This is an optimization exercise on Yosys and OpenROAD, whose aim is small area, a short achievable clock period and few clock cycles per item, not a production implementation.
Only simulation tests tie the RTL to the original design; equivalence was not proved.
The series may have gaps, and a smaller design here may also do less where the tests do not look.

--- flow/design.v: outline only ---
// module mod_add: 12 lines
// module mod_sub: 12 lines
// module booth_enc: 41 lines
// module mul_cs: 836 lines
// module modq_fold1: 116 lines
// module modq_fold2: 99 lines
// module modq_addsub: 149 lines
// module g1_rom: 265 lines
// module ntt_core: 196 lines
// module ntt256: 20 lines
module ntt256 (
    input  wire        clk,
    input  wire        rst_n,
    input  wire        start,
    output wire        done,
    output wire [7:0]  ram_addr_a,
    output wire        ram_we_a,
    output wire [23:0] ram_wdata_a,
    input  wire [23:0] ram_rdata_a,
    output wire [7:0]  ram_addr_b,
    output wire        ram_we_b,
    output wire [23:0] ram_wdata_b,
    input  wire [23:0] ram_rdata_b
);
  // ...
==> flow/flow/run.sh <==
#!/bin/bash
# Standard layout (standard.sh), with timing repair aiming for 6.8 ns of setup slack.
set -euo pipefail
bash standard.sh SETUP_SLACK_MARGIN=6.8 finish > standard_flow.log 2>&1
==> flow/standard.sh <==
#!/bin/bash
# synth_recipe.tcl (not shown) runs the flow's synth.tcl, then flattens the netlist and writes it again
# the make line also repeats each setting of config.mk as NAME=value (left out here)
make -C /OpenROAD-flow-scripts/flow DESIGN_CONFIG=/design/flow/config.mk WORK_HOME=/design/flow/orfs CLKGATE_MAP_FILE= SYNTH_SCRIPT=/design/flow/synth_recipe.tcl "${@:-finish}"
==> flow/config.mk <==
export PLATFORM = sky130hd
export DESIGN_NAME = ntt256
export DESIGN_NICKNAME = ntt256
export VERILOG_FILES = /design/flow/design.v
export SDC_FILE = /design/flow/constraint.sdc
export NUM_CORES = 4
export LEC_CHECK = 0
export CAP_MARGIN = 20
export CORE_MARGIN = 2
export CORE_UTILIZATION = 40
export SLEW_MARGIN = 20
export SYNTH_MEMORY_MAX_BITS = 8192
==> flow/constraint.sdc <==
create_clock -name core_clock -period 10.0 [get_ports {clk}]
set_input_delay 2.0000 -clock core_clock [delete_from_list [all_inputs] [get_ports {clk}]]
set_output_delay 2.0000 -clock core_clock [all_outputs]
set_load 0.01 [all_outputs]
Fig. 1: run 1, power grid
The bar under the picture is 100 µm long. Pins as bars on the die edge.
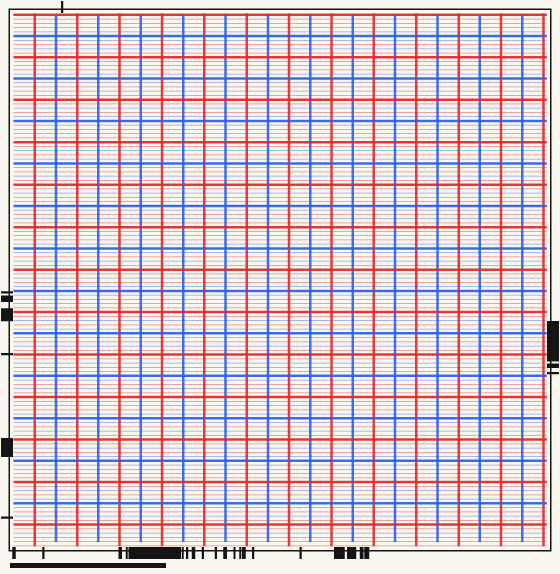
Key: blue = VDD; red = VSS
25 straps on met5. 25 straps on met4.

Fig. 2: run 1, cell classes on the final placement
The bar under the picture is 100 µm long.
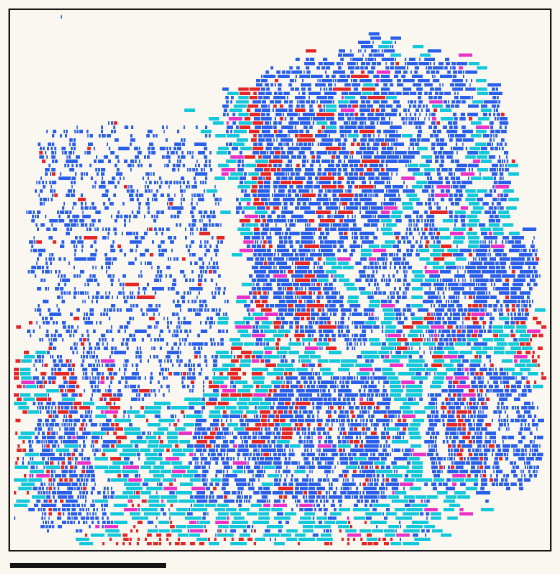
Key: magenta = clock drivers and dummy loads [cells 125, share of their area 3.8%]; cyan = flops [cells 605, share of their area 23%]; red = other buffers and delay cells [cells 555, share of their area 10%]; blue = all other logic [cells 4,372, share of their area 63%]
floorplan row count: 125
Non-Filler Cell Area, Final: 60,000 µm²
Finished Core Util: 51.7%

Fig. 3: run 1, clock distribution
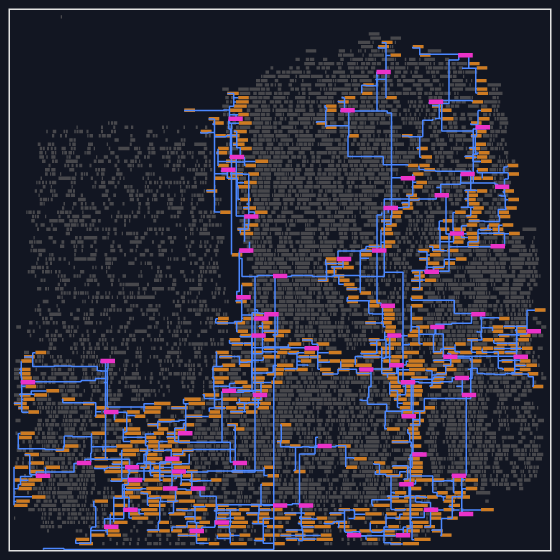
Key: blue = clock wires [length 8,200 µm]; magenta = cells driving clock nets [count 68]; orange = flip-flops [count 605]
Position of the flops: widely spread. There are 69 routed clock nets.

==> impl_results.md, run 1 <==
- Outcome: no timing/DRC/antenna violations
- Proportion of layout cells with a drive suffix above 1: 28.3%
- Congestion Overflow GR: 0
- Category of cells accounting for the largest share of critical-path delay: compound AO/OA/AOI/OAI gates
- Library cell occupying the most area in the post-synthesis netlist: sky130_fd_sc_hd__dfxtp_1
- CTS HTree Levels: 3
- Most frequent cells after synthesis: sky130_fd_sc_hd__inv_1, sky130_fd_sc_hd__dfxtp_1, sky130_fd_sc_hd__nand2_1, sky130_fd_sc_hd__xnor2_1, sky130_fd_sc_hd__ha_1
- Slew headroom: 35.8%
- Pin slew with the least headroom to its limit: 951 ps
- First-pass GRT wire length: 280,000 µm
- Simple-gate portion of the synthesized area: 10.5%
- Final count of hold timing violations: 0
- DP Wirelength: 122,000 µm
- Die span in y: 346 µm
- Commonest non-fill, non-tap cells in the layout: sky130_fd_sc_hd__inv_1, sky130_fd_sc_hd__nand2_1, sky130_fd_sc_hd__dfxtp_1
- Fraction of the yosys area taken by sequential cells: 28.2%
- Max-cap violations: 0
- Final setup vio count: 0
- Detailed-routed wire length on met2: 85,000 µm
- Violation count after the first detailed-routing iteration: 5,400
- Fin. max-slew vios: 0
- Horizontal extent of the die: 346 µm
- Synthesized instance count: 5,338
- Setup repair after global routing missed its margin: true
- Avg Inst Size Synth: 8.75 µm²
- Class of the most critical hold timing path: flip-flop to flip-flop
- FF-to-FF setup slack: 6340 ps
- Number of antenna violations at the first check in global routing: 4
- Multiplexer share of the synthesized area: 1.91%
- Final ANT Viol Nets: 0
- Starting density of the core: 40.3%
- Flops & latches, synth: 605
- Count of buffering cells on the critical path with inverters included: 2
- Yosys warning count: 2
- CTS-repair resized insts: 1,169
- Most common flop cell mapped by yosys: sky130_fd_sc_hd__dfxtp_1
- Top-area cell type share of the netlist area: 20.7%
- Port Buffers: 113
- Most instantiated library cell after synthesis: sky130_fd_sc_hd__inv_1
- Main combinational cell family by area after synthesis: compound AO/OA/AOI/OAI gates
- Worst Path Arrival: 4160 ps
- Synth unique cells: 90
- Final hold slack: 314 ps
- Number of enable-type register cells in the synthesized netlist: 92
- Worst Path Max Fanout: 4
- Global-route usage over all layers: 31.0%
- Cell breakdown of the critical path: inv_4 > ha_2 > inv_1 > fa_2 > o21ba_2 > o21bai_1 > a21oi_1 > o21a_1 > o21ai_1 > a31oi_2 > a211o_1 > o21ai_1 > o21a_1 > a221o_1 > a22oi_2
- Mapped cell area: 46,700 µm²
- Final critical path time including I/O delays and setup: 3660 ps
- Placed instance area: 49,500 µm²
- Most frequent standard cell in the layout excluding fill and tap cells: sky130_fd_sc_hd__inv_1
- Post-synthesis compound-gate area fraction: 23.1%
- Ratio of final minimum period to clock period: 36.6%
- Min-Delay Path Depth: 0
- Placeable Area: 116,000 µm²
- Post-layout nets: 6,267
- Largest incremental delay on the critical path: 510 ps
- Post-detailed-route via-to-cell ratio: 6.16
- Number of global-route vias before repair: 42,100
- Worst clock skew: 27.7 ps
- Required arrival time at the worst endpoint: 10,500 ps
- Vias after detailed routing: 44,300
- Total number of clock tree sinks: 605
- Routed len/inst: 27.4 µm
- Clock-pin slew on the worst setup and hold paths: 70 ps
- I/O pin count: 118
- CTS Hold Buffers Added: 0
- Number of cells on the critical path: 15
- Total negative slack for setup checks: 0 ps
- Cell with the biggest individual delay on the critical path: sky130_fd_sc_hd__fa_2
- CP Class: flip-flop to flip-flop
- Routed length on met1: 78,000 µm
- Number of buffers inserted to repair setup after CTS: 197
- Num CTS Buffers: 68
- Number of iterations in the first detailed-routing pass: 10
- Synth Area in Adders: 20.7%
- Highest layer used for signal routing: met5
- TritonCTS clock tree: built
- Asr flop ratio synth: 4.96%
- Total Die Area: 120,000 µm²
- Routability cong.: 1.02
- Top cells by area in the synthesized netlist: sky130_fd_sc_hd__dfxtp_1, sky130_fd_sc_hd__fa_1, sky130_fd_sc_hd__ha_1, sky130_fd_sc_hd__xnor2_1, sky130_fd_sc_hd__edfxtp_1
- Drt total wl: 197,000 µm
- Routed wire length on met3: 20,200 µm
- Worst-case clock buffer depth: 3
- Reg2reg path depth: 15
- Post-synthesis xor/xnor area fraction: 8.32%
- Clock tree root buffer cell: sky130_fd_sc_hd__clkbuf_16
- Upper clock frequency limit: 273 MHz
- Element type at the critical path end: flip-flop
- Sort of element at the start of the critical path: flip-flop
- Largest net degree at the start of global routing: 85
- Final routed DRC violation total: 0
- Area growth from synthesis to layout: 28.4%
- Source-to-sink clock delay at the later pin of the worst-skew pair: 630 ps
Testbench counts for the RTL of run 1, summed over its fixed seeds: cycles 18,720, ntts 18.
-- run 1: per-stage QoR --
step / setup slack [ps] / std cells
after floorplan: 6570 / 5339
after global placement: 5350 / 6707
after detailed placement: 5310 / 6708
after CTS: 6440 / 7066
after global routing: 6270 / 7181
final: 6340 / 7184
-- run 1: area by class of cell --
cell class	count	area, µm²
Inverter	516	2020
Sequential cell	605	13500
Tap cell	1524	1910
Clock inverter	32	269
Antenna cell	3	7.51
Timing Repair Buffer	555	5990
Clock buffer	93	1940
Fill cell	10400	56100
Multi-Input combinational cell	3856	34300
-- run 1: layer usage --
metal / vias up / GRT usage, %
met5: - / 0
met4: 2 / 18.1
met3: 765 / 6.59
met2: 2763 / 47.0
met1: 21400 / 40.7
li1: 19300 / -
==> run 2: changes to the inputs <==
==> flow/flow/run.sh (replaced) <==
#!/bin/bash
# Standard layout (standard.sh), with timing repair aiming for 6 ns of setup slack.
set -euo pipefail
bash standard.sh SETUP_SLACK_MARGIN=6 finish > standard_flow.log 2>&1
Fig. 4: run 2, cell classes on the final placement
The bar under the picture is 100 µm long.
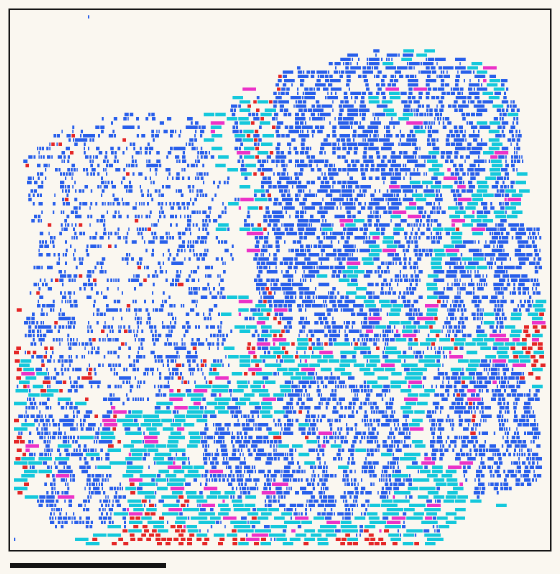
Key: magenta = clock drivers and dummy loads [cells 126, share of their area 4.8%]; red = other buffers and delay cells [cells 235, share of their area 4.2%]; blue = all other logic [cells 4,364, share of their area 65%]; cyan = flops [cells 605, share of their area 26%]

Fig. 5: run 2, clock distribution
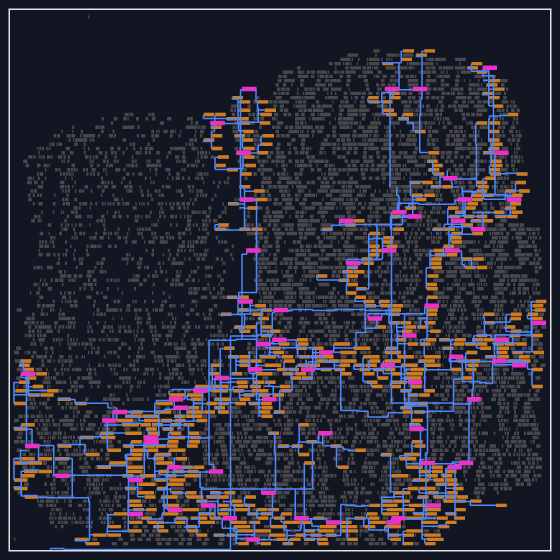
Key: orange = flip-flops [count 605]; blue = clock wires [length 7,930 µm]; magenta = cells driving clock nets [count 69]
Position of the flops: widely spread. There are 70 routed clock nets.

==> run 2 against run 1 <==
Fmax fell by 12%. Via count fell by 7.0%. Area after synthesis did not move. Critical path depth fell by 3. Worst hold slack improved by 1.1 ps. Clock-buffer cell count did not move. Final area fell by 13%. Critical path type unchanged. Largest cell class unchanged.
==> impl_results.md, run 2 <==
- Outcome: no timing/DRC/antenna violations
- Number of non-clock buffers in the layout: 235 (-58%)
- CTS Hold Buffers Added: 0 (unchanged)
- Fillers: 11,300 (+9.1%)
- Asr flop ratio synth: 4.96% (unchanged)
- Final hold slack: 315 ps (+1.14 ps)
- Top cells by area in the synthesized netlist: sky130_fd_sc_hd__dfxtp_1, sky130_fd_sc_hd__fa_1, sky130_fd_sc_hd__ha_1, sky130_fd_sc_hd__xnor2_1, sky130_fd_sc_hd__edfxtp_1
- Multi-input gate share of total cell area: 58.7% (+1.4 points)
- Number of antenna violations at the first check in global routing: 7 (+3)
- Drt total wl: 173,000 µm (-12%)
- TritonCTS clock tree: built
- CP Class: flip-flop to flip-flop
- Min-Delay Path Depth: 0 (unchanged)
- Sequential cell count of the final layout: 605 (unchanged)
- Setup repair after global routing missed its margin: true
- Upper clock frequency limit: 240 MHz (-12%)
- First-pass GRT wire length: 257,000 µm (-8.1%)
- Signal buffers share of area: 4.00% (-6.0 points)
- Clock tree root buffer cell: sky130_fd_sc_hd__clkbuf_16
- Clock-cell share of area: 4.67% (+0.99 points)
- Final ANT Viol Nets: 0 (unchanged)
- Multiplexer share of the synthesized area: 1.91% (unchanged)
- Tapcells: 1,524 (unchanged)
- Final count of hold timing violations: 0 (unchanged)
- Synth unique cells: 90 (unchanged)
- Post-placement setup slack: 5140 ps (-166 ps)
- Fin. max-slew vios: 0 (unchanged)
- Synth Area in Adders: 20.7% (unchanged)
- Total negative slack for setup checks: 0 ps (unchanged)
- Starting density of the core: 40.3% (unchanged)
- Number of enable-type register cells in the synthesized netlist: 92 (unchanged)
- Fraction of the yosys area taken by sequential cells: 28.2% (unchanged)
- Commonest non-fill, non-tap cells in the layout: sky130_fd_sc_hd__inv_1, sky130_fd_sc_hd__dfxtp_1, sky130_fd_sc_hd__nand2_1
- Main combinational cell family by area after synthesis: compound AO/OA/AOI/OAI gates
- CTS-repair resized insts: 67 (-94%)
- Worst-case clock buffer depth: 3 (unchanged)
- Proportion of layout cells with a drive suffix above 1: 8.39% (-20 points)
- Leading cell kind: multi-input gates
- Total placed cells including tap cells: 6,719 (+0.16%)
- Worst Path Max Fanout: 27 (+23)
- Sort of element at the start of the critical path: flip-flop
- Number of iterations in the first detailed-routing pass: 6 (-4)
- Clock Buffer Count: 93 (unchanged)
- Finished Core Util: 45.1% (-6.6 points)
- FF-to-FF setup slack: 5830 ps (-510 ps)
- Multi-input gate count: 3,848 (-0.21%)
- Class of the most critical hold timing path: flip-flop to flip-flop
- Non-clock inverter count: 516 (unchanged)
- Final routed DRC violation total: 0 (unchanged)
- Post-route worst setup slack: 5830 ps (-505 ps)
- Num CTS Buffers: 69 (+1.5%)
- Number of buffers inserted to repair setup after CTS: 5 (-97%)
- Element type at the critical path end: flip-flop
- Violation count after the first detailed-routing iteration: 4,606 (-15%)
- I/O pin count: 118 (unchanged)
- Final setup vio count: 0 (unchanged)
- Required arrival time at the worst endpoint: 10,460 ps (-40 ps)
- Vias after detailed routing: 41,100 (-7.0%)
- Congestion Overflow GR: 0 (unchanged)
- Final std cells w/o fill: 6,855 (-4.6%)
- Routability cong.: 1.04 (+1.6%)
- CTS HTree Levels: 3 (unchanged)
- Source-to-sink clock delay at the later pin of the worst-skew pair: 640 ps (about the same)
- Total Die Area: 120,000 µm² (unchanged)
- Most frequent cells after synthesis: sky130_fd_sc_hd__inv_1, sky130_fd_sc_hd__dfxtp_1, sky130_fd_sc_hd__nand2_1, sky130_fd_sc_hd__xnor2_1, sky130_fd_sc_hd__ha_1
- Global-route usage over all layers: 28.2% (-2.8 points)
- Most instantiated library cell after synthesis: sky130_fd_sc_hd__inv_1
- Post-synthesis xor/xnor area fraction: 8.32% (unchanged)
- Max-cap violations: 0 (unchanged)
- Floorplan row count: 125 (unchanged)
- Post-detailed-route via-to-cell ratio: 6.00 (-2.6%)
- Simple-gate portion of the synthesized area: 10.5% (unchanged)
- DP Wirelength: 122,000 µm (-0.24%)
- Sequential portion of the cell area: 25.3% (+2.7 points)
- Clock-pin slew on the worst setup and hold paths: 70 ps (about the same)
- Area growth from synthesis to layout: 11.9%
- Final critical path time including I/O delays and setup: 4170 ps (+505 ps)
- Ratio of final minimum period to clock period: 41.7% (+5.1 points)
- Routed len/inst: 25.3 µm (-7.5%)
Fig. 6: run 2, power grid
The bar under the picture is 100 µm long. Pins as bars on the die edge.
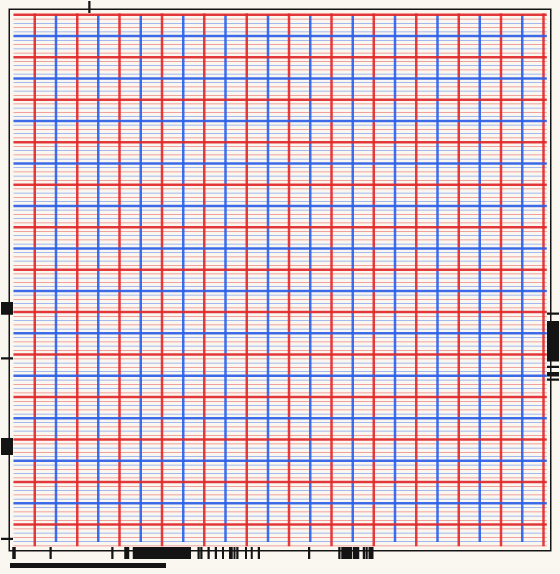
Key: blue = VDD; red = VSS
25 straps on met4. The core has 125 rows. 118 signal pins sit on the boundary. 25 straps on met5. 126 met1 rails follow the rows.
die span in y: 346 µm
Placeable Area: 116,000 µm²
horizontal extent of the die: 346 µm

[run 2: cell counts after synthesis]
Identical to the previous run, type by type.
[run 2: per-layer routing]
layer	wire length, µm	part of all wire (%)	GRT usage [%]	vias to the layer above
li1	-	-	-	18600
met1	73200	42	37.9	20000
met2	75400	43	42.9	2122
met3	15500	9.0	5.76	480
met4	9330	5.4	13.9	2
met5	13	0.0075	0	-
[run 2: critical path, stage by stage, from the launching register on]
cell and delay, ps:
sky130_fd_sc_hd__dfxtp_2 310, sky130_fd_sc_hd__buf_6 210, sky130_fd_sc_hd__clkinv_1 130, sky130_fd_sc_hd__buf_4 240, sky130_fd_sc_hd__ha_1 520, sky130_fd_sc_hd__inv_1 370
sky130_fd_sc_hd__nor2_1 440, sky130_fd_sc_hd__nor2_1 270, sky130_fd_sc_hd__nand2_1 240, sky130_fd_sc_hd__o31ai_1 90, sky130_fd_sc_hd__mux4_2 470, sky130_fd_sc_hd__o21ai_0 480
sky130_fd_sc_hd__o21ai_0 180
==> run 3: changes to the inputs <==
--- a/flow/design.v
+++ b/flow/design.v
@@ -1070,52 +1070,7 @@
     wire n46 = r[22] & 1'b1;
     wire [25:0] s = {1'b1, 1'b1, n46, n44, n42, n40, n38, n36, n34, n32, n30, n28, n26, n24, n22, n20, n18, n16, n14, n12, n10, n8, n6, n4, n2, n1} + {1'b0, 1'b0, 1'b1, n45, n43, n41, n39, n37, n35, n33, n31, n29, n27, n25, n23, n21, n19, n17, n15, n13, n11, n9, n7, n5, n3, 1'b1};
     wire [25:0] sm = {1'b1, 1'b1, 1'b1, r[22], r[21], r[20], r[19], r[18], r[17], r[16], r[15], r[14], r[13], r[12], r[11], r[10], r[9], r[8], r[7], r[6], r[5], r[4], r[3], r[2], r[1], r[0]} + {1'b0, 1'b0, 1'b0, 1'b0, 1'b0, 1'b0, 1'b0, 1'b0, 1'b0, r[26], r[25], r[24], r[23], 1'b1, 1'b1, 1'b1, 1'b1, 1'b1, 1'b1, 1'b1, 1'b1, 1'b1, ~r[26], ~r[25], ~r[24], ~r[23]};
-    wire n47 = r[1] ^ ~r[24];
-    wire n48 = r[1] & ~r[24];
-    wire n49 = r[2] ^ ~r[25];
-    wire n50 = r[2] & ~r[25];
-    wire n51 = r[3] ^ ~r[26];
-    wire n52 = r[3] & ~r[26];
-    wire n53 = r[4] ^ 1'b1;
-    wire n54 = r[4] & 1'b1;
-    wire n55 = r[5] ^ 1'b1;
-    wire n56 = r[5] & 1'b1;
-    wire n57 = r[6] ^ 1'b1;
-    wire n58 = r[6] & 1'b1;
-    wire n59 = r[7] ^ 1'b1;
-    wire n60 = r[7] & 1'b1;
-    wire n61 = r[8] ^ 1'b1;
-    wire n62 = r[8] & 1'b1;
-    wire n63 = r[9] ^ 1'b1;
-    wire n64 = r[9] & 1'b1;
-    wire n65 = r[10] ^ 1'b1;
-    wire n66 = r[10] & 1'b1;
-    wire n67 = r[11] ^ 1'b1;
-    wire n68 = r[11] & 1'b1;
-    wire n69 = r[12] ^ 1'b1;
-    wire n70 = r[12] & 1'b1;
-    wire n71 = r[13] ^ r[23];
-    wire n72 = r[13] & r[23];
-    wire n73 = r[14] ^ r[24] ^ 1'b1;
-    wire n74 = (r[14] & r[24]) | (r[14] & 1'b1) | (r[24] & 1'b1);
-    wire n75 = r[15] ^ r[25] ^ 1'b1;
-    wire n76 = (r[15] & r[25]) | (r[15] & 1'b1) | (r[25] & 1'b1);
-    wire n77 = r[16] ^ r[26] ^ 1'b1;
-    wire n78 = (r[16] & r[26]) | (r[16] & 1'b1) | (r[26] & 1'b1);
-    wire n79 = r[17] ^ 1'b1;
-    wire n80 = r[17] & 1'b1;
-    wire n81 = r[18] ^ 1'b1;
-    wire n82 = r[18] & 1'b1;
-    wire n83 = r[19] ^ 1'b1;
-    wire n84 = r[19] & 1'b1;
-    wire n85 = r[20] ^ 1'b1;
-    wire n86 = r[20] & 1'b1;
-    wire n87 = r[21] ^ 1'b1;
-    wire n88 = r[21] & 1'b1;
-    wire n89 = r[22] ^ 1'b1;
-    wire n90 = r[22] & 1'b1;
-    wire [25:0] sp = {1'b0, 1'b0, n90, n88, n86, n84, n82, n80, n78, n76, n74, n72, n70, n68, n66, n64, n62, n60, n58, n56, n54, n52, n50, n48, n47, r[0]} + {1'b0, 1'b0, 1'b0, n89, n87, n85, n83, n81, n79, n77, n75, n73, n71, n69, n67, n65, n63, n61, n59, n57, n55, n53, n51, n49, 1'b1, ~r[23]};
-    assign t = s[25] ? sp[22:0] : (sm[25] ? s[22:0] : sm[22:0]);
+    assign t = sm[25] ? s[22:0] : sm[22:0];
 endmodule
 module modq_addsub (
     input  wire [22:0] u,
==> flow/flow/run.sh (replaced) <==
#!/bin/bash
# Standard layout (standard.sh), with timing repair aiming for 6.3 ns of setup slack.
set -euo pipefail
bash standard.sh SETUP_SLACK_MARGIN=6.3 finish > standard_flow.log 2>&1
--- a/flow/config.mk
+++ b/flow/config.mk
@@ -5,6 +5,7 @@
 export SDC_FILE = /design/flow/constraint.sdc
 export NUM_CORES = 4
 export LEC_CHECK = 0
+export ABC_AREA = 1
 export CAP_MARGIN = 20
 export CORE_MARGIN = 2
 export CORE_UTILIZATION = 40
Fig. 7: run 3, power grid
The bar under the picture is 100 µm long. Pins as bars on the die edge.
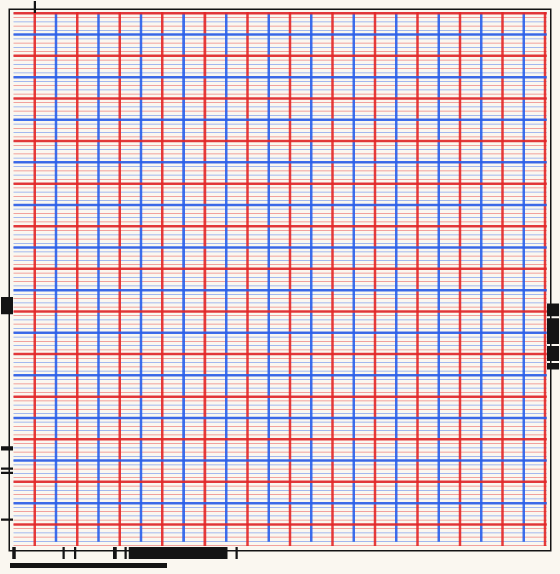
Key: red = VSS; blue = VDD
25 straps on met4. 126 met1 rails follow the rows. 118 signal pins sit on the boundary. The core has 125 rows.
horizontal extent of the die: 345 µm
Placeable Area: 116,000 µm²
die span in y: 345 µm

Fig. 8: run 3, cell classes on the final placement
The bar under the picture is 100 µm long.
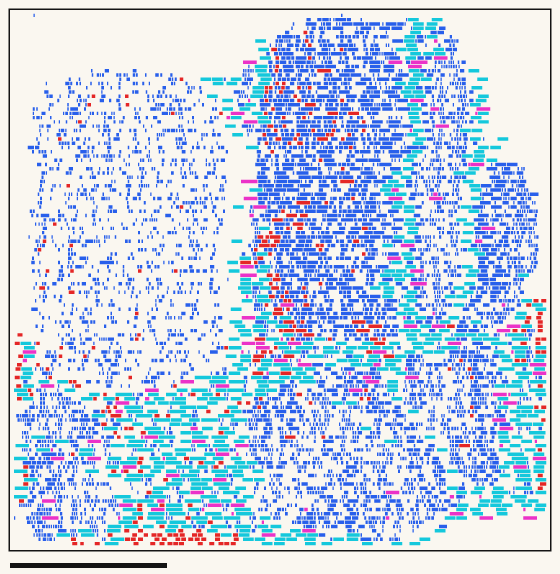
Key: blue = all other logic [cells 5,079, share of their area 64%]; cyan = flops [cells 605, share of their area 26%]; red = other buffers and delay cells [cells 314, share of their area 6.1%]; magenta = clock drivers and dummy loads [cells 125, share of their area 4.4%]
Non-Filler Cell Area, Final: 53,800 µm²
sequential portion of the cell area: 24.7%
Finished Core Util: 46.5%

==> run 3 against run 2 <==
Final area is 3.0% higher. Via count is 6.5% higher. Clock skew is 1.1 ps lower. Fmax is 8.4% higher. Final cell count is 12% higher. First-iteration DRC count is 10% higher. Routed wire length is 15% higher. Sequential share of layout area is 0.59 points lower. Still clean. Critical path type unchanged.
==> impl_results.md, run 3 <==
- Fraction of the yosys area taken by sequential cells: 28.4% (+0.16 points)
- Global Route met3 Usage: 5.44% (-0.32 points)
- Mapped cell area: 46,500 µm²
- Routability cong.: 1.03 (-0.71%)
- Multiplexer share of the synthesized area: 0.0700% (-1.8 points)
- Cell breakdown of the critical path: buf_4 > inv_1 > ha_1 > nor2_1 > inv_1 > nand2_2 > inv_1 > o21ai_1 > o211ai_1 > nand2_1 > nand3_1 > a32o_1
- Sort of element at the start of the critical path: flip-flop
- Final count of hold timing violations: 0 (unchanged)
- Global-route usage over all layers: 32.6% (+4.4 points)
- Number of iterations in the first detailed-routing pass: 8 (+2)
- Min-Delay Path Depth: 0 (unchanged)
- Detailed-routed wire length on met2: 87,400 µm (+16%)
- Starting density of the core: 40.1% (-0.12 points)
- Vias after detailed routing: 43,800 (+6.5%)
- Layer with the highest usage after global routing: met2
- Required arrival time at the worst endpoint: 10,480 ps (+20 ps)
- Worst-case clock buffer depth: 3 (unchanged)
- FF-to-FF setup slack: 6160 ps (+320 ps)
- Violation count after the first detailed-routing iteration: 5,068 (+10%)
- Number of cells on the critical path: 12 (unchanged)
- CP Class: flip-flop to flip-flop
- Element type at the critical path end: flip-flop
- Final setup vio count: 0 (unchanged)
- Total negative slack for setup checks: 0 ps (unchanged)
- Post-detailed-route via-to-cell ratio: 5.73 (-4.6%)
- Final std cells w/o fill: 7,649 (+12%)
- I/O pin count: 118 (unchanged)
- Final critical path time including I/O delays and setup: 3840 ps (-325 ps)
- Met2 Track Usage GR: 51.1% (+8.2 points)
- Routed len/inst: 26.1 µm (+3.1%)
- Proportion of layout cells with a drive suffix above 1: 10.7% (+2.3 points)
- Highest layer used for signal routing: met4
- Count of buffering cells on the critical path with inverters included: 4 (unchanged)
- Main combinational cell family by area after synthesis: adder cells
- Num CTS Buffers: 68 (-1.4%)
- First-pass GRT wire length: 285,000 µm (+11%)
- Source-to-sink clock delay at the later pin of the worst-skew pair: 660 ps (+20 ps)
- Final routed DRC violation total: 0 (unchanged)
- Worst Path Max Fanout: 16 (-41%)
- Routed length on met1: 81,100 µm (+11%)
- TritonCTS clock tree: built
- Final ANT Viol Nets: 0 (unchanged)
- Setup repair after global routing missed its margin: true
- Total Die Area: 119,000 µm² (-0.57%)
- Commonest non-fill, non-tap cells in the layout: sky130_fd_sc_hd__nand2_1, sky130_fd_sc_hd__inv_1, sky130_fd_sc_hd__dfxtp_1
- Largest incremental delay on the critical path: 470 ps (-50 ps)
- Synth Area in Adders: 20.7% (about the same)
- Clock-pin slew on the worst setup and hold paths: 60 ps (about the same)
- Fin. max-slew vios: 0 (unchanged)
- Number of enable-type register cells in the synthesized netlist: 92 (unchanged)
- Routed wire length on met3: 16,700 µm (+7.5%)
- Upper clock frequency limit: 260 MHz (+8.4%)
- Most frequent cells after synthesis: sky130_fd_sc_hd__nand2_1, sky130_fd_sc_hd__inv_1, sky130_fd_sc_hd__dfxtp_1, sky130_fd_sc_hd__xor2_1, sky130_fd_sc_hd__nor2_1
- Ratio of final minimum period to clock period: 38.4% (-3.2 points)
- Max-cap violations: 0 (unchanged)
- Class of the most critical hold timing path: flip-flop to flip-flop
- Most instantiated library cell after synthesis: sky130_fd_sc_hd__nand2_1
- Number of antenna violations at the first check in global routing: 5 (-2)
- Crit path top cell by count: sky130_fd_sc_hd__inv_1
- Category of cells accounting for the largest share of critical-path delay: buffers and inverters
- Post-synthesis xor/xnor area fraction: 8.31% (-0.011 points)
- Clock tree root buffer cell: sky130_fd_sc_hd__clkbuf_16
- Simple-gate portion of the synthesized area: 16.3% (+5.8 points)
- Global routing met1 resource utilization: 42.6% (+4.6 points)
- Congestion Overflow GR: 0 (unchanged)
- Synth unique cells: 73 (-19%)
- Asr flop ratio synth: 4.96% (unchanged)
- Outcome: no timing/DRC/antenna violations
- Floorplan row count: 125 (unchanged)
- Drt total wl: 200,000 µm (+15%)
- Total placed cells including tap cells: 7,386 (+9.9%)
Testbench counts for the RTL of run 3, summed over its fixed seeds: cycles 18,720, ntts 18.
Fig. 9: run 3, clock distribution
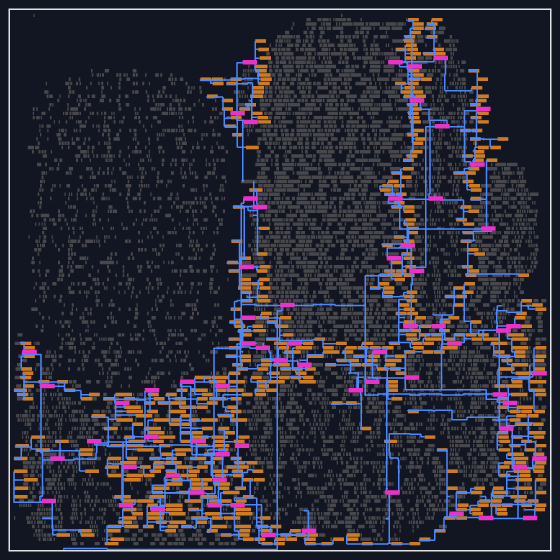
Key: magenta = cells driving clock nets [count 68]; orange = flip-flops [count 605]; blue = clock wires [length 7,900 µm]
Position of the flops: widely spread. There are 69 routed clock nets.

## run 3: logic make-up after synthesis
| kind of cell | after synthesis |
|---|---|
| AOI/OAI and AO/OA | 1273 |
| xor gates and xnor gates | 440 |
| buffers and inverters | 1176 |
| and+or+nand+nor | 1814 |
| other | 1 |
| adders and majority gates | 613 |
| DFF | 605 |
| muxes | 3 |
## run 3: area by class of cell
type	count	area, µm²
Clock inverter	39	407
Clock buffer	86	1870
Sequential cell	605	13300
Tap cell	1524	1910
Multi-Input combinational cell	4146	29500
Antenna cell	2	5.00
Timing Repair Buffer	314	3190
Timing Repair inverter	21	135
Inverter	912	3580
Fill cell	11500	61900
## run 3: stage by stage
stage	worst slack [ps]	hold WS, ps
after floorplan	6310	310
after global placement	5260	310
after detailed placement	5230	312
after CTS	6120	307
after global routing	6100	309
final	6160	307
## run 3: repair_timing
action,in CTS,in global routing
endpoints found under the hold margin,0,0
endpoints found under the setup margin,145,145
buffers inserted,45,63
gates cloned,17,11
hold buffers,0,0
gates resized for setup,117,287
pin swaps,4,59
==> run 4: changes to the inputs <==
==> flow/flow/run.sh (replaced) <==
#!/bin/bash
# Standard layout (standard.sh), with timing repair aiming for 6.5 ns of setup slack.
set -euo pipefail
bash standard.sh SETUP_SLACK_MARGIN=6.5 finish > standard_flow.log 2>&1
Fig. 10: run 4, clock distribution
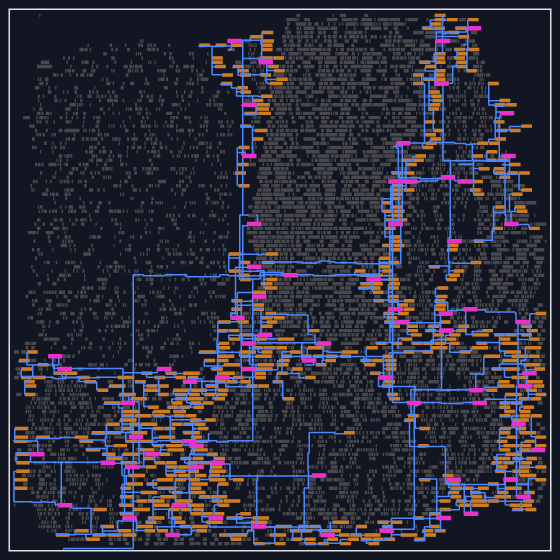
Key: blue = clock wires [length 8,400 µm]; magenta = cells driving clock nets [count 71]; orange = flip-flops [count 605]
Position of the flops: widely spread.

Fig. 11: run 4, the worst timing path
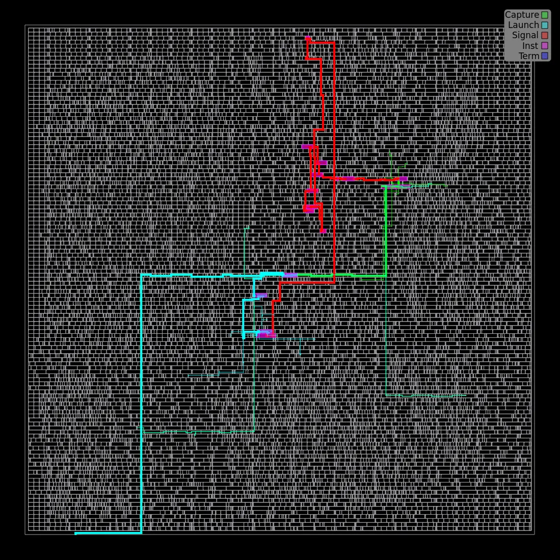
total negative slack for setup checks: 0 ps
post-route worst setup slack: 6150 ps
final critical path time including I/O delays and setup: 3850 ps
final std cells w/o fill: 7,677

==> run 4 against run 3 <==
Routed wire length up 4.6%. Critical path type unchanged. First-iteration DRC count up 1.2%.
==> impl_results.md, run 4 <==
- Outcome: no timing/DRC/antenna violations
- Post-placement setup slack: 5110 ps (-114 ps)
- Setup repair after global routing missed its margin: true
- Num CTS Buffers: 71 (+4.4%)
- FF-to-FF setup slack: 6150 ps (about the same)
- TritonCTS clock tree: built
- Routed len/inst: 27.2 µm (+4.3%)
- Max-cap violations: 0 (unchanged)
- Asr flop ratio synth: 4.96% (unchanged)
- Final hold slack: 321 ps (+13.6 ps)
- Main combinational cell family by area after synthesis: adder cells
- Final setup vio count: 0 (unchanged)
- Synth unique cells: 73 (unchanged)
- Clock tree root buffer cell: sky130_fd_sc_hd__clkbuf_16
- Number of iterations in the first detailed-routing pass: 8 (unchanged)
- Upper clock frequency limit: 260 MHz (-0.19%)
- Worst-case clock buffer depth: 3 (unchanged)
- Routability cong.: 1.03 (-0.22%)
- Non-Filler Cell Area, Final: 54,800 µm² (+1.8%)
- Total Die Area: 119,000 µm² (unchanged)
- Most instantiated library cell after synthesis: sky130_fd_sc_hd__nand2_1
- Congestion Overflow GR: 0 (unchanged)
- Min-Delay Path Depth: 0 (unchanged)
- Fraction of the yosys area taken by sequential cells: 28.4% (unchanged)
- Floorplan row count: 125 (unchanged)
- Largest incremental delay on the critical path: 600 ps (+130 ps)
- Fin. max-slew vios: 0 (unchanged)
- Synth Area in Adders: 20.7% (unchanged)
- Crit path top cell by count: sky130_fd_sc_hd__fa_2
- CTS Hold Buffers Added: 0 (unchanged)
- Starting density of the core: 40.1% (unchanged)
- Final ANT Viol Nets: 0 (unchanged)
- First-pass GRT wire length: 298,000 µm (+4.5%)
- Simple-gate portion of the synthesized area: 16.3% (unchanged)
- Clock-pin slew on the worst setup and hold paths: 60 ps (about the same)
- Post-synthesis xor/xnor area fraction: 8.31% (unchanged)
- CP Class: flip-flop to flip-flop
- Final routed DRC violation total: 0 (unchanged)
- Total placed cells including tap cells: 7,384 (-0.027%)
- Multiplexer share of the synthesized area: 0.0700% (unchanged)
- Vias after detailed routing: 44,500 (+1.5%)
- Final count of hold timing violations: 0 (unchanged)
- Horizontal extent of the die: 345 µm (unchanged)
- Finished Core Util: 47.4% (+0.85 points)
- Number of enable-type register cells in the synthesized netlist: 92 (unchanged)
- Violation count after the first detailed-routing iteration: 5,127 (+1.2%)
- Post-detailed-route via-to-cell ratio: 5.79 (+1.1%)
- Sort of element at the start of the critical path: flip-flop
- Cell breakdown of the critical path: buf_8 > clkinvlp_4 > buf_6 > o22ai_4 > xor2_2 > fa_1 > fa_2 > fa_2 > fa_2 > inv_2 > fa_2
- Number of antenna violations at the first check in global routing: 8 (+3)
- Most frequent cells after synthesis: sky130_fd_sc_hd__nand2_1, sky130_fd_sc_hd__inv_1, sky130_fd_sc_hd__dfxtp_1, sky130_fd_sc_hd__xor2_1, sky130_fd_sc_hd__nor2_1
- Proportion of layout cells with a drive suffix above 1: 12.5% (+1.8 points)
Fig. 12: run 4, power grid
The bar under the picture is 100 µm long. Pins as bars on the die edge.
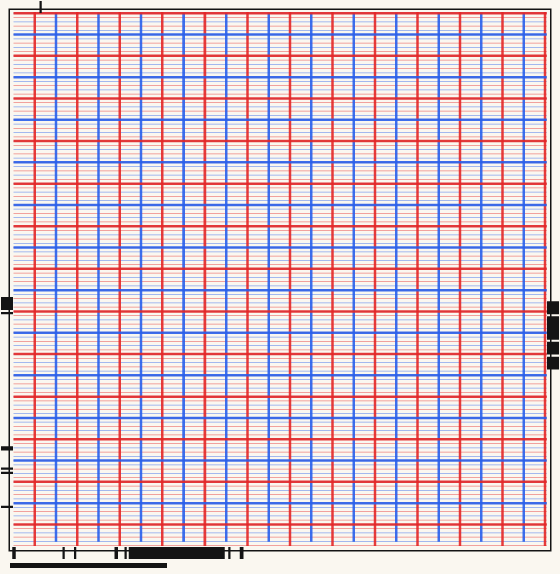
Key: red = VSS; blue = VDD
118 signal pins sit on the boundary. The core has 125 rows.

run 4: what timing repair did:
item                                   4_1_cts  5_1_grt
pin swaps                                   68       69
gates resized for setup                    404      190
buffers inserted                            90       37
cloned                                      32        2
endpoints found under the hold margin        0        0
setup endpoints to repair                  189      127
run 4: per-layer routing:
layer | global-route usage [%] | up-vias | routed length, µm
met5 | 0 | - | 26
met3 | 5.83 | 604 | 18200
li1 | - | 19900 | -
met2 | 53.9 | 2493 | 91600
met4 | 18.9 | 4 | 14200
met1 | 45.0 | 21500 | 84700
run 4: area by class of cell:
cell class	count	area, µm²	area share (%)
multi-input combinational	4146	29800	54.4
sequential	605	13300	24.2
timing repair buffer	339	3630	6.62
inverter	912	3630	6.61
clock buffer	93	2000	3.65
tap	1524	1910	3.48
clock inverter	37	399	0.728
timing repair inverter	19	135	0.246
antenna	2	5.00	0.00913
run 4: cells by family (layout without fill, tap and decap cells):
family,Yosys count,in the layout
simple gates,1814,1814
compound gates,1273,1274
buf+inv,1176,1400
fa+ha+maj,613,613
flops,605,605
xor+xnor,440,440
mux,3,3
other cells,1,4
==> run 5: changes to the inputs <==
--- a/flow/design.v
+++ b/flow/design.v
@@ -1505,12 +1505,12 @@
     input  wire [WIDTH-1:0] ram_rdata_b
 );
     localparam [22:0] Q = 23'd8380417;
-    localparam [10:0] T_END = 11'd1040;    
+    localparam [10:0] T_END = 11'd1039;    
     function [7:0] rd_addr(input [1:0] P, input [5:0] g, input [1:0] k);
         begin
             case (P)
-                2'd0: rd_addr = {k[0], k[1], g[2], g[3], g[4], g[5], g[1], g[0]};
-                2'd1: rd_addr = {g[5], g[4], k[0], k[1], g[1], g[0], g[3], g[2]};
+                2'd0: rd_addr = {k[0], k[1], g[2], g[3], g[4], g[5], g[1], ~(g[0] ^ g[1])};
+                2'd1: rd_addr = {g[5], g[4], k[0], k[1], g[1], ~(g[0] ^ g[1]), g[3], g[2]};
                 2'd2: rd_addr = {g[5], g[4], k[1], k[0], g[1], g[0], g[3], g[2]};
                 2'd3: rd_addr = {k[1], k[0], g[1], g[0], g[5], g[4], g[3], g[2]};
             endcase
@@ -1519,8 +1519,8 @@
     function [7:0] wr_addr(input [1:0] P, input [5:0] g, input [1:0] k);
         begin
             case (P)
-                2'd0: wr_addr = {g[0], g[1], g[2], g[3], g[4], g[5], k[1], k[0]};
-                2'd1: wr_addr = {g[5], g[4], g[0], g[1], k[1], k[0], g[3], g[2]};
+                2'd0: wr_addr = {~(g[0] ^ g[1]), g[1], g[2], g[3], g[4], g[5], k[1], k[0]};
+                2'd1: wr_addr = {g[5], g[4], ~(g[0] ^ g[1]), g[1], k[1], k[0], g[3], g[2]};
                 2'd2: wr_addr = {g[5], g[4], k[1], k[0], g[1], g[0], g[3], g[2]};
                 2'd3: wr_addr = {k[1], k[0], g[1], g[0], g[5], g[4], g[3], g[2]};
             endcase
@@ -1552,37 +1552,39 @@
             endcase
         end
     endfunction
+    localparam [7:0] IDLE_B = 8'd193;     
     reg         running;
     reg  [10:0] t;
     wire [10:0] n   = t + 11'd1;          
     wire [1:0]  ph  = n[1:0];
     wire [8:0]  qn  = n[10:2];
-    wire [8:0]  gw  = qn - 9'd4;          
-    wire        rd_ok = (qn < 9'd256);
-    wire        wr_ok = (qn >= 9'd4) && (qn < 9'd260);
+    wire [8:0]  g1  = qn - 9'd1;
+    wire [8:0]  g2  = qn - 9'd2;
+    wire [8:0]  g3  = qn - 9'd3;
+    wire [8:0]  g4  = qn - 9'd4;
     reg  [7:0] nxt_a, nxt_b;
     reg        nxt_we;
     always @(*) begin
         nxt_a  = 8'd0;
-        nxt_b  = 8'd128;
+        nxt_b  = IDLE_B;
         nxt_we = 1'b0;
         case (ph)
-            2'd0: if (rd_ok) begin
-                nxt_a = rd_addr(qn[7:6], qn[5:0], 2'd0);
-                nxt_b = rd_addr(qn[7:6], qn[5:0], 2'd1);
+            2'd0: begin
+                if (!qn[8]) nxt_b = rd_addr(qn[7:6], qn[5:0], 2'd3);
+                if (!g1[8]) nxt_a = rd_addr(g1[7:6], g1[5:0], 2'd2);
             end
-            2'd2: if (rd_ok) begin
-                nxt_a = rd_addr(qn[7:6], qn[5:0], 2'd2);
-                nxt_b = rd_addr(qn[7:6], qn[5:0], 2'd3);
+            2'd1: begin
+                if (!g1[8]) nxt_b = rd_addr(g1[7:6], g1[5:0], 2'd1);
+                if (!g2[8]) nxt_a = rd_addr(g2[7:6], g2[5:0], 2'd0);
             end
-            2'd1: if (wr_ok) begin
-                nxt_a  = wr_addr(gw[7:6], gw[5:0], 2'd0);
-                nxt_b  = wr_addr(gw[7:6], gw[5:0], 2'd2);
+            2'd3: if (!g3[8]) begin
+                nxt_a  = wr_addr(g3[7:6], g3[5:0], 2'd0);
+                nxt_b  = wr_addr(g3[7:6], g3[5:0], 2'd2);
                 nxt_we = 1'b1;
             end
-            default: if (wr_ok) begin
-                nxt_a  = wr_addr(gw[7:6], gw[5:0], 2'd1);
-                nxt_b  = wr_addr(gw[7:6], gw[5:0], 2'd3);
+            default: if (!g4[8]) begin
+                nxt_a  = wr_addr(g4[7:6], g4[5:0], 2'd1);
+                nxt_b  = wr_addr(g4[7:6], g4[5:0], 2'd3);
                 nxt_we = 1'b1;
             end
         endcase
@@ -1593,7 +1595,7 @@
             done       <= 1'b0;
             t          <= 11'd0;
             ram_addr_a <= 8'd0;
-            ram_addr_b <= 8'd128;
+            ram_addr_b <= IDLE_B;
             ram_we_a   <= 1'b0;
             ram_we_b   <= 1'b0;
         end else begin
@@ -1623,8 +1625,8 @@
     always @(*) begin
         case (phe)
             2'd3:    begin ge = te[10:2];          sel = 2'd0; end
-            2'd1:    begin ge = te[10:2] - 9'd1;   sel = 2'd0; end
-            2'd0:    begin ge = te[10:2] - 9'd3;   sel = 2'd1; end
+            2'd0:    begin ge = te[10:2] - 9'd2;   sel = 2'd0; end
+            2'd2:    begin ge = te[10:2] - 9'd2;   sel = 2'd1; end
             default: begin ge = te[10:2] - 9'd3;   sel = 2'd2; end
         endcase
     end
@@ -1636,9 +1638,9 @@
     g1_rom   u_rom  ( .e(e), .w(rom_w) );
     booth_enc u_enc ( .b(wr), .bd(w_enc) );
     reg  [22:0] rd_a, rd_b;           
-    reg  [22:0] u, v;                 
-    reg  [22:0] h0, h1, h2, h3;       
-    reg  [22:0] u1, u2, u3, u4;
+    reg  [22:0] v;                    
+    reg  [22:0] ua;                   
+    reg  [22:0] h1, h2, h3;           
     reg  [45:0] ms, mc;               
     reg  [45:0] prod;
     reg  [26:0] r1;
@@ -1651,7 +1653,7 @@
     mul_cs     u_mul   ( .a(v), .bd(w), .s(mul_s), .c(mul_c) );
     modq_fold1 u_fold1 ( .p(prod), .r(fold1_out) );
     modq_fold2 u_fold2 ( .r(r1), .t(fold2_out) );
-    modq_addsub u_as   ( .u(u4), .t(tm), .x(add_out), .y(sub_out) );
+    modq_addsub u_as   ( .u(ua), .t(tm), .x(add_out), .y(sub_out) );
     always @(posedge clk) begin
         e    <= tw_exp(ge[7:6], ge[5:0], sel);
         wr   <= rom_w;
@@ -1659,25 +1661,20 @@
         rd_a <= ram_rdata_a[22:0];
         rd_b <= ram_rdata_b[22:0];
         case (ph)
-            2'd0:    begin u <= h0;   v <= h2;   end
-            2'd2:    begin u <= h2;   v <= h3;   end
-            default: begin u <= rd_a; v <= rd_b; end
+            2'd2:    begin v <= h2;   ua <= x;    end
+            2'd1:    begin v <= h3;   ua <= h1;   end
+            default: begin v <= rd_b; ua <= rd_a; end
         endcase
         case (t[1:0])
-            2'd0: begin h0 <= x; h1 <= y; end
-            2'd2: begin h2 <= x; h3 <= y; end
-            2'd3: begin h2 <= h1; end
+            2'd0: begin h2 <= x; h3 <= y; end
+            2'd1: begin h1 <= y; end
             default: ;
         endcase
         ms   <= mul_s;
         mc   <= mul_c;
-        u1   <= u;
         prod <= ms + mc;
-        u2   <= u1;
         r1   <= fold1_out;
-        u3   <= u2;
         tm   <= fold2_out;
-        u4   <= u3;
         x    <= add_out;
         y    <= sub_out;
     end
==> flow/flow/run.sh (replaced) <==
#!/bin/bash
# Standard layout (standard.sh), with timing repair aiming for 6.0 ns of setup slack.
set -euo pipefail
bash standard.sh SETUP_SLACK_MARGIN=6.0 finish > standard_flow.log 2>&1
Fig. 13: run 5, the worst timing path
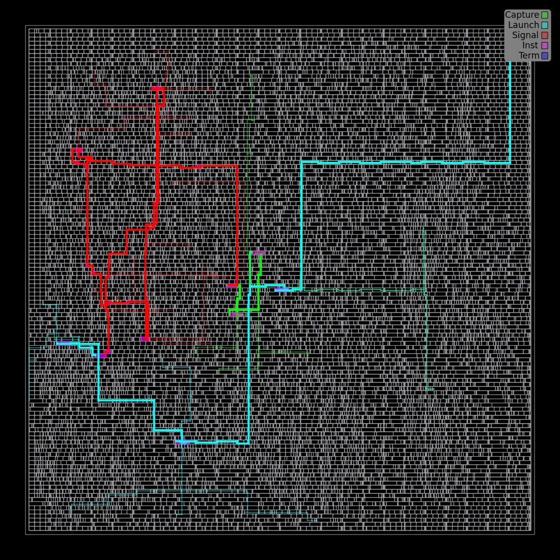
post-route worst setup slack: 5900 ps
final std cells w/o fill: 7,430
final critical path time including I/O delays and setup: 4100 ps
Finished Core Util: 45.2%

Fig. 14: run 5, power grid
The bar under the picture is 100 µm long. Pins as bars on the die edge.
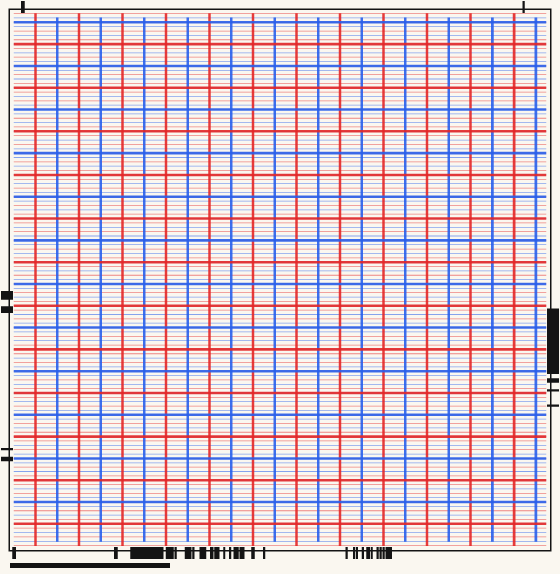
Key: blue = VDD; red = VSS
24 straps on met5. 24 straps on met4. 118 signal pins sit on the boundary. 123 met1 rails follow the rows.
Placeable Area: 110,000 µm²
horizontal extent of the die: 337 µm
die span in y: 337 µm

==> run 5 against run 4 <==
Sequential share of layout area decreased by 2.8 points. Worst hold slack improved by 47 ps. Area after synthesis decreased by 4.6%. Die area fell by 4.6%. Final cell count down 3.2%. Register-to-register slack worse by 250 ps. Sequential cell count is 115 lower. Non-clock buffer count fell by 97. Highest routed layer unchanged. Largest cell class unchanged. Still clean on timing, DRC and antenna.
==> impl_results.md, run 5 <==
- DP Wirelength: 145,000 µm
- Detailed-routed wire length on met2: 85,800 µm (-6.4%)
- Most common flop cell mapped by yosys: sky130_fd_sc_hd__dfxtp_1
- Final hold slack: 367 ps (+46.6 ps)
- Total Die Area: 113,000 µm² (-4.6%)
- Multi-input logic area: 29,300 µm² (-1.9%)
- Global-route usage over all layers: 33.5%
- Ratio of final minimum period to clock period: 41.0%
- Num CTS Buffers: 57 (-20%)
- Sequential cell count of the final layout: 490 (-19%)
- Reg2reg path depth: 13
- Most frequent cells after synthesis: sky130_fd_sc_hd__inv_1, sky130_fd_sc_hd__nand2_1, sky130_fd_sc_hd__xor2_1, sky130_fd_sc_hd__dfxtp_1, sky130_fd_sc_hd__o21ai_0
- Synthesized instance count: 5,822
- Largest net degree at the start of global routing: 72
- Multiplexer share of the synthesized area: 0.186% (+0.12 points)
- Clock-cell share of area: 4.00% (-0.38 points)
- Worst-case clock buffer depth: 3 (unchanged)
- Non-clock inverter count: 961 (+3.2%)
- Class of the most critical hold timing path: flip-flop to flip-flop
- Routed wire length on met3: 17,100 µm (-6.2%)
- Avg Inst Size Synth: 7.61 µm²
- Sequential cell area: 10,700 µm² (-20%)
- Clock tree root buffer cell: sky130_fd_sc_hd__clkbuf_16
- Proportion of layout cells with a drive suffix above 1: 6.84% (-5.7 points)
- Multi-input gate count: 4,136 (-0.24%)
- First-pass GRT wire length: 280,000 µm (-5.9%)
- Most instantiated library cell after synthesis: sky130_fd_sc_hd__inv_1
- Count of buffering cells on the critical path with inverters included: 5
- Outcome: no timing/DRC/antenna violations
- Number of buffers inserted to repair setup after CTS: 14 (-84%)
- Upper clock frequency limit: 244 MHz (-6.1%)
- Pin slew with the least headroom to its limit: 1260 ps
- Flops & latches, synth: 490
- Synth unique cells: 71 (-2.7%)
- CTS Hold Buffers Added: 0 (unchanged)
- Largest incremental delay on the critical path: 520 ps (-80 ps)
- Number of non-clock buffers in the layout: 242 (-29%)
- Multi-input gate share of total cell area: 58.8% (+4.4 points)
- Sort of element at the start of the critical path: flip-flop
- Tapcells: 1,488 (-2.4%)
- Asr flop ratio synth: 6.12% (+1.2 points)
- Mapped cell area: 44,300 µm²
- Final ANT Viol Nets: 0 (unchanged)
- Fin. max-slew vios: 0 (unchanged)
- CTS-repair resized insts: 33 (-92%)
- Top-area cell type share of the netlist area: 17.7%
- Number of enable-type register cells in the synthesized netlist: 69 (-25%)
- Total placed cells including tap cells: 7,251 (-1.8%)
- Top cells by area in the synthesized netlist: sky130_fd_sc_hd__dfxtp_1, sky130_fd_sc_hd__fa_1, sky130_fd_sc_hd__ha_1, sky130_fd_sc_hd__xor2_1, sky130_fd_sc_hd__inv_1
- Cell with the biggest individual delay on the critical path: sky130_fd_sc_hd__nor3_1
- Number of antenna violations at the first check in global routing: 11 (+3)
- Yosys warning count: 2
- Clock Buffer Count: 74 (-20%)
- Setup repair after global routing missed its margin: true
- Crit path top cell by count: sky130_fd_sc_hd__inv_1
- Final routed DRC violation total: 0 (unchanged)
- Number of inserted diodes: 6 (+4)
- Slew headroom: 15.0%
- Area growth from synthesis to layout: 12.4%
- Element type at the critical path end: flip-flop
- Routed len/inst: 26.2 µm (-3.7%)
- Main combinational cell family by area after synthesis: adder cells
- Category of cells accounting for the largest share of critical-path delay: simple AND/OR/NAND/NOR gates
- Violation count after the first detailed-routing iteration: 4,887 (-4.7%)
- I/O pin count: 118
- Clock-pin slew on the worst setup and hold paths: 60 ps (about the same)
- Post-synthesis compound-gate area fraction: 17.9%
- Placed instance area: 47,000 µm²
- Highest layer used for signal routing: met5
- CTS HTree Levels: 2
- Final setup vio count: 0 (unchanged)
- Drt total wl: 195,000 µm
- Simple-gate portion of the synthesized area: 16.6% (+0.34 points)
- Post-placement setup slack: 5480 ps (+367 ps)
- Total negative slack for setup checks: 0 ps (unchanged)
- Post-layout nets: 6,551
- Most frequent standard cell in the layout excluding fill and tap cells: sky130_fd_sc_hd__nand2_1
- Post-detailed-route via-to-cell ratio: 5.79 (about the same)
- FF-to-FF setup slack: 5900 ps (-250 ps)
- Fillers: 11,300
- Worst Path Arrival: 4500 ps
- Signal buffers share of area: 4.39% (-2.2 points)
- Fraction of the yosys area taken by sequential cells: 24.0% (-4.3 points)
- Port Buffers: 113
- Worst clock skew: 64.7 ps
- Vias after detailed routing: 43,000 (-3.3%)
- TritonCTS clock tree: built
- Routability cong.: 1.04 (+0.40%)
- Final count of hold timing violations: 0 (unchanged)
- Post-synthesis xor/xnor area fraction: 9.24% (+0.93 points)
- Starting density of the core: 40.2% (+0.057 points)
- Required arrival time at the worst endpoint: 10,400 ps
- Total number of clock tree sinks: 490
- Number of cells on the critical path: 13
- CP Class: flip-flop to flip-flop
- Source-to-sink clock delay at the later pin of the worst-skew pair: 680 ps
- Synth Area in Adders: 21.8% (+1.1 points)
- Max-cap violations: 0 (unchanged)
- Number of global-route vias before repair: 41,300
- Worst Path Max Fanout: 13
- Cell breakdown of the critical path: buf_4 > inv_1 > buf_4 > ha_2 > inv_1 > nor2_1 > inv_1 > nand2_1 > a31oi_1 > o21ai_0 > a21oi_1 > nor3_1 > a31oi_1
- Number of iterations in the first detailed-routing pass: 6 (-2)
- Library cell occupying the most area in the post-synthesis netlist: sky130_fd_sc_hd__dfxtp_1
- Commonest non-fill, non-tap cells in the layout: sky130_fd_sc_hd__nand2_1, sky130_fd_sc_hd__inv_1, sky130_fd_sc_hd__xor2_1
- Routed length on met1: 78,700 µm (-7.1%)
- Min-Delay Path Depth: 0 (unchanged)
- Congestion Overflow GR: 0 (unchanged)
- Leading cell kind: multi-input gates
Testbench counts for the RTL of run 5, summed over its fixed seeds: cycles 18,702, ntts 18.
Fig. 15: run 5, cell classes on the final placement
The bar under the picture is 100 µm long.
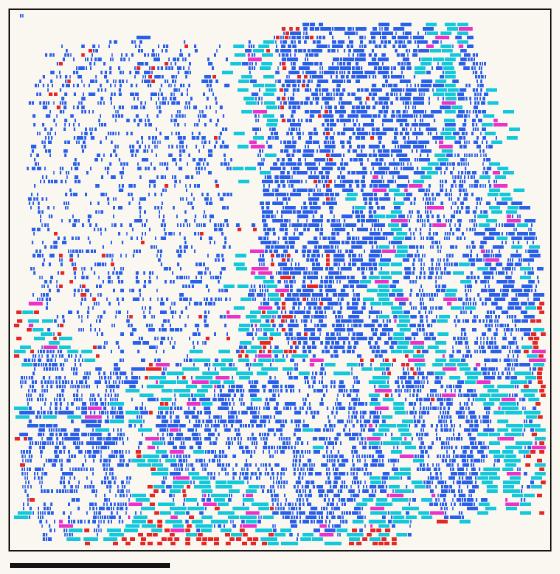
Key: magenta = clock drivers and dummy loads [cells 107, share of their area 4.2%]; blue = all other logic [cells 5,097, share of their area 69%]; cyan = flops [cells 490, share of their area 22%]; red = other buffers and delay cells [cells 242, share of their area 4.6%]
floorplan row count: 122
Non-Filler Cell Area, Final: 49,800 µm²
sequential portion of the cell area: 21.5%

## run 5: changes by cell type in the layout (fill, tap and decap cells not counted), moves of 28 or more
cell / before / now
sky130_fd_sc_hd__o21ai_0: 315 / 362
sky130_fd_sc_hd__dlygate4sd2_1: 64 / 0
sky130_fd_sc_hd__clkdlybuf4s50_1: 48 / 113
sky130_fd_sc_hd__fa_1: 203 / 261
sky130_fd_sc_hd__inv_1: 815 / 886
sky130_fd_sc_hd__nand2_1: 964 / 890
sky130_fd_sc_hd__fa_2: 59 / 0
sky130_fd_sc_hd__buf_4: 151 / 122
sky130_fd_sc_hd__dfxtp_1: 440 / 379
sky130_fd_sc_hd__inv_2: 48 / 20
sky130_fd_sc_hd__buf_12: 34 / 5
sky130_fd_sc_hd__o22ai_1: 247 / 289
## run 5: routing by layer
| metal | up-vias | GRT usage (%) |
|---|---|---|
| met1 | 20600 | 43.5 |
| met4 | 4 | 19.2 |
| met2 | 2323 | 52.3 |
| met3 | 592 | 6.05 |
| li1 | 19400 | - |
| met5 | - | 0 |
==> run 6: changes to the inputs <==
==> flow/flow/run.sh (replaced) <==
#!/bin/bash
# Standard layout (standard.sh), with timing repair aiming for 6.5 ns of setup slack.
set -euo pipefail
bash standard.sh SETUP_SLACK_MARGIN=6.5 finish > standard_flow.log 2>&1
Fig. 16: run 6, clock distribution
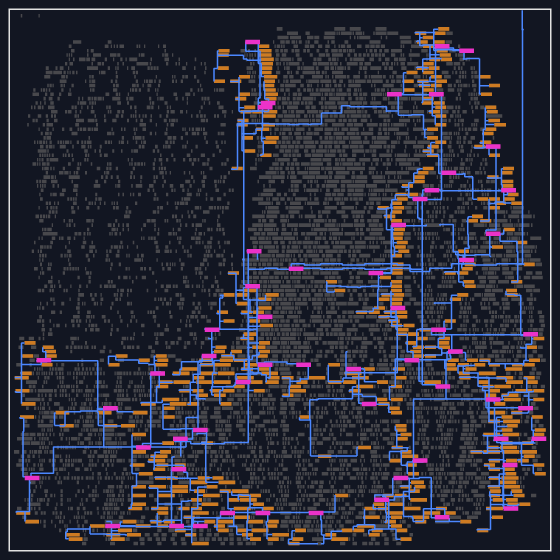
Key: magenta = cells driving clock nets [count 57]; blue = clock wires [length 7,030 µm]; orange = flip-flops [count 490]
There are 58 routed clock nets.
worst clock skew: 71.9 ps
source-to-sink clock delay at the later pin of the worst-skew pair: 690 ps

Fig. 17: run 6, power grid
The bar under the picture is 100 µm long. Pins as bars on the die edge.
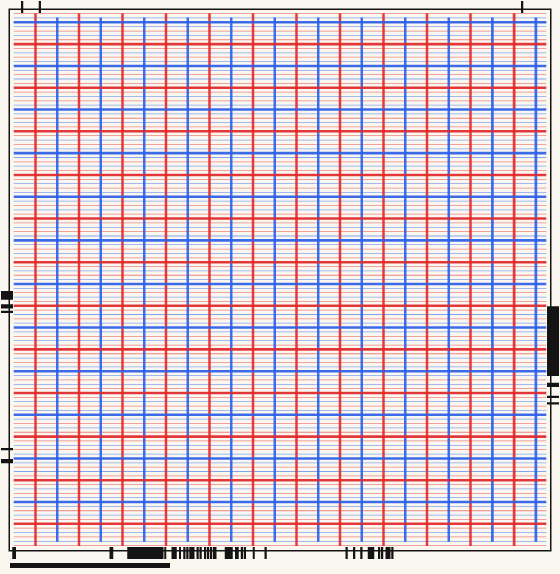
Key: red = VSS; blue = VDD
123 met1 rails follow the rows. 24 straps on met4. 24 straps on met5. 118 signal pins sit on the boundary. The core has 122 rows.

==> run 6 against run 5 <==
Still clean. Critical path depth shrank 1. Core utilization grew 2.9 points. Setup slack gained 380 ps. Clock skew grew 7.2 ps. First-iteration DRC count grew 7.4%. Area after synthesis is the same. Worst hold slack lost 1.9 ps. Routed wire length grew 3.9%. Fmax grew 10%. Via count grew 2.9%. Clock-buffer cell count shrank 1. Highest routed layer unchanged.
==> impl_results.md, run 6 <==
- Outcome: no timing/DRC/antenna violations
- Element type at the critical path end: flip-flop
- Top-area cell type share of the netlist area: 17.7% (unchanged)
- Crit path top cell by count: sky130_fd_sc_hd__fa_2
- Non-Filler Cell Area, Final: 53,000 µm² (+6.4%)
- Avg Inst Size Synth: 7.61 µm² (unchanged)
- Floorplan row count: 122 (unchanged)
- Vias after detailed routing: 44,200 (+2.9%)
- Category of cells accounting for the largest share of critical-path delay: adder cells
- Global-route usage over all layers: 34.6% (+1.1 points)
- Worst Path Arrival: 4310 ps (-190 ps)
- Count of buffering cells on the critical path with inverters included: 5 (unchanged)
- Final routed DRC violation total: 0 (unchanged)
- Most frequent standard cell in the layout excluding fill and tap cells: sky130_fd_sc_hd__nand2_1
- Fraction of the yosys area taken by sequential cells: 24.0% (unchanged)
- Post-route worst setup slack: 6280 ps (+377 ps)
- Asr flop ratio synth: 6.12% (unchanged)
- Port Buffers: 113 (unchanged)
- Yosys warning count: 2 (unchanged)
- FF-to-FF setup slack: 6280 ps (+380 ps)
- Finished Core Util: 48.1% (+2.9 points)
- Top cells by area in the synthesized netlist: sky130_fd_sc_hd__dfxtp_1, sky130_fd_sc_hd__fa_1, sky130_fd_sc_hd__ha_1, sky130_fd_sc_hd__xor2_1, sky130_fd_sc_hd__inv_1
- Die span in y: 337 µm (unchanged)
- Number of iterations in the first detailed-routing pass: 8 (+2)
- Reg2reg path depth: 12 (-1)
- Routability cong.: 1.04 (+0.45%)
- Commonest non-fill, non-tap cells in the layout: sky130_fd_sc_hd__nand2_1, sky130_fd_sc_hd__inv_1, sky130_fd_sc_hd__xor2_1
- Sort of element at the start of the critical path: flip-flop
- Fillers: 10,900 (-4.2%)
- Slew headroom: 22.2% (+7.2 points)
- Ratio of final minimum period to clock period: 37.2% (-3.8 points)
- Clock tree root buffer cell: sky130_fd_sc_hd__clkbuf_16
- Number of antenna violations at the first check in global routing: 12 (+1)
- Worst Path Max Fanout: 5 (-8)
- Routed wire length on met3: 20,100 µm (+18%)
- Max-cap violations: 0 (unchanged)
- Global Route met3 Usage: 7.57% (+1.5 points)
- Total Die Area: 113,000 µm² (unchanged)
- Multi-input logic area: 30,500 µm² (+4.3%)
- Number of cells on the critical path: 12 (-1)
- CTS HTree Levels: 2 (unchanged)
- Area growth from synthesis to layout: 19.5%
- Starting density of the core: 40.2% (unchanged)
- Num CTS Buffers: 57 (unchanged)
- Total negative slack for setup checks: 0 ps (unchanged)
- Worst-case clock buffer depth: 3 (unchanged)
- First-pass GRT wire length: 289,000 µm (+3.2%)
- Proportion of layout cells with a drive suffix above 1: 14.7% (+7.8 points)
- Largest incremental delay on the critical path: 560 ps (+40 ps)
- CP Class: flip-flop to flip-flop
- Cell with the biggest individual delay on the critical path: sky130_fd_sc_hd__fa_2
- Upper clock frequency limit: 268 MHz (+10%)
- Final hold slack: 365 ps (-1.88 ps)
- Final ANT Viol Nets: 0 (unchanged)
- Largest net degree at the start of global routing: 60 (-17%)
- Library cell occupying the most area in the post-synthesis netlist: sky130_fd_sc_hd__dfxtp_1
- Total number of clock tree sinks: 490 (unchanged)
- Most frequent cells after synthesis: sky130_fd_sc_hd__inv_1, sky130_fd_sc_hd__nand2_1, sky130_fd_sc_hd__xor2_1, sky130_fd_sc_hd__dfxtp_1, sky130_fd_sc_hd__o21ai_0
- Placeable Area: 110,000 µm² (unchanged)
Fig. 18: run 6, the worst timing path
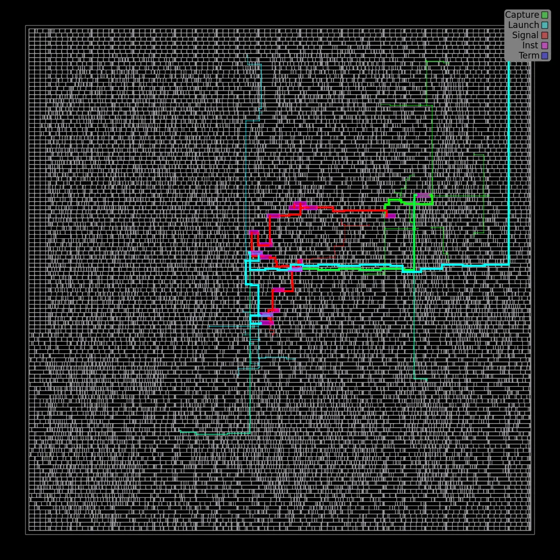
final std cells w/o fill: 7,557
final critical path time including I/O delays and setup: 3720 ps

-- run 6: cell counts after synthesis --
Identical to the previous run, type by type.
-- run 6: cell type report --
class | instances | share of cell area [%]
clock buffers | 73 | 3.06
diodes | 4 | 0.0189
well taps | 1488 | 3.52
multi-input cells | 4136 | 57.7
flip-flops and latches | 490 | 20.4
repair buffers | 366 | 7.13
clock inverters | 35 | 0.827
repair inverters | 25 | 0.333
inverters | 940 | 7.00
-- run 6: timing repair --
item                                    CTS  global route
endpoints found under the setup margin  195           140
setup buffers                           112            50
gates cloned                             27             5
resized for setup                       499           208
pin swaps                               102            70
-- run 6: logic make-up (layout without fill, tap and decap cells) --
group / count (synthesis) / after routing / synth area share (%)
xor gates and xnor gates: 452 / 452 / 9.24
and+or+nand+nor: 1736 / 1736 / 16.6
AOI/OAI and AO/OA: 1323 / 1323 / 17.9
adders and majority gates: 615 / 615 / 21.8
other: 1 / 6 / 0.00846
buffers and inverters: 1197 / 1439 / 10.2
DFF: 490 / 490 / 24.0
muxes: 8 / 8 / 0.186
==> run 7: changes to the inputs <==
--- a/flow/design.v
+++ b/flow/design.v
@@ -70,7 +70,8 @@
     input  wire [22:0] a,
     input  wire [35:0] bd,
     output wire [45:0] s,
-    output wire [45:0] c
+    output wire [45:0] c,
+    output wire [45:0] d
 );
     wire n1 = ((bd[1] & a[0]) | (bd[2] & 1'b0)) ^ bd[0];
     wire n2 = ((bd[1] & a[1]) | (bd[2] & a[0])) ^ bd[0];
@@ -811,96 +812,109 @@
     wire n737 = (n659 & n250) | (n659 & n273) | (n250 & n273);
     wire n738 = n274 ^ n297;
     wire n739 = n274 & n297;
-    wire n740 = n3 ^ n26;
-    wire n741 = n3 & n26;
-    wire n742 = n4 ^ n27;
-    wire n743 = n4 & n27;
-    wire n744 = n660 ^ n51 ^ bd[6];
-    wire n745 = (n660 & n51) | (n660 & bd[6]) | (n51 & bd[6]);
-    wire n746 = n661 ^ n662 ^ n52;
-    wire n747 = (n661 & n662) | (n661 & n52) | (n662 & n52);
-    wire n748 = n663 ^ n664 ^ bd[9];
-    wire n749 = (n663 & n664) | (n663 & bd[9]) | (n664 & bd[9]);
-    wire n750 = n665 ^ n666 ^ n77;
-    wire n751 = (n665 & n666) | (n665 & n77) | (n666 & n77);
-    wire n752 = n667 ^ n668 ^ bd[12];
-    wire n753 = (n667 & n668) | (n667 & bd[12]) | (n668 & bd[12]);
-    wire n754 = n669 ^ n670 ^ n534;
-    wire n755 = (n669 & n670) | (n669 & n534) | (n670 & n534);
-    wire n756 = n671 ^ n672 ^ n538;
-    wire n757 = (n671 & n672) | (n671 & n538) | (n672 & n538);
-    wire n758 = n673 ^ n674 ^ n542;
-    wire n759 = (n673 & n674) | (n673 & n542) | (n674 & n542);
-    wire n760 = n675 ^ n676 ^ n546;
-    wire n761 = (n675 & n676) | (n675 & n546) | (n676 & n546);
-    wire n762 = n677 ^ n678 ^ n550;
-    wire n763 = (n677 & n678) | (n677 & n550) | (n678 & n550);
-    wire n764 = n679 ^ n680 ^ n554;
-    wire n765 = (n679 & n680) | (n679 & n554) | (n680 & n554);
-    wire n766 = n681 ^ n682 ^ n558;
-    wire n767 = (n681 & n682) | (n681 & n558) | (n682 & n558);
-    wire n768 = n683 ^ n684 ^ n562;
-    wire n769 = (n683 & n684) | (n683 & n562) | (n684 & n562);
-    wire n770 = n685 ^ n686 ^ n566;
-    wire n771 = (n685 & n686) | (n685 & n566) | (n686 & n566);
-    wire n772 = n687 ^ n688 ^ n570;
-    wire n773 = (n687 & n688) | (n687 & n570) | (n688 & n570);
-    wire n774 = n689 ^ n690 ^ n574;
-    wire n775 = (n689 & n690) | (n689 & n574) | (n690 & n574);
-    wire n776 = n691 ^ n692 ^ n578;
-    wire n777 = (n691 & n692) | (n691 & n578) | (n692 & n578);
-    wire n778 = n693 ^ n694 ^ n582;
-    wire n779 = (n693 & n694) | (n693 & n582) | (n694 & n582);
-    wire n780 = n695 ^ n696 ^ n586;
-    wire n781 = (n695 & n696) | (n695 & n586) | (n696 & n586);
-    wire n782 = n697 ^ n698 ^ n590;
-    wire n783 = (n697 & n698) | (n697 & n590) | (n698 & n590);
-    wire n784 = n699 ^ n700 ^ n594;
-    wire n785 = (n699 & n700) | (n699 & n594) | (n700 & n594);
-    wire n786 = n701 ^ n702 ^ n598;
-    wire n787 = (n701 & n702) | (n701 & n598) | (n702 & n598);
-    wire n788 = n703 ^ n704 ^ n602;
-    wire n789 = (n703 & n704) | (n703 & n602) | (n704 & n602);
-    wire n790 = n705 ^ n706 ^ n606;
-    wire n791 = (n705 & n706) | (n705 & n606) | (n706 & n606);
-    wire n792 = n707 ^ n708 ^ n610;
-    wire n793 = (n707 & n708) | (n707 & n610) | (n708 & n610);
-    wire n794 = n709 ^ n710 ^ n614;
-    wire n795 = (n709 & n710) | (n709 & n614) | (n710 & n614);
-    wire n796 = n711 ^ n712 ^ n618;
-    wire n797 = (n711 & n712) | (n711 & n618) | (n712 & n618);
-    wire n798 = n713 ^ n714 ^ n622;
-    wire n799 = (n713 & n714) | (n713 & n622) | (n714 & n622);
-    wire n800 = n715 ^ n716 ^ n626;
-    wire n801 = (n715 & n716) | (n715 & n626) | (n716 & n626);
-    wire n802 = n717 ^ n718 ^ n630;
-    wire n803 = (n717 & n718) | (n717 & n630) | (n718 & n630);
-    wire n804 = n719 ^ n720 ^ n634;
-    wire n805 = (n719 & n720) | (n719 & n634) | (n720 & n634);
-    wire n806 = n721 ^ n722 ^ n638;
-    wire n807 = (n721 & n722) | (n721 & n638) | (n722 & n638);
-    wire n808 = n723 ^ n724 ^ n642;
-    wire n809 = (n723 & n724) | (n723 & n642) | (n724 & n642);
-    wire n810 = n725 ^ n726 ^ n646;
-    wire n811 = (n725 & n726) | (n725 & n646) | (n726 & n646);
-    wire n812 = n727 ^ n728 ^ n650;
-    wire n813 = (n727 & n728) | (n727 & n650) | (n728 & n650);
-    wire n814 = n729 ^ n730 ^ n654;
-    wire n815 = (n729 & n730) | (n729 & n654) | (n730 & n654);
-    wire n816 = n731 ^ n732 ^ n294;
-    wire n817 = (n731 & n732) | (n731 & n294) | (n732 & n294);
-    wire n818 = n733 ^ n734 ^ 1'b1;
-    wire n819 = (n733 & n734) | (n733 & 1'b1) | (n734 & 1'b1);
-    wire n820 = n735 ^ n736 ^ n296;
-    wire n821 = (n735 & n736) | (n735 & n296) | (n736 & n296);
-    wire n822 = n737 ^ n738 ^ 1'b1;
-    wire n823 = (n737 & n738) | (n737 & 1'b1) | (n738 & 1'b1);
-    wire n824 = n739 ^ n275 ^ n298;
-    wire n825 = (n739 & n275) | (n739 & n298) | (n275 & n298);
-    wire n826 = n299 ^ 1'b1;
-    wire n827 = n299 & 1'b1;
-    assign s = {n825, n823, n821, n819, n817, n815, n813, n811, n809, n807, n805, n803, n801, n799, n797, n795, n793, n791, n789, n787, n785, n783, n781, n779, n777, n775, n773, n771, n769, n767, n765, n763, n761, n759, n757, n755, n753, n751, n749, n747, n745, n743, n741, n740, n2, n1};
-    assign c = {n826, n824, n822, n820, n818, n816, n814, n812, n810, n808, n806, n804, n802, n800, n798, n796, n794, n792, n790, n788, n786, n784, n782, n780, n778, n776, n774, n772, n770, n768, n766, n764, n762, n760, n758, n756, n754, n752, n750, n748, n746, n744, n742, bd[3], 1'b0, bd[0]};
+    assign s = {n299, n739, n737, n735, n733, n731, n729, n727, n725, n723, n721, n719, n717, n715, n713, n711, n709, n707, n705, n703, n701, n699, n697, n695, n693, n691, n689, n687, n685, n683, n681, n679, n677, n675, n673, n671, n669, n667, n665, n663, n661, n660, n4, n3, n2, n1};
+    assign c = {1'b1, n275, n738, n736, n734, n732, n730, n728, n726, n724, n722, n720, n718, n716, n714, n712, n710, n708, n706, n704, n702, n700, n698, n696, n694, n692, n690, n688, n686, n684, n682, n680, n678, n676, n674, n672, n670, n668, n666, n664, n662, n51, n27, n26, 1'b0, bd[0]};
+    assign d = {1'b0, n298, 1'b1, n296, 1'b1, n294, n654, n650, n646, n642, n638, n634, n630, n626, n622, n618, n614, n610, n606, n602, n598, n594, n590, n586, n582, n578, n574, n570, n566, n562, n558, n554, n550, n546, n542, n538, n534, bd[12], n77, bd[9], n52, bd[6], 1'b0, bd[3], 1'b0, 1'b0};
+endmodule
+module add3_46 (
+    input  wire [45:0] a,
+    input  wire [45:0] b,
+    input  wire [45:0] c,
+    output wire [45:0] s
+);
+    wire n1 = a[0] ^ b[0];
+    wire n2 = a[0] & b[0];
+    wire n3 = a[1] ^ b[1] ^ c[1];
+    wire n4 = (a[1] & b[1]) | (a[1] & c[1]) | (b[1] & c[1]);
+    wire n5 = a[2] ^ b[2] ^ c[2];
+    wire n6 = (a[2] & b[2]) | (a[2] & c[2]) | (b[2] & c[2]);
+    wire n7 = a[3] ^ b[3] ^ c[3];
+    wire n8 = (a[3] & b[3]) | (a[3] & c[3]) | (b[3] & c[3]);
+    wire n9 = a[4] ^ b[4] ^ c[4];
+    wire n10 = (a[4] & b[4]) | (a[4] & c[4]) | (b[4] & c[4]);
+    wire n11 = a[5] ^ b[5] ^ c[5];
+    wire n12 = (a[5] & b[5]) | (a[5] & c[5]) | (b[5] & c[5]);
+    wire n13 = a[6] ^ b[6] ^ c[6];
+    wire n14 = (a[6] & b[6]) | (a[6] & c[6]) | (b[6] & c[6]);
+    wire n15 = a[7] ^ b[7] ^ c[7];
+    wire n16 = (a[7] & b[7]) | (a[7] & c[7]) | (b[7] & c[7]);
+    wire n17 = a[8] ^ b[8] ^ c[8];
+    wire n18 = (a[8] & b[8]) | (a[8] & c[8]) | (b[8] & c[8]);
+    wire n19 = a[9] ^ b[9] ^ c[9];
+    wire n20 = (a[9] & b[9]) | (a[9] & c[9]) | (b[9] & c[9]);
+    wire n21 = a[10] ^ b[10] ^ c[10];
+    wire n22 = (a[10] & b[10]) | (a[10] & c[10]) | (b[10] & c[10]);
+    wire n23 = a[11] ^ b[11] ^ c[11];
+    wire n24 = (a[11] & b[11]) | (a[11] & c[11]) | (b[11] & c[11]);
+    wire n25 = a[12] ^ b[12] ^ c[12];
+    wire n26 = (a[12] & b[12]) | (a[12] & c[12]) | (b[12] & c[12]);
+    wire n27 = a[13] ^ b[13] ^ c[13];
+    wire n28 = (a[13] & b[13]) | (a[13] & c[13]) | (b[13] & c[13]);
+    wire n29 = a[14] ^ b[14] ^ c[14];
+    wire n30 = (a[14] & b[14]) | (a[14] & c[14]) | (b[14] & c[14]);
+    wire n31 = a[15] ^ b[15] ^ c[15];
+    wire n32 = (a[15] & b[15]) | (a[15] & c[15]) | (b[15] & c[15]);
+    wire n33 = a[16] ^ b[16] ^ c[16];
+    wire n34 = (a[16] & b[16]) | (a[16] & c[16]) | (b[16] & c[16]);
+    wire n35 = a[17] ^ b[17] ^ c[17];
+    wire n36 = (a[17] & b[17]) | (a[17] & c[17]) | (b[17] & c[17]);
+    wire n37 = a[18] ^ b[18] ^ c[18];
+    wire n38 = (a[18] & b[18]) | (a[18] & c[18]) | (b[18] & c[18]);
+    wire n39 = a[19] ^ b[19] ^ c[19];
+    wire n40 = (a[19] & b[19]) | (a[19] & c[19]) | (b[19] & c[19]);
+    wire n41 = a[20] ^ b[20] ^ c[20];
+    wire n42 = (a[20] & b[20]) | (a[20] & c[20]) | (b[20] & c[20]);
+    wire n43 = a[21] ^ b[21] ^ c[21];
+    wire n44 = (a[21] & b[21]) | (a[21] & c[21]) | (b[21] & c[21]);
+    wire n45 = a[22] ^ b[22] ^ c[22];
+    wire n46 = (a[22] & b[22]) | (a[22] & c[22]) | (b[22] & c[22]);
+    wire n47 = a[23] ^ b[23] ^ c[23];
+    wire n48 = (a[23] & b[23]) | (a[23] & c[23]) | (b[23] & c[23]);
+    wire n49 = a[24] ^ b[24] ^ c[24];
+    wire n50 = (a[24] & b[24]) | (a[24] & c[24]) | (b[24] & c[24]);
+    wire n51 = a[25] ^ b[25] ^ c[25];
+    wire n52 = (a[25] & b[25]) | (a[25] & c[25]) | (b[25] & c[25]);
+    wire n53 = a[26] ^ b[26] ^ c[26];
+    wire n54 = (a[26] & b[26]) | (a[26] & c[26]) | (b[26] & c[26]);
+    wire n55 = a[27] ^ b[27] ^ c[27];
+    wire n56 = (a[27] & b[27]) | (a[27] & c[27]) | (b[27] & c[27]);
+    wire n57 = a[28] ^ b[28] ^ c[28];
+    wire n58 = (a[28] & b[28]) | (a[28] & c[28]) | (b[28] & c[28]);
+    wire n59 = a[29] ^ b[29] ^ c[29];
+    wire n60 = (a[29] & b[29]) | (a[29] & c[29]) | (b[29] & c[29]);
+    wire n61 = a[30] ^ b[30] ^ c[30];
+    wire n62 = (a[30] & b[30]) | (a[30] & c[30]) | (b[30] & c[30]);
+    wire n63 = a[31] ^ b[31] ^ c[31];
+    wire n64 = (a[31] & b[31]) | (a[31] & c[31]) | (b[31] & c[31]);
+    wire n65 = a[32] ^ b[32] ^ c[32];
+    wire n66 = (a[32] & b[32]) | (a[32] & c[32]) | (b[32] & c[32]);
+    wire n67 = a[33] ^ b[33] ^ c[33];
+    wire n68 = (a[33] & b[33]) | (a[33] & c[33]) | (b[33] & c[33]);
+    wire n69 = a[34] ^ b[34] ^ c[34];
+    wire n70 = (a[34] & b[34]) | (a[34] & c[34]) | (b[34] & c[34]);
+    wire n71 = a[35] ^ b[35] ^ c[35];
+    wire n72 = (a[35] & b[35]) | (a[35] & c[35]) | (b[35] & c[35]);
+    wire n73 = a[36] ^ b[36] ^ c[36];
+    wire n74 = (a[36] & b[36]) | (a[36] & c[36]) | (b[36] & c[36]);
+    wire n75 = a[37] ^ b[37] ^ c[37];
+    wire n76 = (a[37] & b[37]) | (a[37] & c[37]) | (b[37] & c[37]);
+    wire n77 = a[38] ^ b[38] ^ c[38];
+    wire n78 = (a[38] & b[38]) | (a[38] & c[38]) | (b[38] & c[38]);
+    wire n79 = a[39] ^ b[39] ^ c[39];
+    wire n80 = (a[39] & b[39]) | (a[39] & c[39]) | (b[39] & c[39]);
+    wire n81 = a[40] ^ b[40] ^ c[40];
+    wire n82 = (a[40] & b[40]) | (a[40] & c[40]) | (b[40] & c[40]);
+    wire n83 = a[41] ^ b[41] ^ c[41];
+    wire n84 = (a[41] & b[41]) | (a[41] & c[41]) | (b[41] & c[41]);
+    wire n85 = a[42] ^ b[42] ^ c[42];
+    wire n86 = (a[42] & b[42]) | (a[42] & c[42]) | (b[42] & c[42]);
+    wire n87 = a[43] ^ b[43] ^ c[43];
+    wire n88 = (a[43] & b[43]) | (a[43] & c[43]) | (b[43] & c[43]);
+    wire n89 = a[44] ^ b[44] ^ c[44];
+    wire n90 = (a[44] & b[44]) | (a[44] & c[44]) | (b[44] & c[44]);
+    wire n91 = a[45] ^ b[45] ^ c[45];
+    wire n92 = (a[45] & b[45]) | (a[45] & c[45]) | (b[45] & c[45]);
+    assign s = {n90, n88, n86, n84, n82, n80, n78, n76, n74, n72, n70, n68, n66, n64, n62, n60, n58, n56, n54, n52, n50, n48, n46, n44, n42, n40, n38, n36, n34, n32, n30, n28, n26, n24, n22, n20, n18, n16, n14, n12, n10, n8, n6, n4, n2, n1} + {n91, n89, n87, n85, n83, n81, n79, n77, n75, n73, n71, n69, n67, n65, n63, n61, n59, n57, n55, n53, n51, n49, n47, n45, n43, n41, n39, n37, n35, n33, n31, n29, n27, n25, n23, n21, n19, n17, n15, n13, n11, n9, n7, n5, n3, c[0]};
 endmodule
 module modq_fold1 (
     input  wire [45:0] p,
@@ -1641,7 +1655,7 @@
     reg  [22:0] v;                    
     reg  [22:0] ua;                   
     reg  [22:0] h1, h2, h3;           
-    reg  [45:0] ms, mc;               
+    reg  [45:0] ms, mc, md;           
     reg  [45:0] prod;
     reg  [26:0] r1;
     reg  [22:0] tm;
@@ -1649,8 +1663,9 @@
     wire [26:0] fold1_out;
     wire [22:0] fold2_out;
     wire [22:0] add_out, sub_out;
-    wire [45:0] mul_s, mul_c;
-    mul_cs     u_mul   ( .a(v), .bd(w), .s(mul_s), .c(mul_c) );
+    wire [45:0] mul_s, mul_c, mul_d, prod_sum;
+    mul_cs     u_mul   ( .a(v), .bd(w), .s(mul_s), .c(mul_c), .d(mul_d) );
+    add3_46    u_add3  ( .a(ms), .b(mc), .c(md), .s(prod_sum) );
     modq_fold1 u_fold1 ( .p(prod), .r(fold1_out) );
     modq_fold2 u_fold2 ( .r(r1), .t(fold2_out) );
     modq_addsub u_as   ( .u(ua), .t(tm), .x(add_out), .y(sub_out) );
@@ -1672,7 +1687,8 @@
         endcase
         ms   <= mul_s;
         mc   <= mul_c;
-        prod <= ms + mc;
+        md   <= mul_d;
+        prod <= prod_sum;
         r1   <= fold1_out;
         tm   <= fold2_out;
         x    <= add_out;
Fig. 19: run 7, the worst timing path
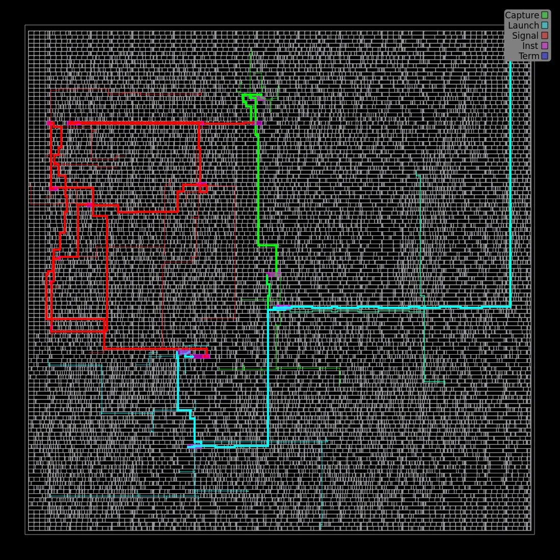
final critical path time including I/O delays and setup: 3670 ps
Finished Core Util: 46.0%
post-route worst setup slack: 6330 ps

Fig. 20: run 7, cell classes on the final placement
The bar under the picture is 100 µm long.
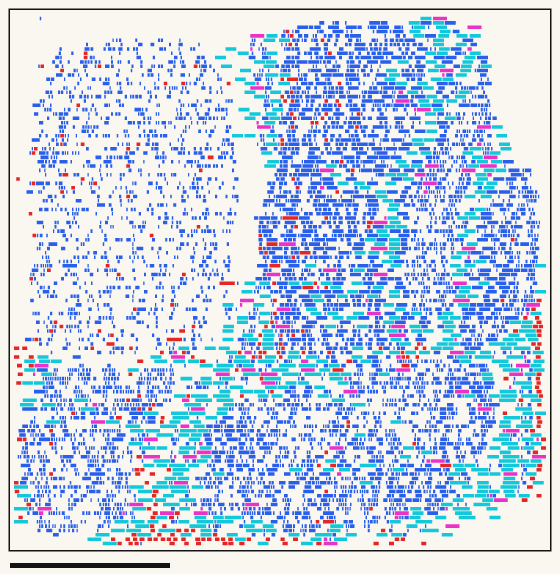
Key: red = other buffers and delay cells [cells 280, share of their area 5.1%]; blue = all other logic [cells 5,004, share of their area 67%]; magenta = clock drivers and dummy loads [cells 112, share of their area 4.1%]; cyan = flops [cells 529, share of their area 23%]
sequential portion of the cell area: 22.6%
Non-Filler Cell Area, Final: 51,000 µm²
Placeable Area: 111,000 µm²

==> run 7 against run 6 <==
Setup slack improved by 57 ps. Die area grew 1.0%. Core utilization shrank 2.0 points. Final area fell by 3.7%. Worst hold slack better by 18 ps. Critical path type unchanged. Final cell count decreased by 1.9%. Sequential share of layout area rose by 2.2 points.
==> impl_results.md, run 7 <==
- Fraction of the yosys area taken by sequential cells: 25.5% (+1.5 points)
- Source-to-sink clock delay at the later pin of the worst-skew pair: 700 ps (about the same)
- Library cell occupying the most area in the post-synthesis netlist: sky130_fd_sc_hd__dfxtp_1
- Number of non-clock buffers in the layout: 280 (-23%)
- Worst-case clock buffer depth: 3 (unchanged)
- Clock tree root buffer cell: sky130_fd_sc_hd__clkbuf_16
- Top cells by area in the synthesized netlist: sky130_fd_sc_hd__dfxtp_1, sky130_fd_sc_hd__fa_1, sky130_fd_sc_hd__ha_1, sky130_fd_sc_hd__xor2_1, sky130_fd_sc_hd__nand2_1
- Clock Buffer Count: 70 (-4.1%)
- First-pass GRT wire length: 287,000 µm (-0.90%)
- Num CTS Buffers: 59 (+3.5%)
- Vias after detailed routing: 43,500 (-1.6%)
- Number of inserted diodes: 4 (unchanged)
- Worst clock skew: 55.4 ps (-16.6 ps)
- Routability cong.: 1.04 (+0.48%)
- Signal buffers share of area: 4.94% (-2.2 points)
- Outcome: no timing/DRC/antenna violations
- Upper clock frequency limit: 273 MHz (+1.5%)
- Final routed DRC violation total: 0 (unchanged)
- Avg Inst Size Synth: 7.75 µm² (+1.9%)
- Top-area cell type share of the netlist area: 19.2% (+1.6 points)
- CTS HTree Levels: 2 (unchanged)
- Number of iterations in the first detailed-routing pass: 6 (-2)
- Total Die Area: 115,000 µm² (+1.0%)
- Port Buffers: 113 (unchanged)
- Most frequent standard cell in the layout excluding fill and tap cells: sky130_fd_sc_hd__nand2_1
- Sort of element at the start of the critical path: flip-flop
- Worst Path Arrival: 4190 ps (-120 ps)
- Floorplan row count: 122 (unchanged)
- Total number of clock tree sinks: 529 (+8.0%)
- Total negative slack for setup checks: 0 ps (unchanged)
- Area growth from synthesis to layout: 13.9%
- Slew headroom: 20.0% (-2.2 points)
- Ratio of final minimum period to clock period: 36.7% (-0.57 points)
- Element type at the critical path end: flip-flop
- Starting density of the core: 40.4% (+0.20 points)
- Non-clock inverter count: 854 (-12%)
- Main combinational cell family by area after synthesis: adder cells
- Fillers: 11,300 (+3.8%)
- Final std cells w/o fill: 7,417 (-1.9%)
- Worst Path Max Fanout: 14 (+9)
- Post-synthesis compound-gate area fraction: 17.8% (-0.097 points)
- CTS-repair resized insts: 249 (-50%)
- Max-cap violations: 0 (unchanged)
- Sequential cell count of the final layout: 529 (+8.0%)
- Reg2reg path depth: 13 (+1)
- Yosys warning count: 2 (unchanged)
- Largest net degree at the start of global routing: 110 (+83%)
- Multiplexer share of the synthesized area: 0.0978% (-0.089 points)
- Final ANT Viol Nets: 0 (unchanged)
- Multi-input logic area: 29,700 µm² (-2.8%)
- Number of antenna violations at the first check in global routing: 11 (-1)
- FF-to-FF setup slack: 6330 ps (+60 ps)
- Asr flop ratio synth: 5.67% (-0.45 points)
- Number of buffers inserted to repair setup after CTS: 26 (-77%)
- Tapcells: 1,488 (unchanged)
Testbench counts for the RTL of run 7, summed over its fixed seeds: cycles 18,702, ntts 18.
Fig. 21: run 7, power grid
The bar under the picture is 100 µm long. Pins as bars on the die edge.
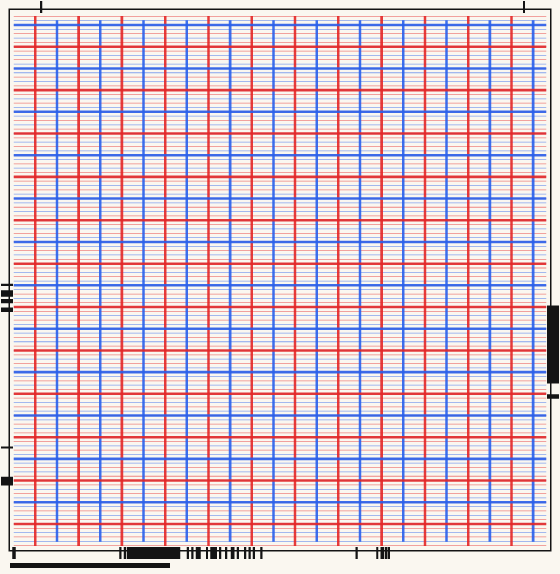
Key: blue = VDD; red = VSS
The core has 122 rows. 24 straps on met4. 123 met1 rails follow the rows. 118 signal pins sit on the boundary.

==> run 7: changes by cell type after synthesis, sizes merged, moves of 9 or more <==
cell / change
o31ai: +9
nand3: -9
a21oi: -9
nand2: +25
xor2: -19
inv: -104
o21ai: -10
dfxtp: +39
xnor2: +9
nor2: +19
==> run 7: critical path: stages, from the launching register on <==
cell	delay, ps
sky130_fd_sc_hd__dfxtp_1	320
sky130_fd_sc_hd__buf_6	280
sky130_fd_sc_hd__clkinv_4	230
sky130_fd_sc_hd__ha_2	510
sky130_fd_sc_hd__nand2_1	150
sky130_fd_sc_hd__nand2_1	160
sky130_fd_sc_hd__inv_1	230
sky130_fd_sc_hd__nor2_4	300
sky130_fd_sc_hd__inv_1	130
sky130_fd_sc_hd__nor2_4	250
sky130_fd_sc_hd__o21ai_1	270
sky130_fd_sc_hd__o2111ai_1	160
sky130_fd_sc_hd__o21ai_0	130
sky130_fd_sc_hd__o21ai_2	350
==> run 7: layer usage <==
layer / global-route usage (%) / vias up / routed length, µm
li1: - / 19400 / -
met1: 43.8 / 21000 / 81500
met2: 52.6 / 2424 / 87500
met4: 18.6 / 14 / 14000
met3: 6.06 / 649 / 17400
met5: 0.0833 / - / 86
==> run 8: changes to the inputs <==
==> flow/run.sh (new file) <==
#!/bin/bash
# synth_recipe.tcl (not shown) runs the flow's synth.tcl, then flattens the netlist and writes it again
# the make line also repeats each setting of config.mk as NAME=value (left out here)
make -C /OpenROAD-flow-scripts/flow DESIGN_CONFIG=/design/flow/config.mk WORK_HOME=/design/flow/orfs CLKGATE_MAP_FILE= SYNTH_SCRIPT=/design/flow/synth_recipe.tcl finish
--- a/flow/config.mk
+++ b/flow/config.mk
@@ -9,5 +9,6 @@
 export CAP_MARGIN = 20
 export CORE_MARGIN = 2
 export CORE_UTILIZATION = 40
+export SETUP_SLACK_MARGIN = 5
 export SLEW_MARGIN = 20
 export SYNTH_MEMORY_MAX_BITS = 8192
removed: flow/flow/run.sh
removed: flow/standard.sh
Fig. 22: run 8, clock distribution
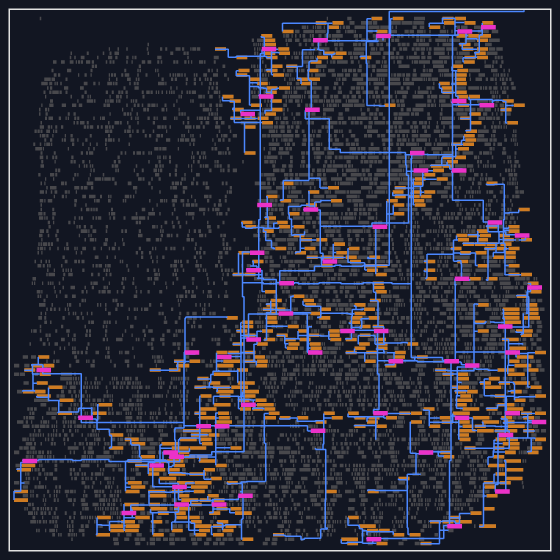
Key: magenta = cells driving clock nets [count 60]; orange = flip-flops [count 529]; blue = clock wires [length 7,590 µm]
Position of the flops: widely spread. There are 61 routed clock nets.
source-to-sink clock delay at the later pin of the worst-skew pair: 700 ps
worst clock skew: 79.6 ps

Fig. 23: run 8, power grid
The bar under the picture is 100 µm long. Pins as bars on the die edge.
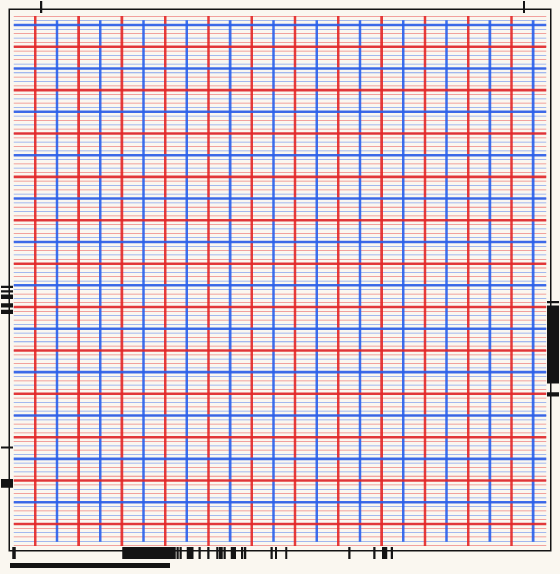
Key: red = VSS; blue = VDD
118 signal pins sit on the boundary. 24 straps on met5. 24 straps on met4. The core has 122 rows.

==> run 8 against run 7 <==
First-iteration DRC count is 1.7% higher. Critical path depth fell by 2. Still clean. Non-clock buffer count decreased by 75. Area after synthesis unchanged. Setup slack worse by 1300 ps.
==> impl_results.md, run 8 <==
- Top cells by area in the synthesized netlist: sky130_fd_sc_hd__dfxtp_1, sky130_fd_sc_hd__fa_1, sky130_fd_sc_hd__ha_1, sky130_fd_sc_hd__xor2_1, sky130_fd_sc_hd__nand2_1
- Drt total wl: 194,000 µm
- Most frequent cells after synthesis: sky130_fd_sc_hd__nand2_1, sky130_fd_sc_hd__inv_1, sky130_fd_sc_hd__dfxtp_1, sky130_fd_sc_hd__nor2_1, sky130_fd_sc_hd__xor2_1
- CP Class: flip-flop to flip-flop
- Element type at the critical path end: flip-flop
- Post-layout nets: 6,445
- Signal buffers share of area: 3.68% (-1.3 points)
- Vias after detailed routing: 42,600 (-2.0%)
- Multi-input logic area: 29,200 µm² (-1.7%)
- Total Die Area: 115,000 µm² (unchanged)
- Routed len/inst: 26.5 µm
- Die span in y: 339 µm
- Synthesized instance count: 5,776
- Sequential portion of the cell area: 23.1% (+0.49 points)
- Routability cong.: 0.997 (-4.5%)
- Number of non-clock buffers in the layout: 205 (-27%)
- Violation count after the first detailed-routing iteration: 4,922
- Sequential cell count of the final layout: 529 (unchanged)
- Final hold slack: 375 ps
- Port Buffers: 113 (unchanged)
- Starting density of the core: 40.4% (unchanged)
- Most common flop cell mapped by yosys: sky130_fd_sc_hd__dfxtp_1
- FF-to-FF setup slack: 5070 ps (-1270 ps)
- CTS HTree Levels: 2 (unchanged)
- Global-route usage over all layers: 32.8%
- Number of buffers inserted to repair setup after CTS: 0 (-100%)
- Worst Path Max Fanout: 14 (unchanged)
- Ratio of final minimum period to clock period: 49.3% (+13 points)
- Flops & latches, synth: 529
- Final setup vio count: 0
- CTS-repair resized insts: 0 (-100%)
- Class of the most critical hold timing path: flip-flop to flip-flop
- First-pass GRT wire length: 281,000 µm (-1.9%)
- Library cell occupying the most area in the post-synthesis netlist: sky130_fd_sc_hd__dfxtp_1
- Number of iterations in the first detailed-routing pass: 6 (unchanged)
- Category of cells accounting for the largest share of critical-path delay: compound AO/OA/AOI/OAI gates
- Cell with the biggest individual delay on the critical path: sky130_fd_sc_hd__clkinv_1
- DP Wirelength: 147,000 µm
- Largest net degree at the start of global routing: 60 (-45%)
- Top-area cell type share of the netlist area: 19.2% (unchanged)
- Max-cap violations: 0 (unchanged)
- Setup repair after global routing missed its margin: false
- Worst-case clock buffer depth: 3 (unchanged)
- Pin slew with the least headroom to its limit: 1220 ps
- Final routed DRC violation total: 0 (unchanged)
- Most frequent standard cell in the layout excluding fill and tap cells: sky130_fd_sc_hd__nand2_1
- Total number of clock tree sinks: 529 (unchanged)
- Mapped cell area: 44,800 µm²
- Synth unique cells: 78
- Largest incremental delay on the critical path: 650 ps (+140 ps)
- Worst Path Arrival: 5360 ps (+1170 ps)
- Final ANT Viol Nets: 0 (unchanged)
- Avg Inst Size Synth: 7.75 µm² (unchanged)
- Sort of element at the start of the critical path: flip-flop
- Slew headroom: 17.7% (-2.3 points)
- Clock tree root buffer cell: sky130_fd_sc_hd__clkbuf_16
- Fraction of the yosys area taken by sequential cells: 25.5% (unchanged)
- Crit path top cell by count: sky130_fd_sc_hd__o21ai_0
- TritonCTS clock tree: built
- Final count of hold timing violations: 0
- Area growth from synthesis to layout: 10.7%
- Asr flop ratio synth: 5.67% (unchanged)
- Leading cell kind: multi-input gates
- Number of inserted diodes: 1 (-3)
- Multi-input gate share of total cell area: 58.9%
- Multi-input gate count: 4,150
- Placeable Area: 111,000 µm² (unchanged)
- Outcome: no timing/DRC/antenna violations
- Sequential cell area: 11,400 µm²
- Min-Delay Path Depth: 0
- Clock-cell share of area: 4.24%
- Number of enable-type register cells in the synthesized netlist: 69
- Horizontal extent of the die: 339 µm
- Fillers: 11,400 (+1.1%)
- Number of global-route vias before repair: 40,900
- Proportion of layout cells with a drive suffix above 1: 5.59%
- Floorplan row count: 122 (unchanged)
- Required arrival time at the worst endpoint: 10,430 ps
- Total negative slack for setup checks: 0 ps (unchanged)
- Cell breakdown of the critical path: buf_4 > clkinv_1 > ha_1 > nand2_1 > nand2_1 > inv_1 > o22ai_1 > a221oi_1 > o21ai_0 > o21ai_0 > o21ai_0
- Reg2reg path depth: 11 (-2)
- Upper clock frequency limit: 203 MHz (-26%)
- Number of antenna violations at the first check in global routing: 5 (-6)
- CTS Hold Buffers Added: 0
- Commonest non-fill, non-tap cells in the layout: sky130_fd_sc_hd__nand2_1, sky130_fd_sc_hd__inv_1, sky130_fd_sc_hd__dfxtp_1
- Clock-pin slew on the worst setup and hold paths: 60 ps
- Tapcells: 1,488 (unchanged)
- Number of cells on the critical path: 11 (-2)
- Num CTS Buffers: 60 (+1.7%)
- Yosys warning count: 2 (unchanged)
- Count of buffering cells on the critical path with inverters included: 3 (-1)
- Post-detailed-route via-to-cell ratio: 5.82
- Non-clock inverter count: 834 (-2.3%)
- Congestion Overflow GR: 0
- Clock Buffer Count: 67 (-4.3%)
Fig. 24: run 8, the worst timing path
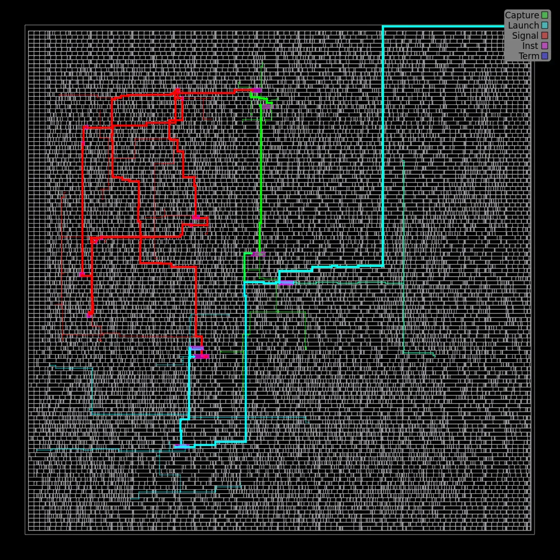
post-route worst setup slack: 5070 ps
final critical path time including I/O delays and setup: 4930 ps
final std cells w/o fill: 7,321
Finished Core Util: 44.7%

[run 8: stage by stage]
| step | instance area, µm² | util (%) | cells | setup slack [ps] |
|---|---|---|---|---|
| finish | 49600 | 44.7 | 7321 | 5070 |
| global route | 49600 | 44.7 | 7320 | 5180 |
| CTS | 49600 | 44.7 | 7320 | 5390 |
| detailed placement | 47400 | 42.8 | 7206 | 5460 |
| global placement | 47400 | 42.8 | 7206 | 5360 |
| floorplan | 44800 | - | 5777 | 6310 |
[run 8: cells by family (layout without fill, tap and decap cells)]
group | Yosys count | after routing | share of synthesized area, %
and+or+nand+nor | 1766 | 1766 | 16.8
AOI/OAI and AO/OA | 1320 | 1320 | 17.8
buffers and inverters | 1098 | 1153 | 9.35
adders and majority gates | 616 | 616 | 21.6
DFF | 529 | 529 | 25.5
xor gates and xnor gates | 442 | 442 | 8.76
muxes | 4 | 4 | 0.0978
other | 1 | 3 | 0.00838
[run 8: routing by layer]
layer  routed length [µm]  up-vias  global-route usage (%)
li1                     -    19300                       -
met1                82300    20700                    44.5
met2                84600     2227                    50.5
met3                15600      485                    4.84
met4                11800        2                    17.1
met5                   11        -                       0
==> run 9: changes to the inputs <==
==> flow/flow/run.sh (new file) <==
#!/bin/bash
# Standard layout (standard.sh), with timing repair aiming for 6.8 ns of setup slack.
set -euo pipefail
bash standard.sh SETUP_SLACK_MARGIN=6.8 finish > standard_flow.log 2>&1
==> flow/standard.sh (new file) <==
#!/bin/bash
# synth_recipe.tcl (not shown) runs the flow's synth.tcl, then flattens the netlist and writes it again
# the make line also repeats each setting of config.mk as NAME=value (left out here)
make -C /OpenROAD-flow-scripts/flow DESIGN_CONFIG=/design/flow/config.mk WORK_HOME=/design/flow/orfs CLKGATE_MAP_FILE= SYNTH_SCRIPT=/design/flow/synth_recipe.tcl "${@:-finish}"
--- a/flow/config.mk
+++ b/flow/config.mk
@@ -9,6 +9,5 @@
 export CAP_MARGIN = 20
 export CORE_MARGIN = 2
 export CORE_UTILIZATION = 40
-export SETUP_SLACK_MARGIN = 5
 export SLEW_MARGIN = 20
 export SYNTH_MEMORY_MAX_BITS = 8192
removed: flow/run.sh
Fig. 25: run 9, track usage over the die
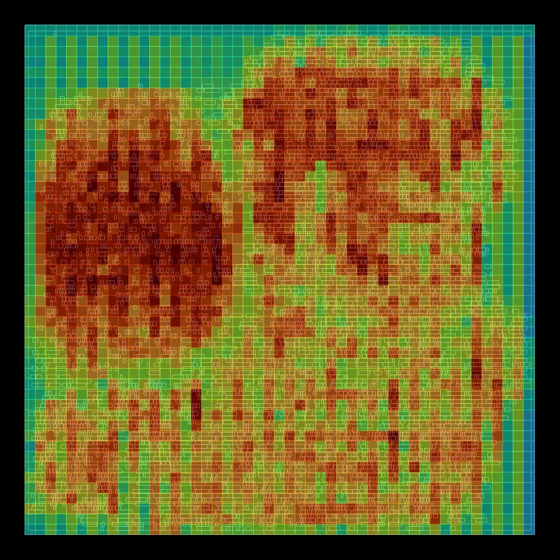
Finished Core Util: 48.6%
routed len/inst: 26.3 µm
global routing met1 resource utilization: 43.8%
met2 Track Usage GR: 49.6%

Fig. 26: run 9, the worst timing path
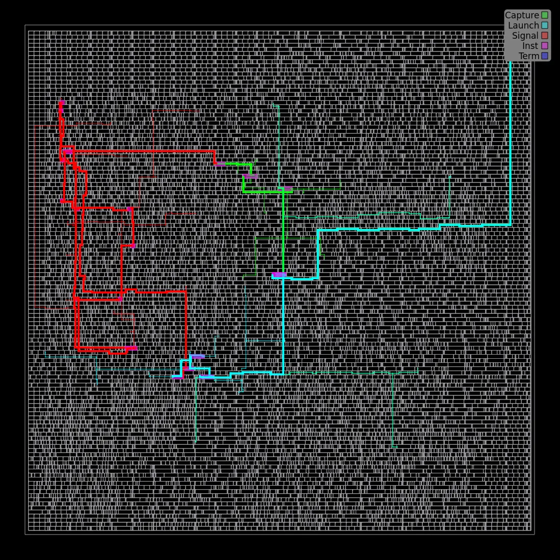
final std cells w/o fill: 7,533
post-route worst setup slack: 6720 ps
final critical path time including I/O delays and setup: 3280 ps

==> run 9 against run 8 <==
Via count up 3.8%. Area after synthesis did not move. Critical path depth grew 2. Clock-buffer cell count rose by 23. Highest routed layer unchanged.
==> impl_results.md, run 9 <==
- Fin. max-slew vios: 0
- Multi-input gate share of total cell area: 57.7% (-1.2 points)
- Detailed-routed wire length on met2: 83,700 µm (-1.0%)
- Highest layer used for signal routing: met5
- Most instantiated library cell after synthesis: sky130_fd_sc_hd__nand2_1
- Asr flop ratio synth: 5.67% (unchanged)
- Yosys warning count: 2 (unchanged)
- Number of inserted diodes: 5 (+4)
- Cell breakdown of the critical path: buf_12 > clkinvlp_4 > buf_4 > buf_4 > ha_1 > buf_4 > nand2_1 > nand2_2 > clkinvlp_4 > o221ai_1 > a32o_1 > o21ai_0 > o32ai_2
- Worst Path Max Fanout: 10 (-4)
- Final routed DRC violation total: 0 (unchanged)
- Avg Inst Size Synth: 7.75 µm² (unchanged)
- Pin slew with the least headroom to its limit: 948 ps (-271 ps)
- Ratio of final minimum period to clock period: 32.8% (-17 points)
- Outcome: no timing/DRC/antenna violations
- Most frequent standard cell in the layout excluding fill and tap cells: sky130_fd_sc_hd__nand2_1
- Floorplan row count: 122 (unchanged)
- Final setup vio count: 0 (unchanged)
- CTS Hold Buffers Added: 0 (unchanged)
- Source-to-sink clock delay at the later pin of the worst-skew pair: 650 ps (-50 ps)
- Clock Buffer Count: 90 (+34%)
- Fraction of the yosys area taken by sequential cells: 25.5% (unchanged)
- Congestion Overflow GR: 0 (unchanged)
- Routed length on met1: 80,100 µm (-2.7%)
- Number of iterations in the first detailed-routing pass: 6 (unchanged)
- Commonest non-fill, non-tap cells in the layout: sky130_fd_sc_hd__nand2_1, sky130_fd_sc_hd__inv_1, sky130_fd_sc_hd__xor2_1
- Total Die Area: 115,000 µm² (unchanged)
- Number of global-route vias before repair: 42,400 (+3.8%)
- Required arrival time at the worst endpoint: 10,470 ps (+40 ps)
- Routability cong.: 1.10 (+10%)
- Num CTS Buffers: 67 (+12%)
- Class of the most critical hold timing path: flip-flop to flip-flop
- Tapcells: 1,488 (unchanged)
- Final ANT Viol Nets: 0 (unchanged)
- Largest incremental delay on the critical path: 350 ps (-300 ps)
- Global-route usage over all layers: 33.1% (+0.36 points)
- Die span in y: 339 µm (unchanged)
- Total number of clock tree sinks: 529 (unchanged)
- Upper clock frequency limit: 305 MHz (+50%)
- Worst-case clock buffer depth: 3 (unchanged)
- Clock-cell share of area: 4.33% (+0.089 points)
- Mapped cell area: 44,800 µm² (unchanged)
- Final count of hold timing violations: 0 (unchanged)
- Sort of element at the start of the critical path: flip-flop
- Violation count after the first detailed-routing iteration: 4,995 (+1.5%)
- CP Class: flip-flop to flip-flop
- Total negative slack for setup checks: 0 ps (unchanged)
- Cell with the biggest individual delay on the critical path: sky130_fd_sc_hd__o32ai_2
- Global Route met3 Usage: 7.99% (+3.2 points)
- Total placed cells including tap cells: 7,213 (+0.097%)
- TritonCTS clock tree: built
- CTS-repair resized insts: 668 (+668)
- Worst clock skew: 26.0 ps (-53.6 ps)
- Number of cells on the critical path: 13 (+2)
- Number of enable-type register cells in the synthesized netlist: 69 (unchanged)
- CTS HTree Levels: 3 (+1)
- Clock tree root buffer cell: sky130_fd_sc_hd__clkbuf_16
- Non-Filler Cell Area, Final: 53,900 µm² (+8.7%)
- Flops & latches, synth: 529 (unchanged)
- Area growth from synthesis to layout: 20.4%
- Number of buffers inserted to repair setup after CTS: 90 (+90)
- Max-cap violations: 0 (unchanged)
- Number of antenna violations at the first check in global routing: 9 (+4)
- Crit path top cell by count: sky130_fd_sc_hd__buf_4
- Post-placement setup slack: 5600 ps (+139 ps)
- Proportion of layout cells with a drive suffix above 1: 17.1% (+12 points)
- Leading cell kind: multi-input gates
- Non-clock inverter count: 851 (+2.0%)
- Port Buffers: 113 (unchanged)
- Slew headroom: 36.8% (+19 points)
- DP Wirelength: 142,000 µm (-3.4%)
- Most frequent cells after synthesis: sky130_fd_sc_hd__nand2_1, sky130_fd_sc_hd__inv_1, sky130_fd_sc_hd__dfxtp_1, sky130_fd_sc_hd__nor2_1, sky130_fd_sc_hd__xor2_1
- Multi-input gate count: 4,150 (unchanged)
- Placed instance area: 47,500 µm² (+0.12%)
- Layer with the highest usage after global routing: met2
- Largest net degree at the start of global routing: 84 (+40%)
- Sequential portion of the cell area: 21.7% (-1.4 points)
- Fillers: 10,900 (-4.0%)
- Top-area cell type share of the netlist area: 19.2% (unchanged)
- Synthesized instance count: 5,776 (unchanged)
- Multi-input logic area: 31,100 µm² (+6.5%)
- Clock-pin slew on the worst setup and hold paths: 60 ps (about the same)
- Final hold slack: 428 ps (+52.9 ps)
- Count of buffering cells on the critical path with inverters included: 6 (+3)
- Top cells by area in the synthesized netlist: sky130_fd_sc_hd__dfxtp_1, sky130_fd_sc_hd__fa_1, sky130_fd_sc_hd__ha_1, sky130_fd_sc_hd__xor2_1, sky130_fd_sc_hd__nand2_1
- Most common flop cell mapped by yosys: sky130_fd_sc_hd__dfxtp_1
- FF-to-FF setup slack: 6720 ps (+1650 ps)
- Synth unique cells: 78 (unchanged)
- Starting density of the core: 40.4% (unchanged)
- I/O pin count: 118
- Setup repair after global routing missed its margin: true
- Horizontal extent of the die: 339 µm (unchanged)
- Min-Delay Path Depth: 0 (unchanged)
- Number of non-clock buffers in the layout: 387 (+89%)
- Sequential cell area: 11,700 µm² (+2.2%)
- Worst Path Arrival: 3750 ps (-1610 ps)
- Element type at the critical path end: flip-flop
- First-pass GRT wire length: 284,000 µm (+1.1%)
- Category of cells accounting for the largest share of critical-path delay: buffers and inverters
- Sequential cell count of the final layout: 529 (unchanged)
- Library cell occupying the most area in the post-synthesis netlist: sky130_fd_sc_hd__dfxtp_1
- Post-layout nets: 6,651 (+3.2%)
- Reg2reg path depth: 13 (+2)
- Routed wire length on met3: 20,500 µm (+32%)
- Placeable Area: 111,000 µm² (unchanged)
- Signal buffers share of area: 6.43% (+2.8 points)
- Post-detailed-route via-to-cell ratio: 5.88 (+0.92%)
Fig. 27: run 9, wiring by layer
Only two layers are drawn.
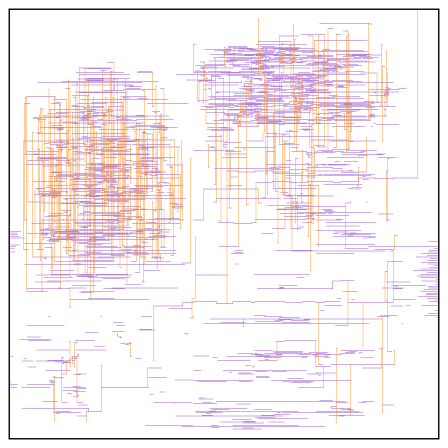
Key: orange = met4 [wire length 13,500 µm]; purple = met3 [wire length 20.5 mm]
vias after detailed routing: 44,300
drt total wl: 198,000 µm

[run 9: cell counts after synthesis]
No cell type changed its count.
[run 9: worst register-to-register path, cell delays in order, from the launching register on]
cell and delay, ps:
sky130_fd_sc_hd__dfxtp_1 320, sky130_fd_sc_hd__buf_12 150, sky130_fd_sc_hd__clkinvlp_4 110, sky130_fd_sc_hd__buf_4 170, sky130_fd_sc_hd__buf_4 250, sky130_fd_sc_hd__ha_1 210
sky130_fd_sc_hd__buf_4 250, sky130_fd_sc_hd__nand2_1 170, sky130_fd_sc_hd__nand2_2 230, sky130_fd_sc_hd__clkinvlp_4 230, sky130_fd_sc_hd__o221ai_1 340, sky130_fd_sc_hd__a32o_1 190
sky130_fd_sc_hd__o21ai_0 140, sky130_fd_sc_hd__o32ai_2 350
[run 9: cells by family (layout without fill, tap and decap cells)]
logic type,count (synthesis),after routing,synth area share (%)
AND/OR/NAND/NOR,1766,1766,16.8
AO/OA/AOI/OAI,1320,1320,17.8
buffers and inverters,1098,1361,9.35
adder cells (fa/ha/maj),616,616,21.6
flip-flops,529,529,25.5
XOR/XNOR,442,442,8.76
multiplexers,4,4,0.0978
other,1,7,0.00838

## Gallery

Track usage over the die.
picture 1
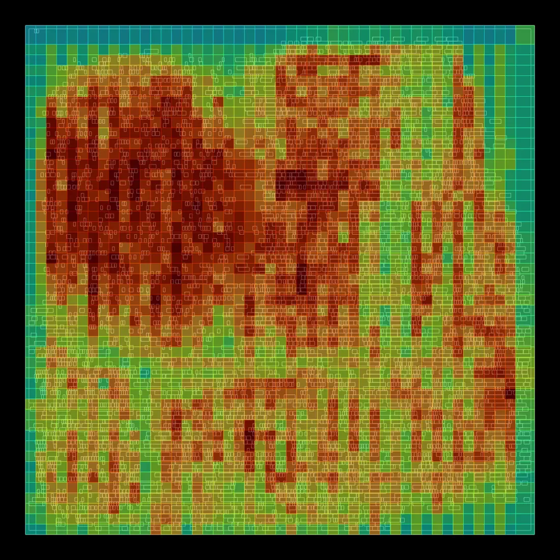
picture 2
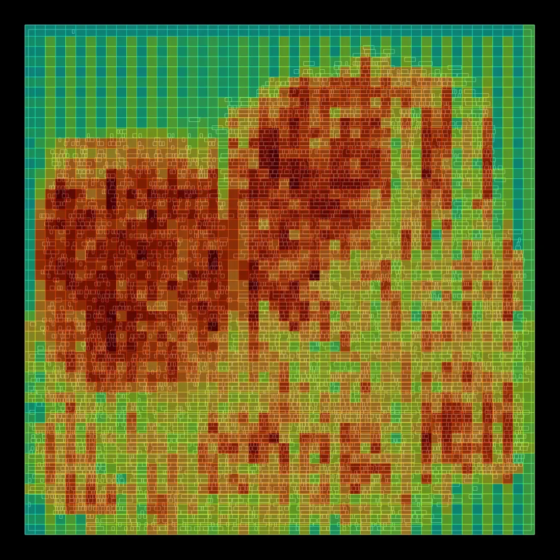
Picture 2 is run 1.
Picture 1 is run 5.

[port drivers added, routing unchanged]
Ports are ideal in the flow. The routed layouts listed here were re-timed in OpenROAD.
Step 1 (the two cells are an assumption about what drives the block):
set clk [get_ports {clk}]
set_driving_cell -lib_cell sky130_fd_sc_hd__clkbuf_16 $clk
set_driving_cell -lib_cell sky130_fd_sc_hd__buf_2 [delete_from_list [all_inputs] $clk]
Step 2 times the ports against the registers' clock, not the clock port: input delays grow and output delays shrink by t, the midpoint of the rising clock arrivals with the driver on.
Three values: ideal ports, drivers, drivers and shift; two values: the first two.
| run | t (ns) | setup WS [ns] | hold slack, ns |
|---|---|---|---|
| run 1 | 0.690 | 6.336 / 6.336 / 6.336 | 0.314 / 0.314 / 0.314 |
| run 2 | 0.688 | 5.831 / 5.831 / 5.831 | 0.315 / 0.315 / 0.315 |
| run 3 | 0.708 | 6.156 / 6.156 / 6.156 | 0.307 / 0.307 / 0.307 |
| run 4 | 0.705 | 6.149 / 6.149 / 6.149 | 0.321 / 0.321 / 0.321 |
| run 5 | 0.722 | 5.899 / 5.899 / 5.899 | 0.367 / 0.367 / 0.367 |
| run 6 | 0.730 | 6.275 / 6.275 / 6.275 | 0.365 / 0.365 / 0.365 |
| run 7 | 0.750 | 6.332 / 6.332 / 6.332 | 0.384 / 0.384 / 0.384 |
| run 8 | 0.738 | 5.066 / 5.066 / 5.066 | 0.375 / 0.375 / 0.375 |
| run 9 | 0.714 | 6.718 / 6.654 / 6.718 | 0.428 / 0.428 / 0.428 |
After both steps setup and hold are still met in every run listed.
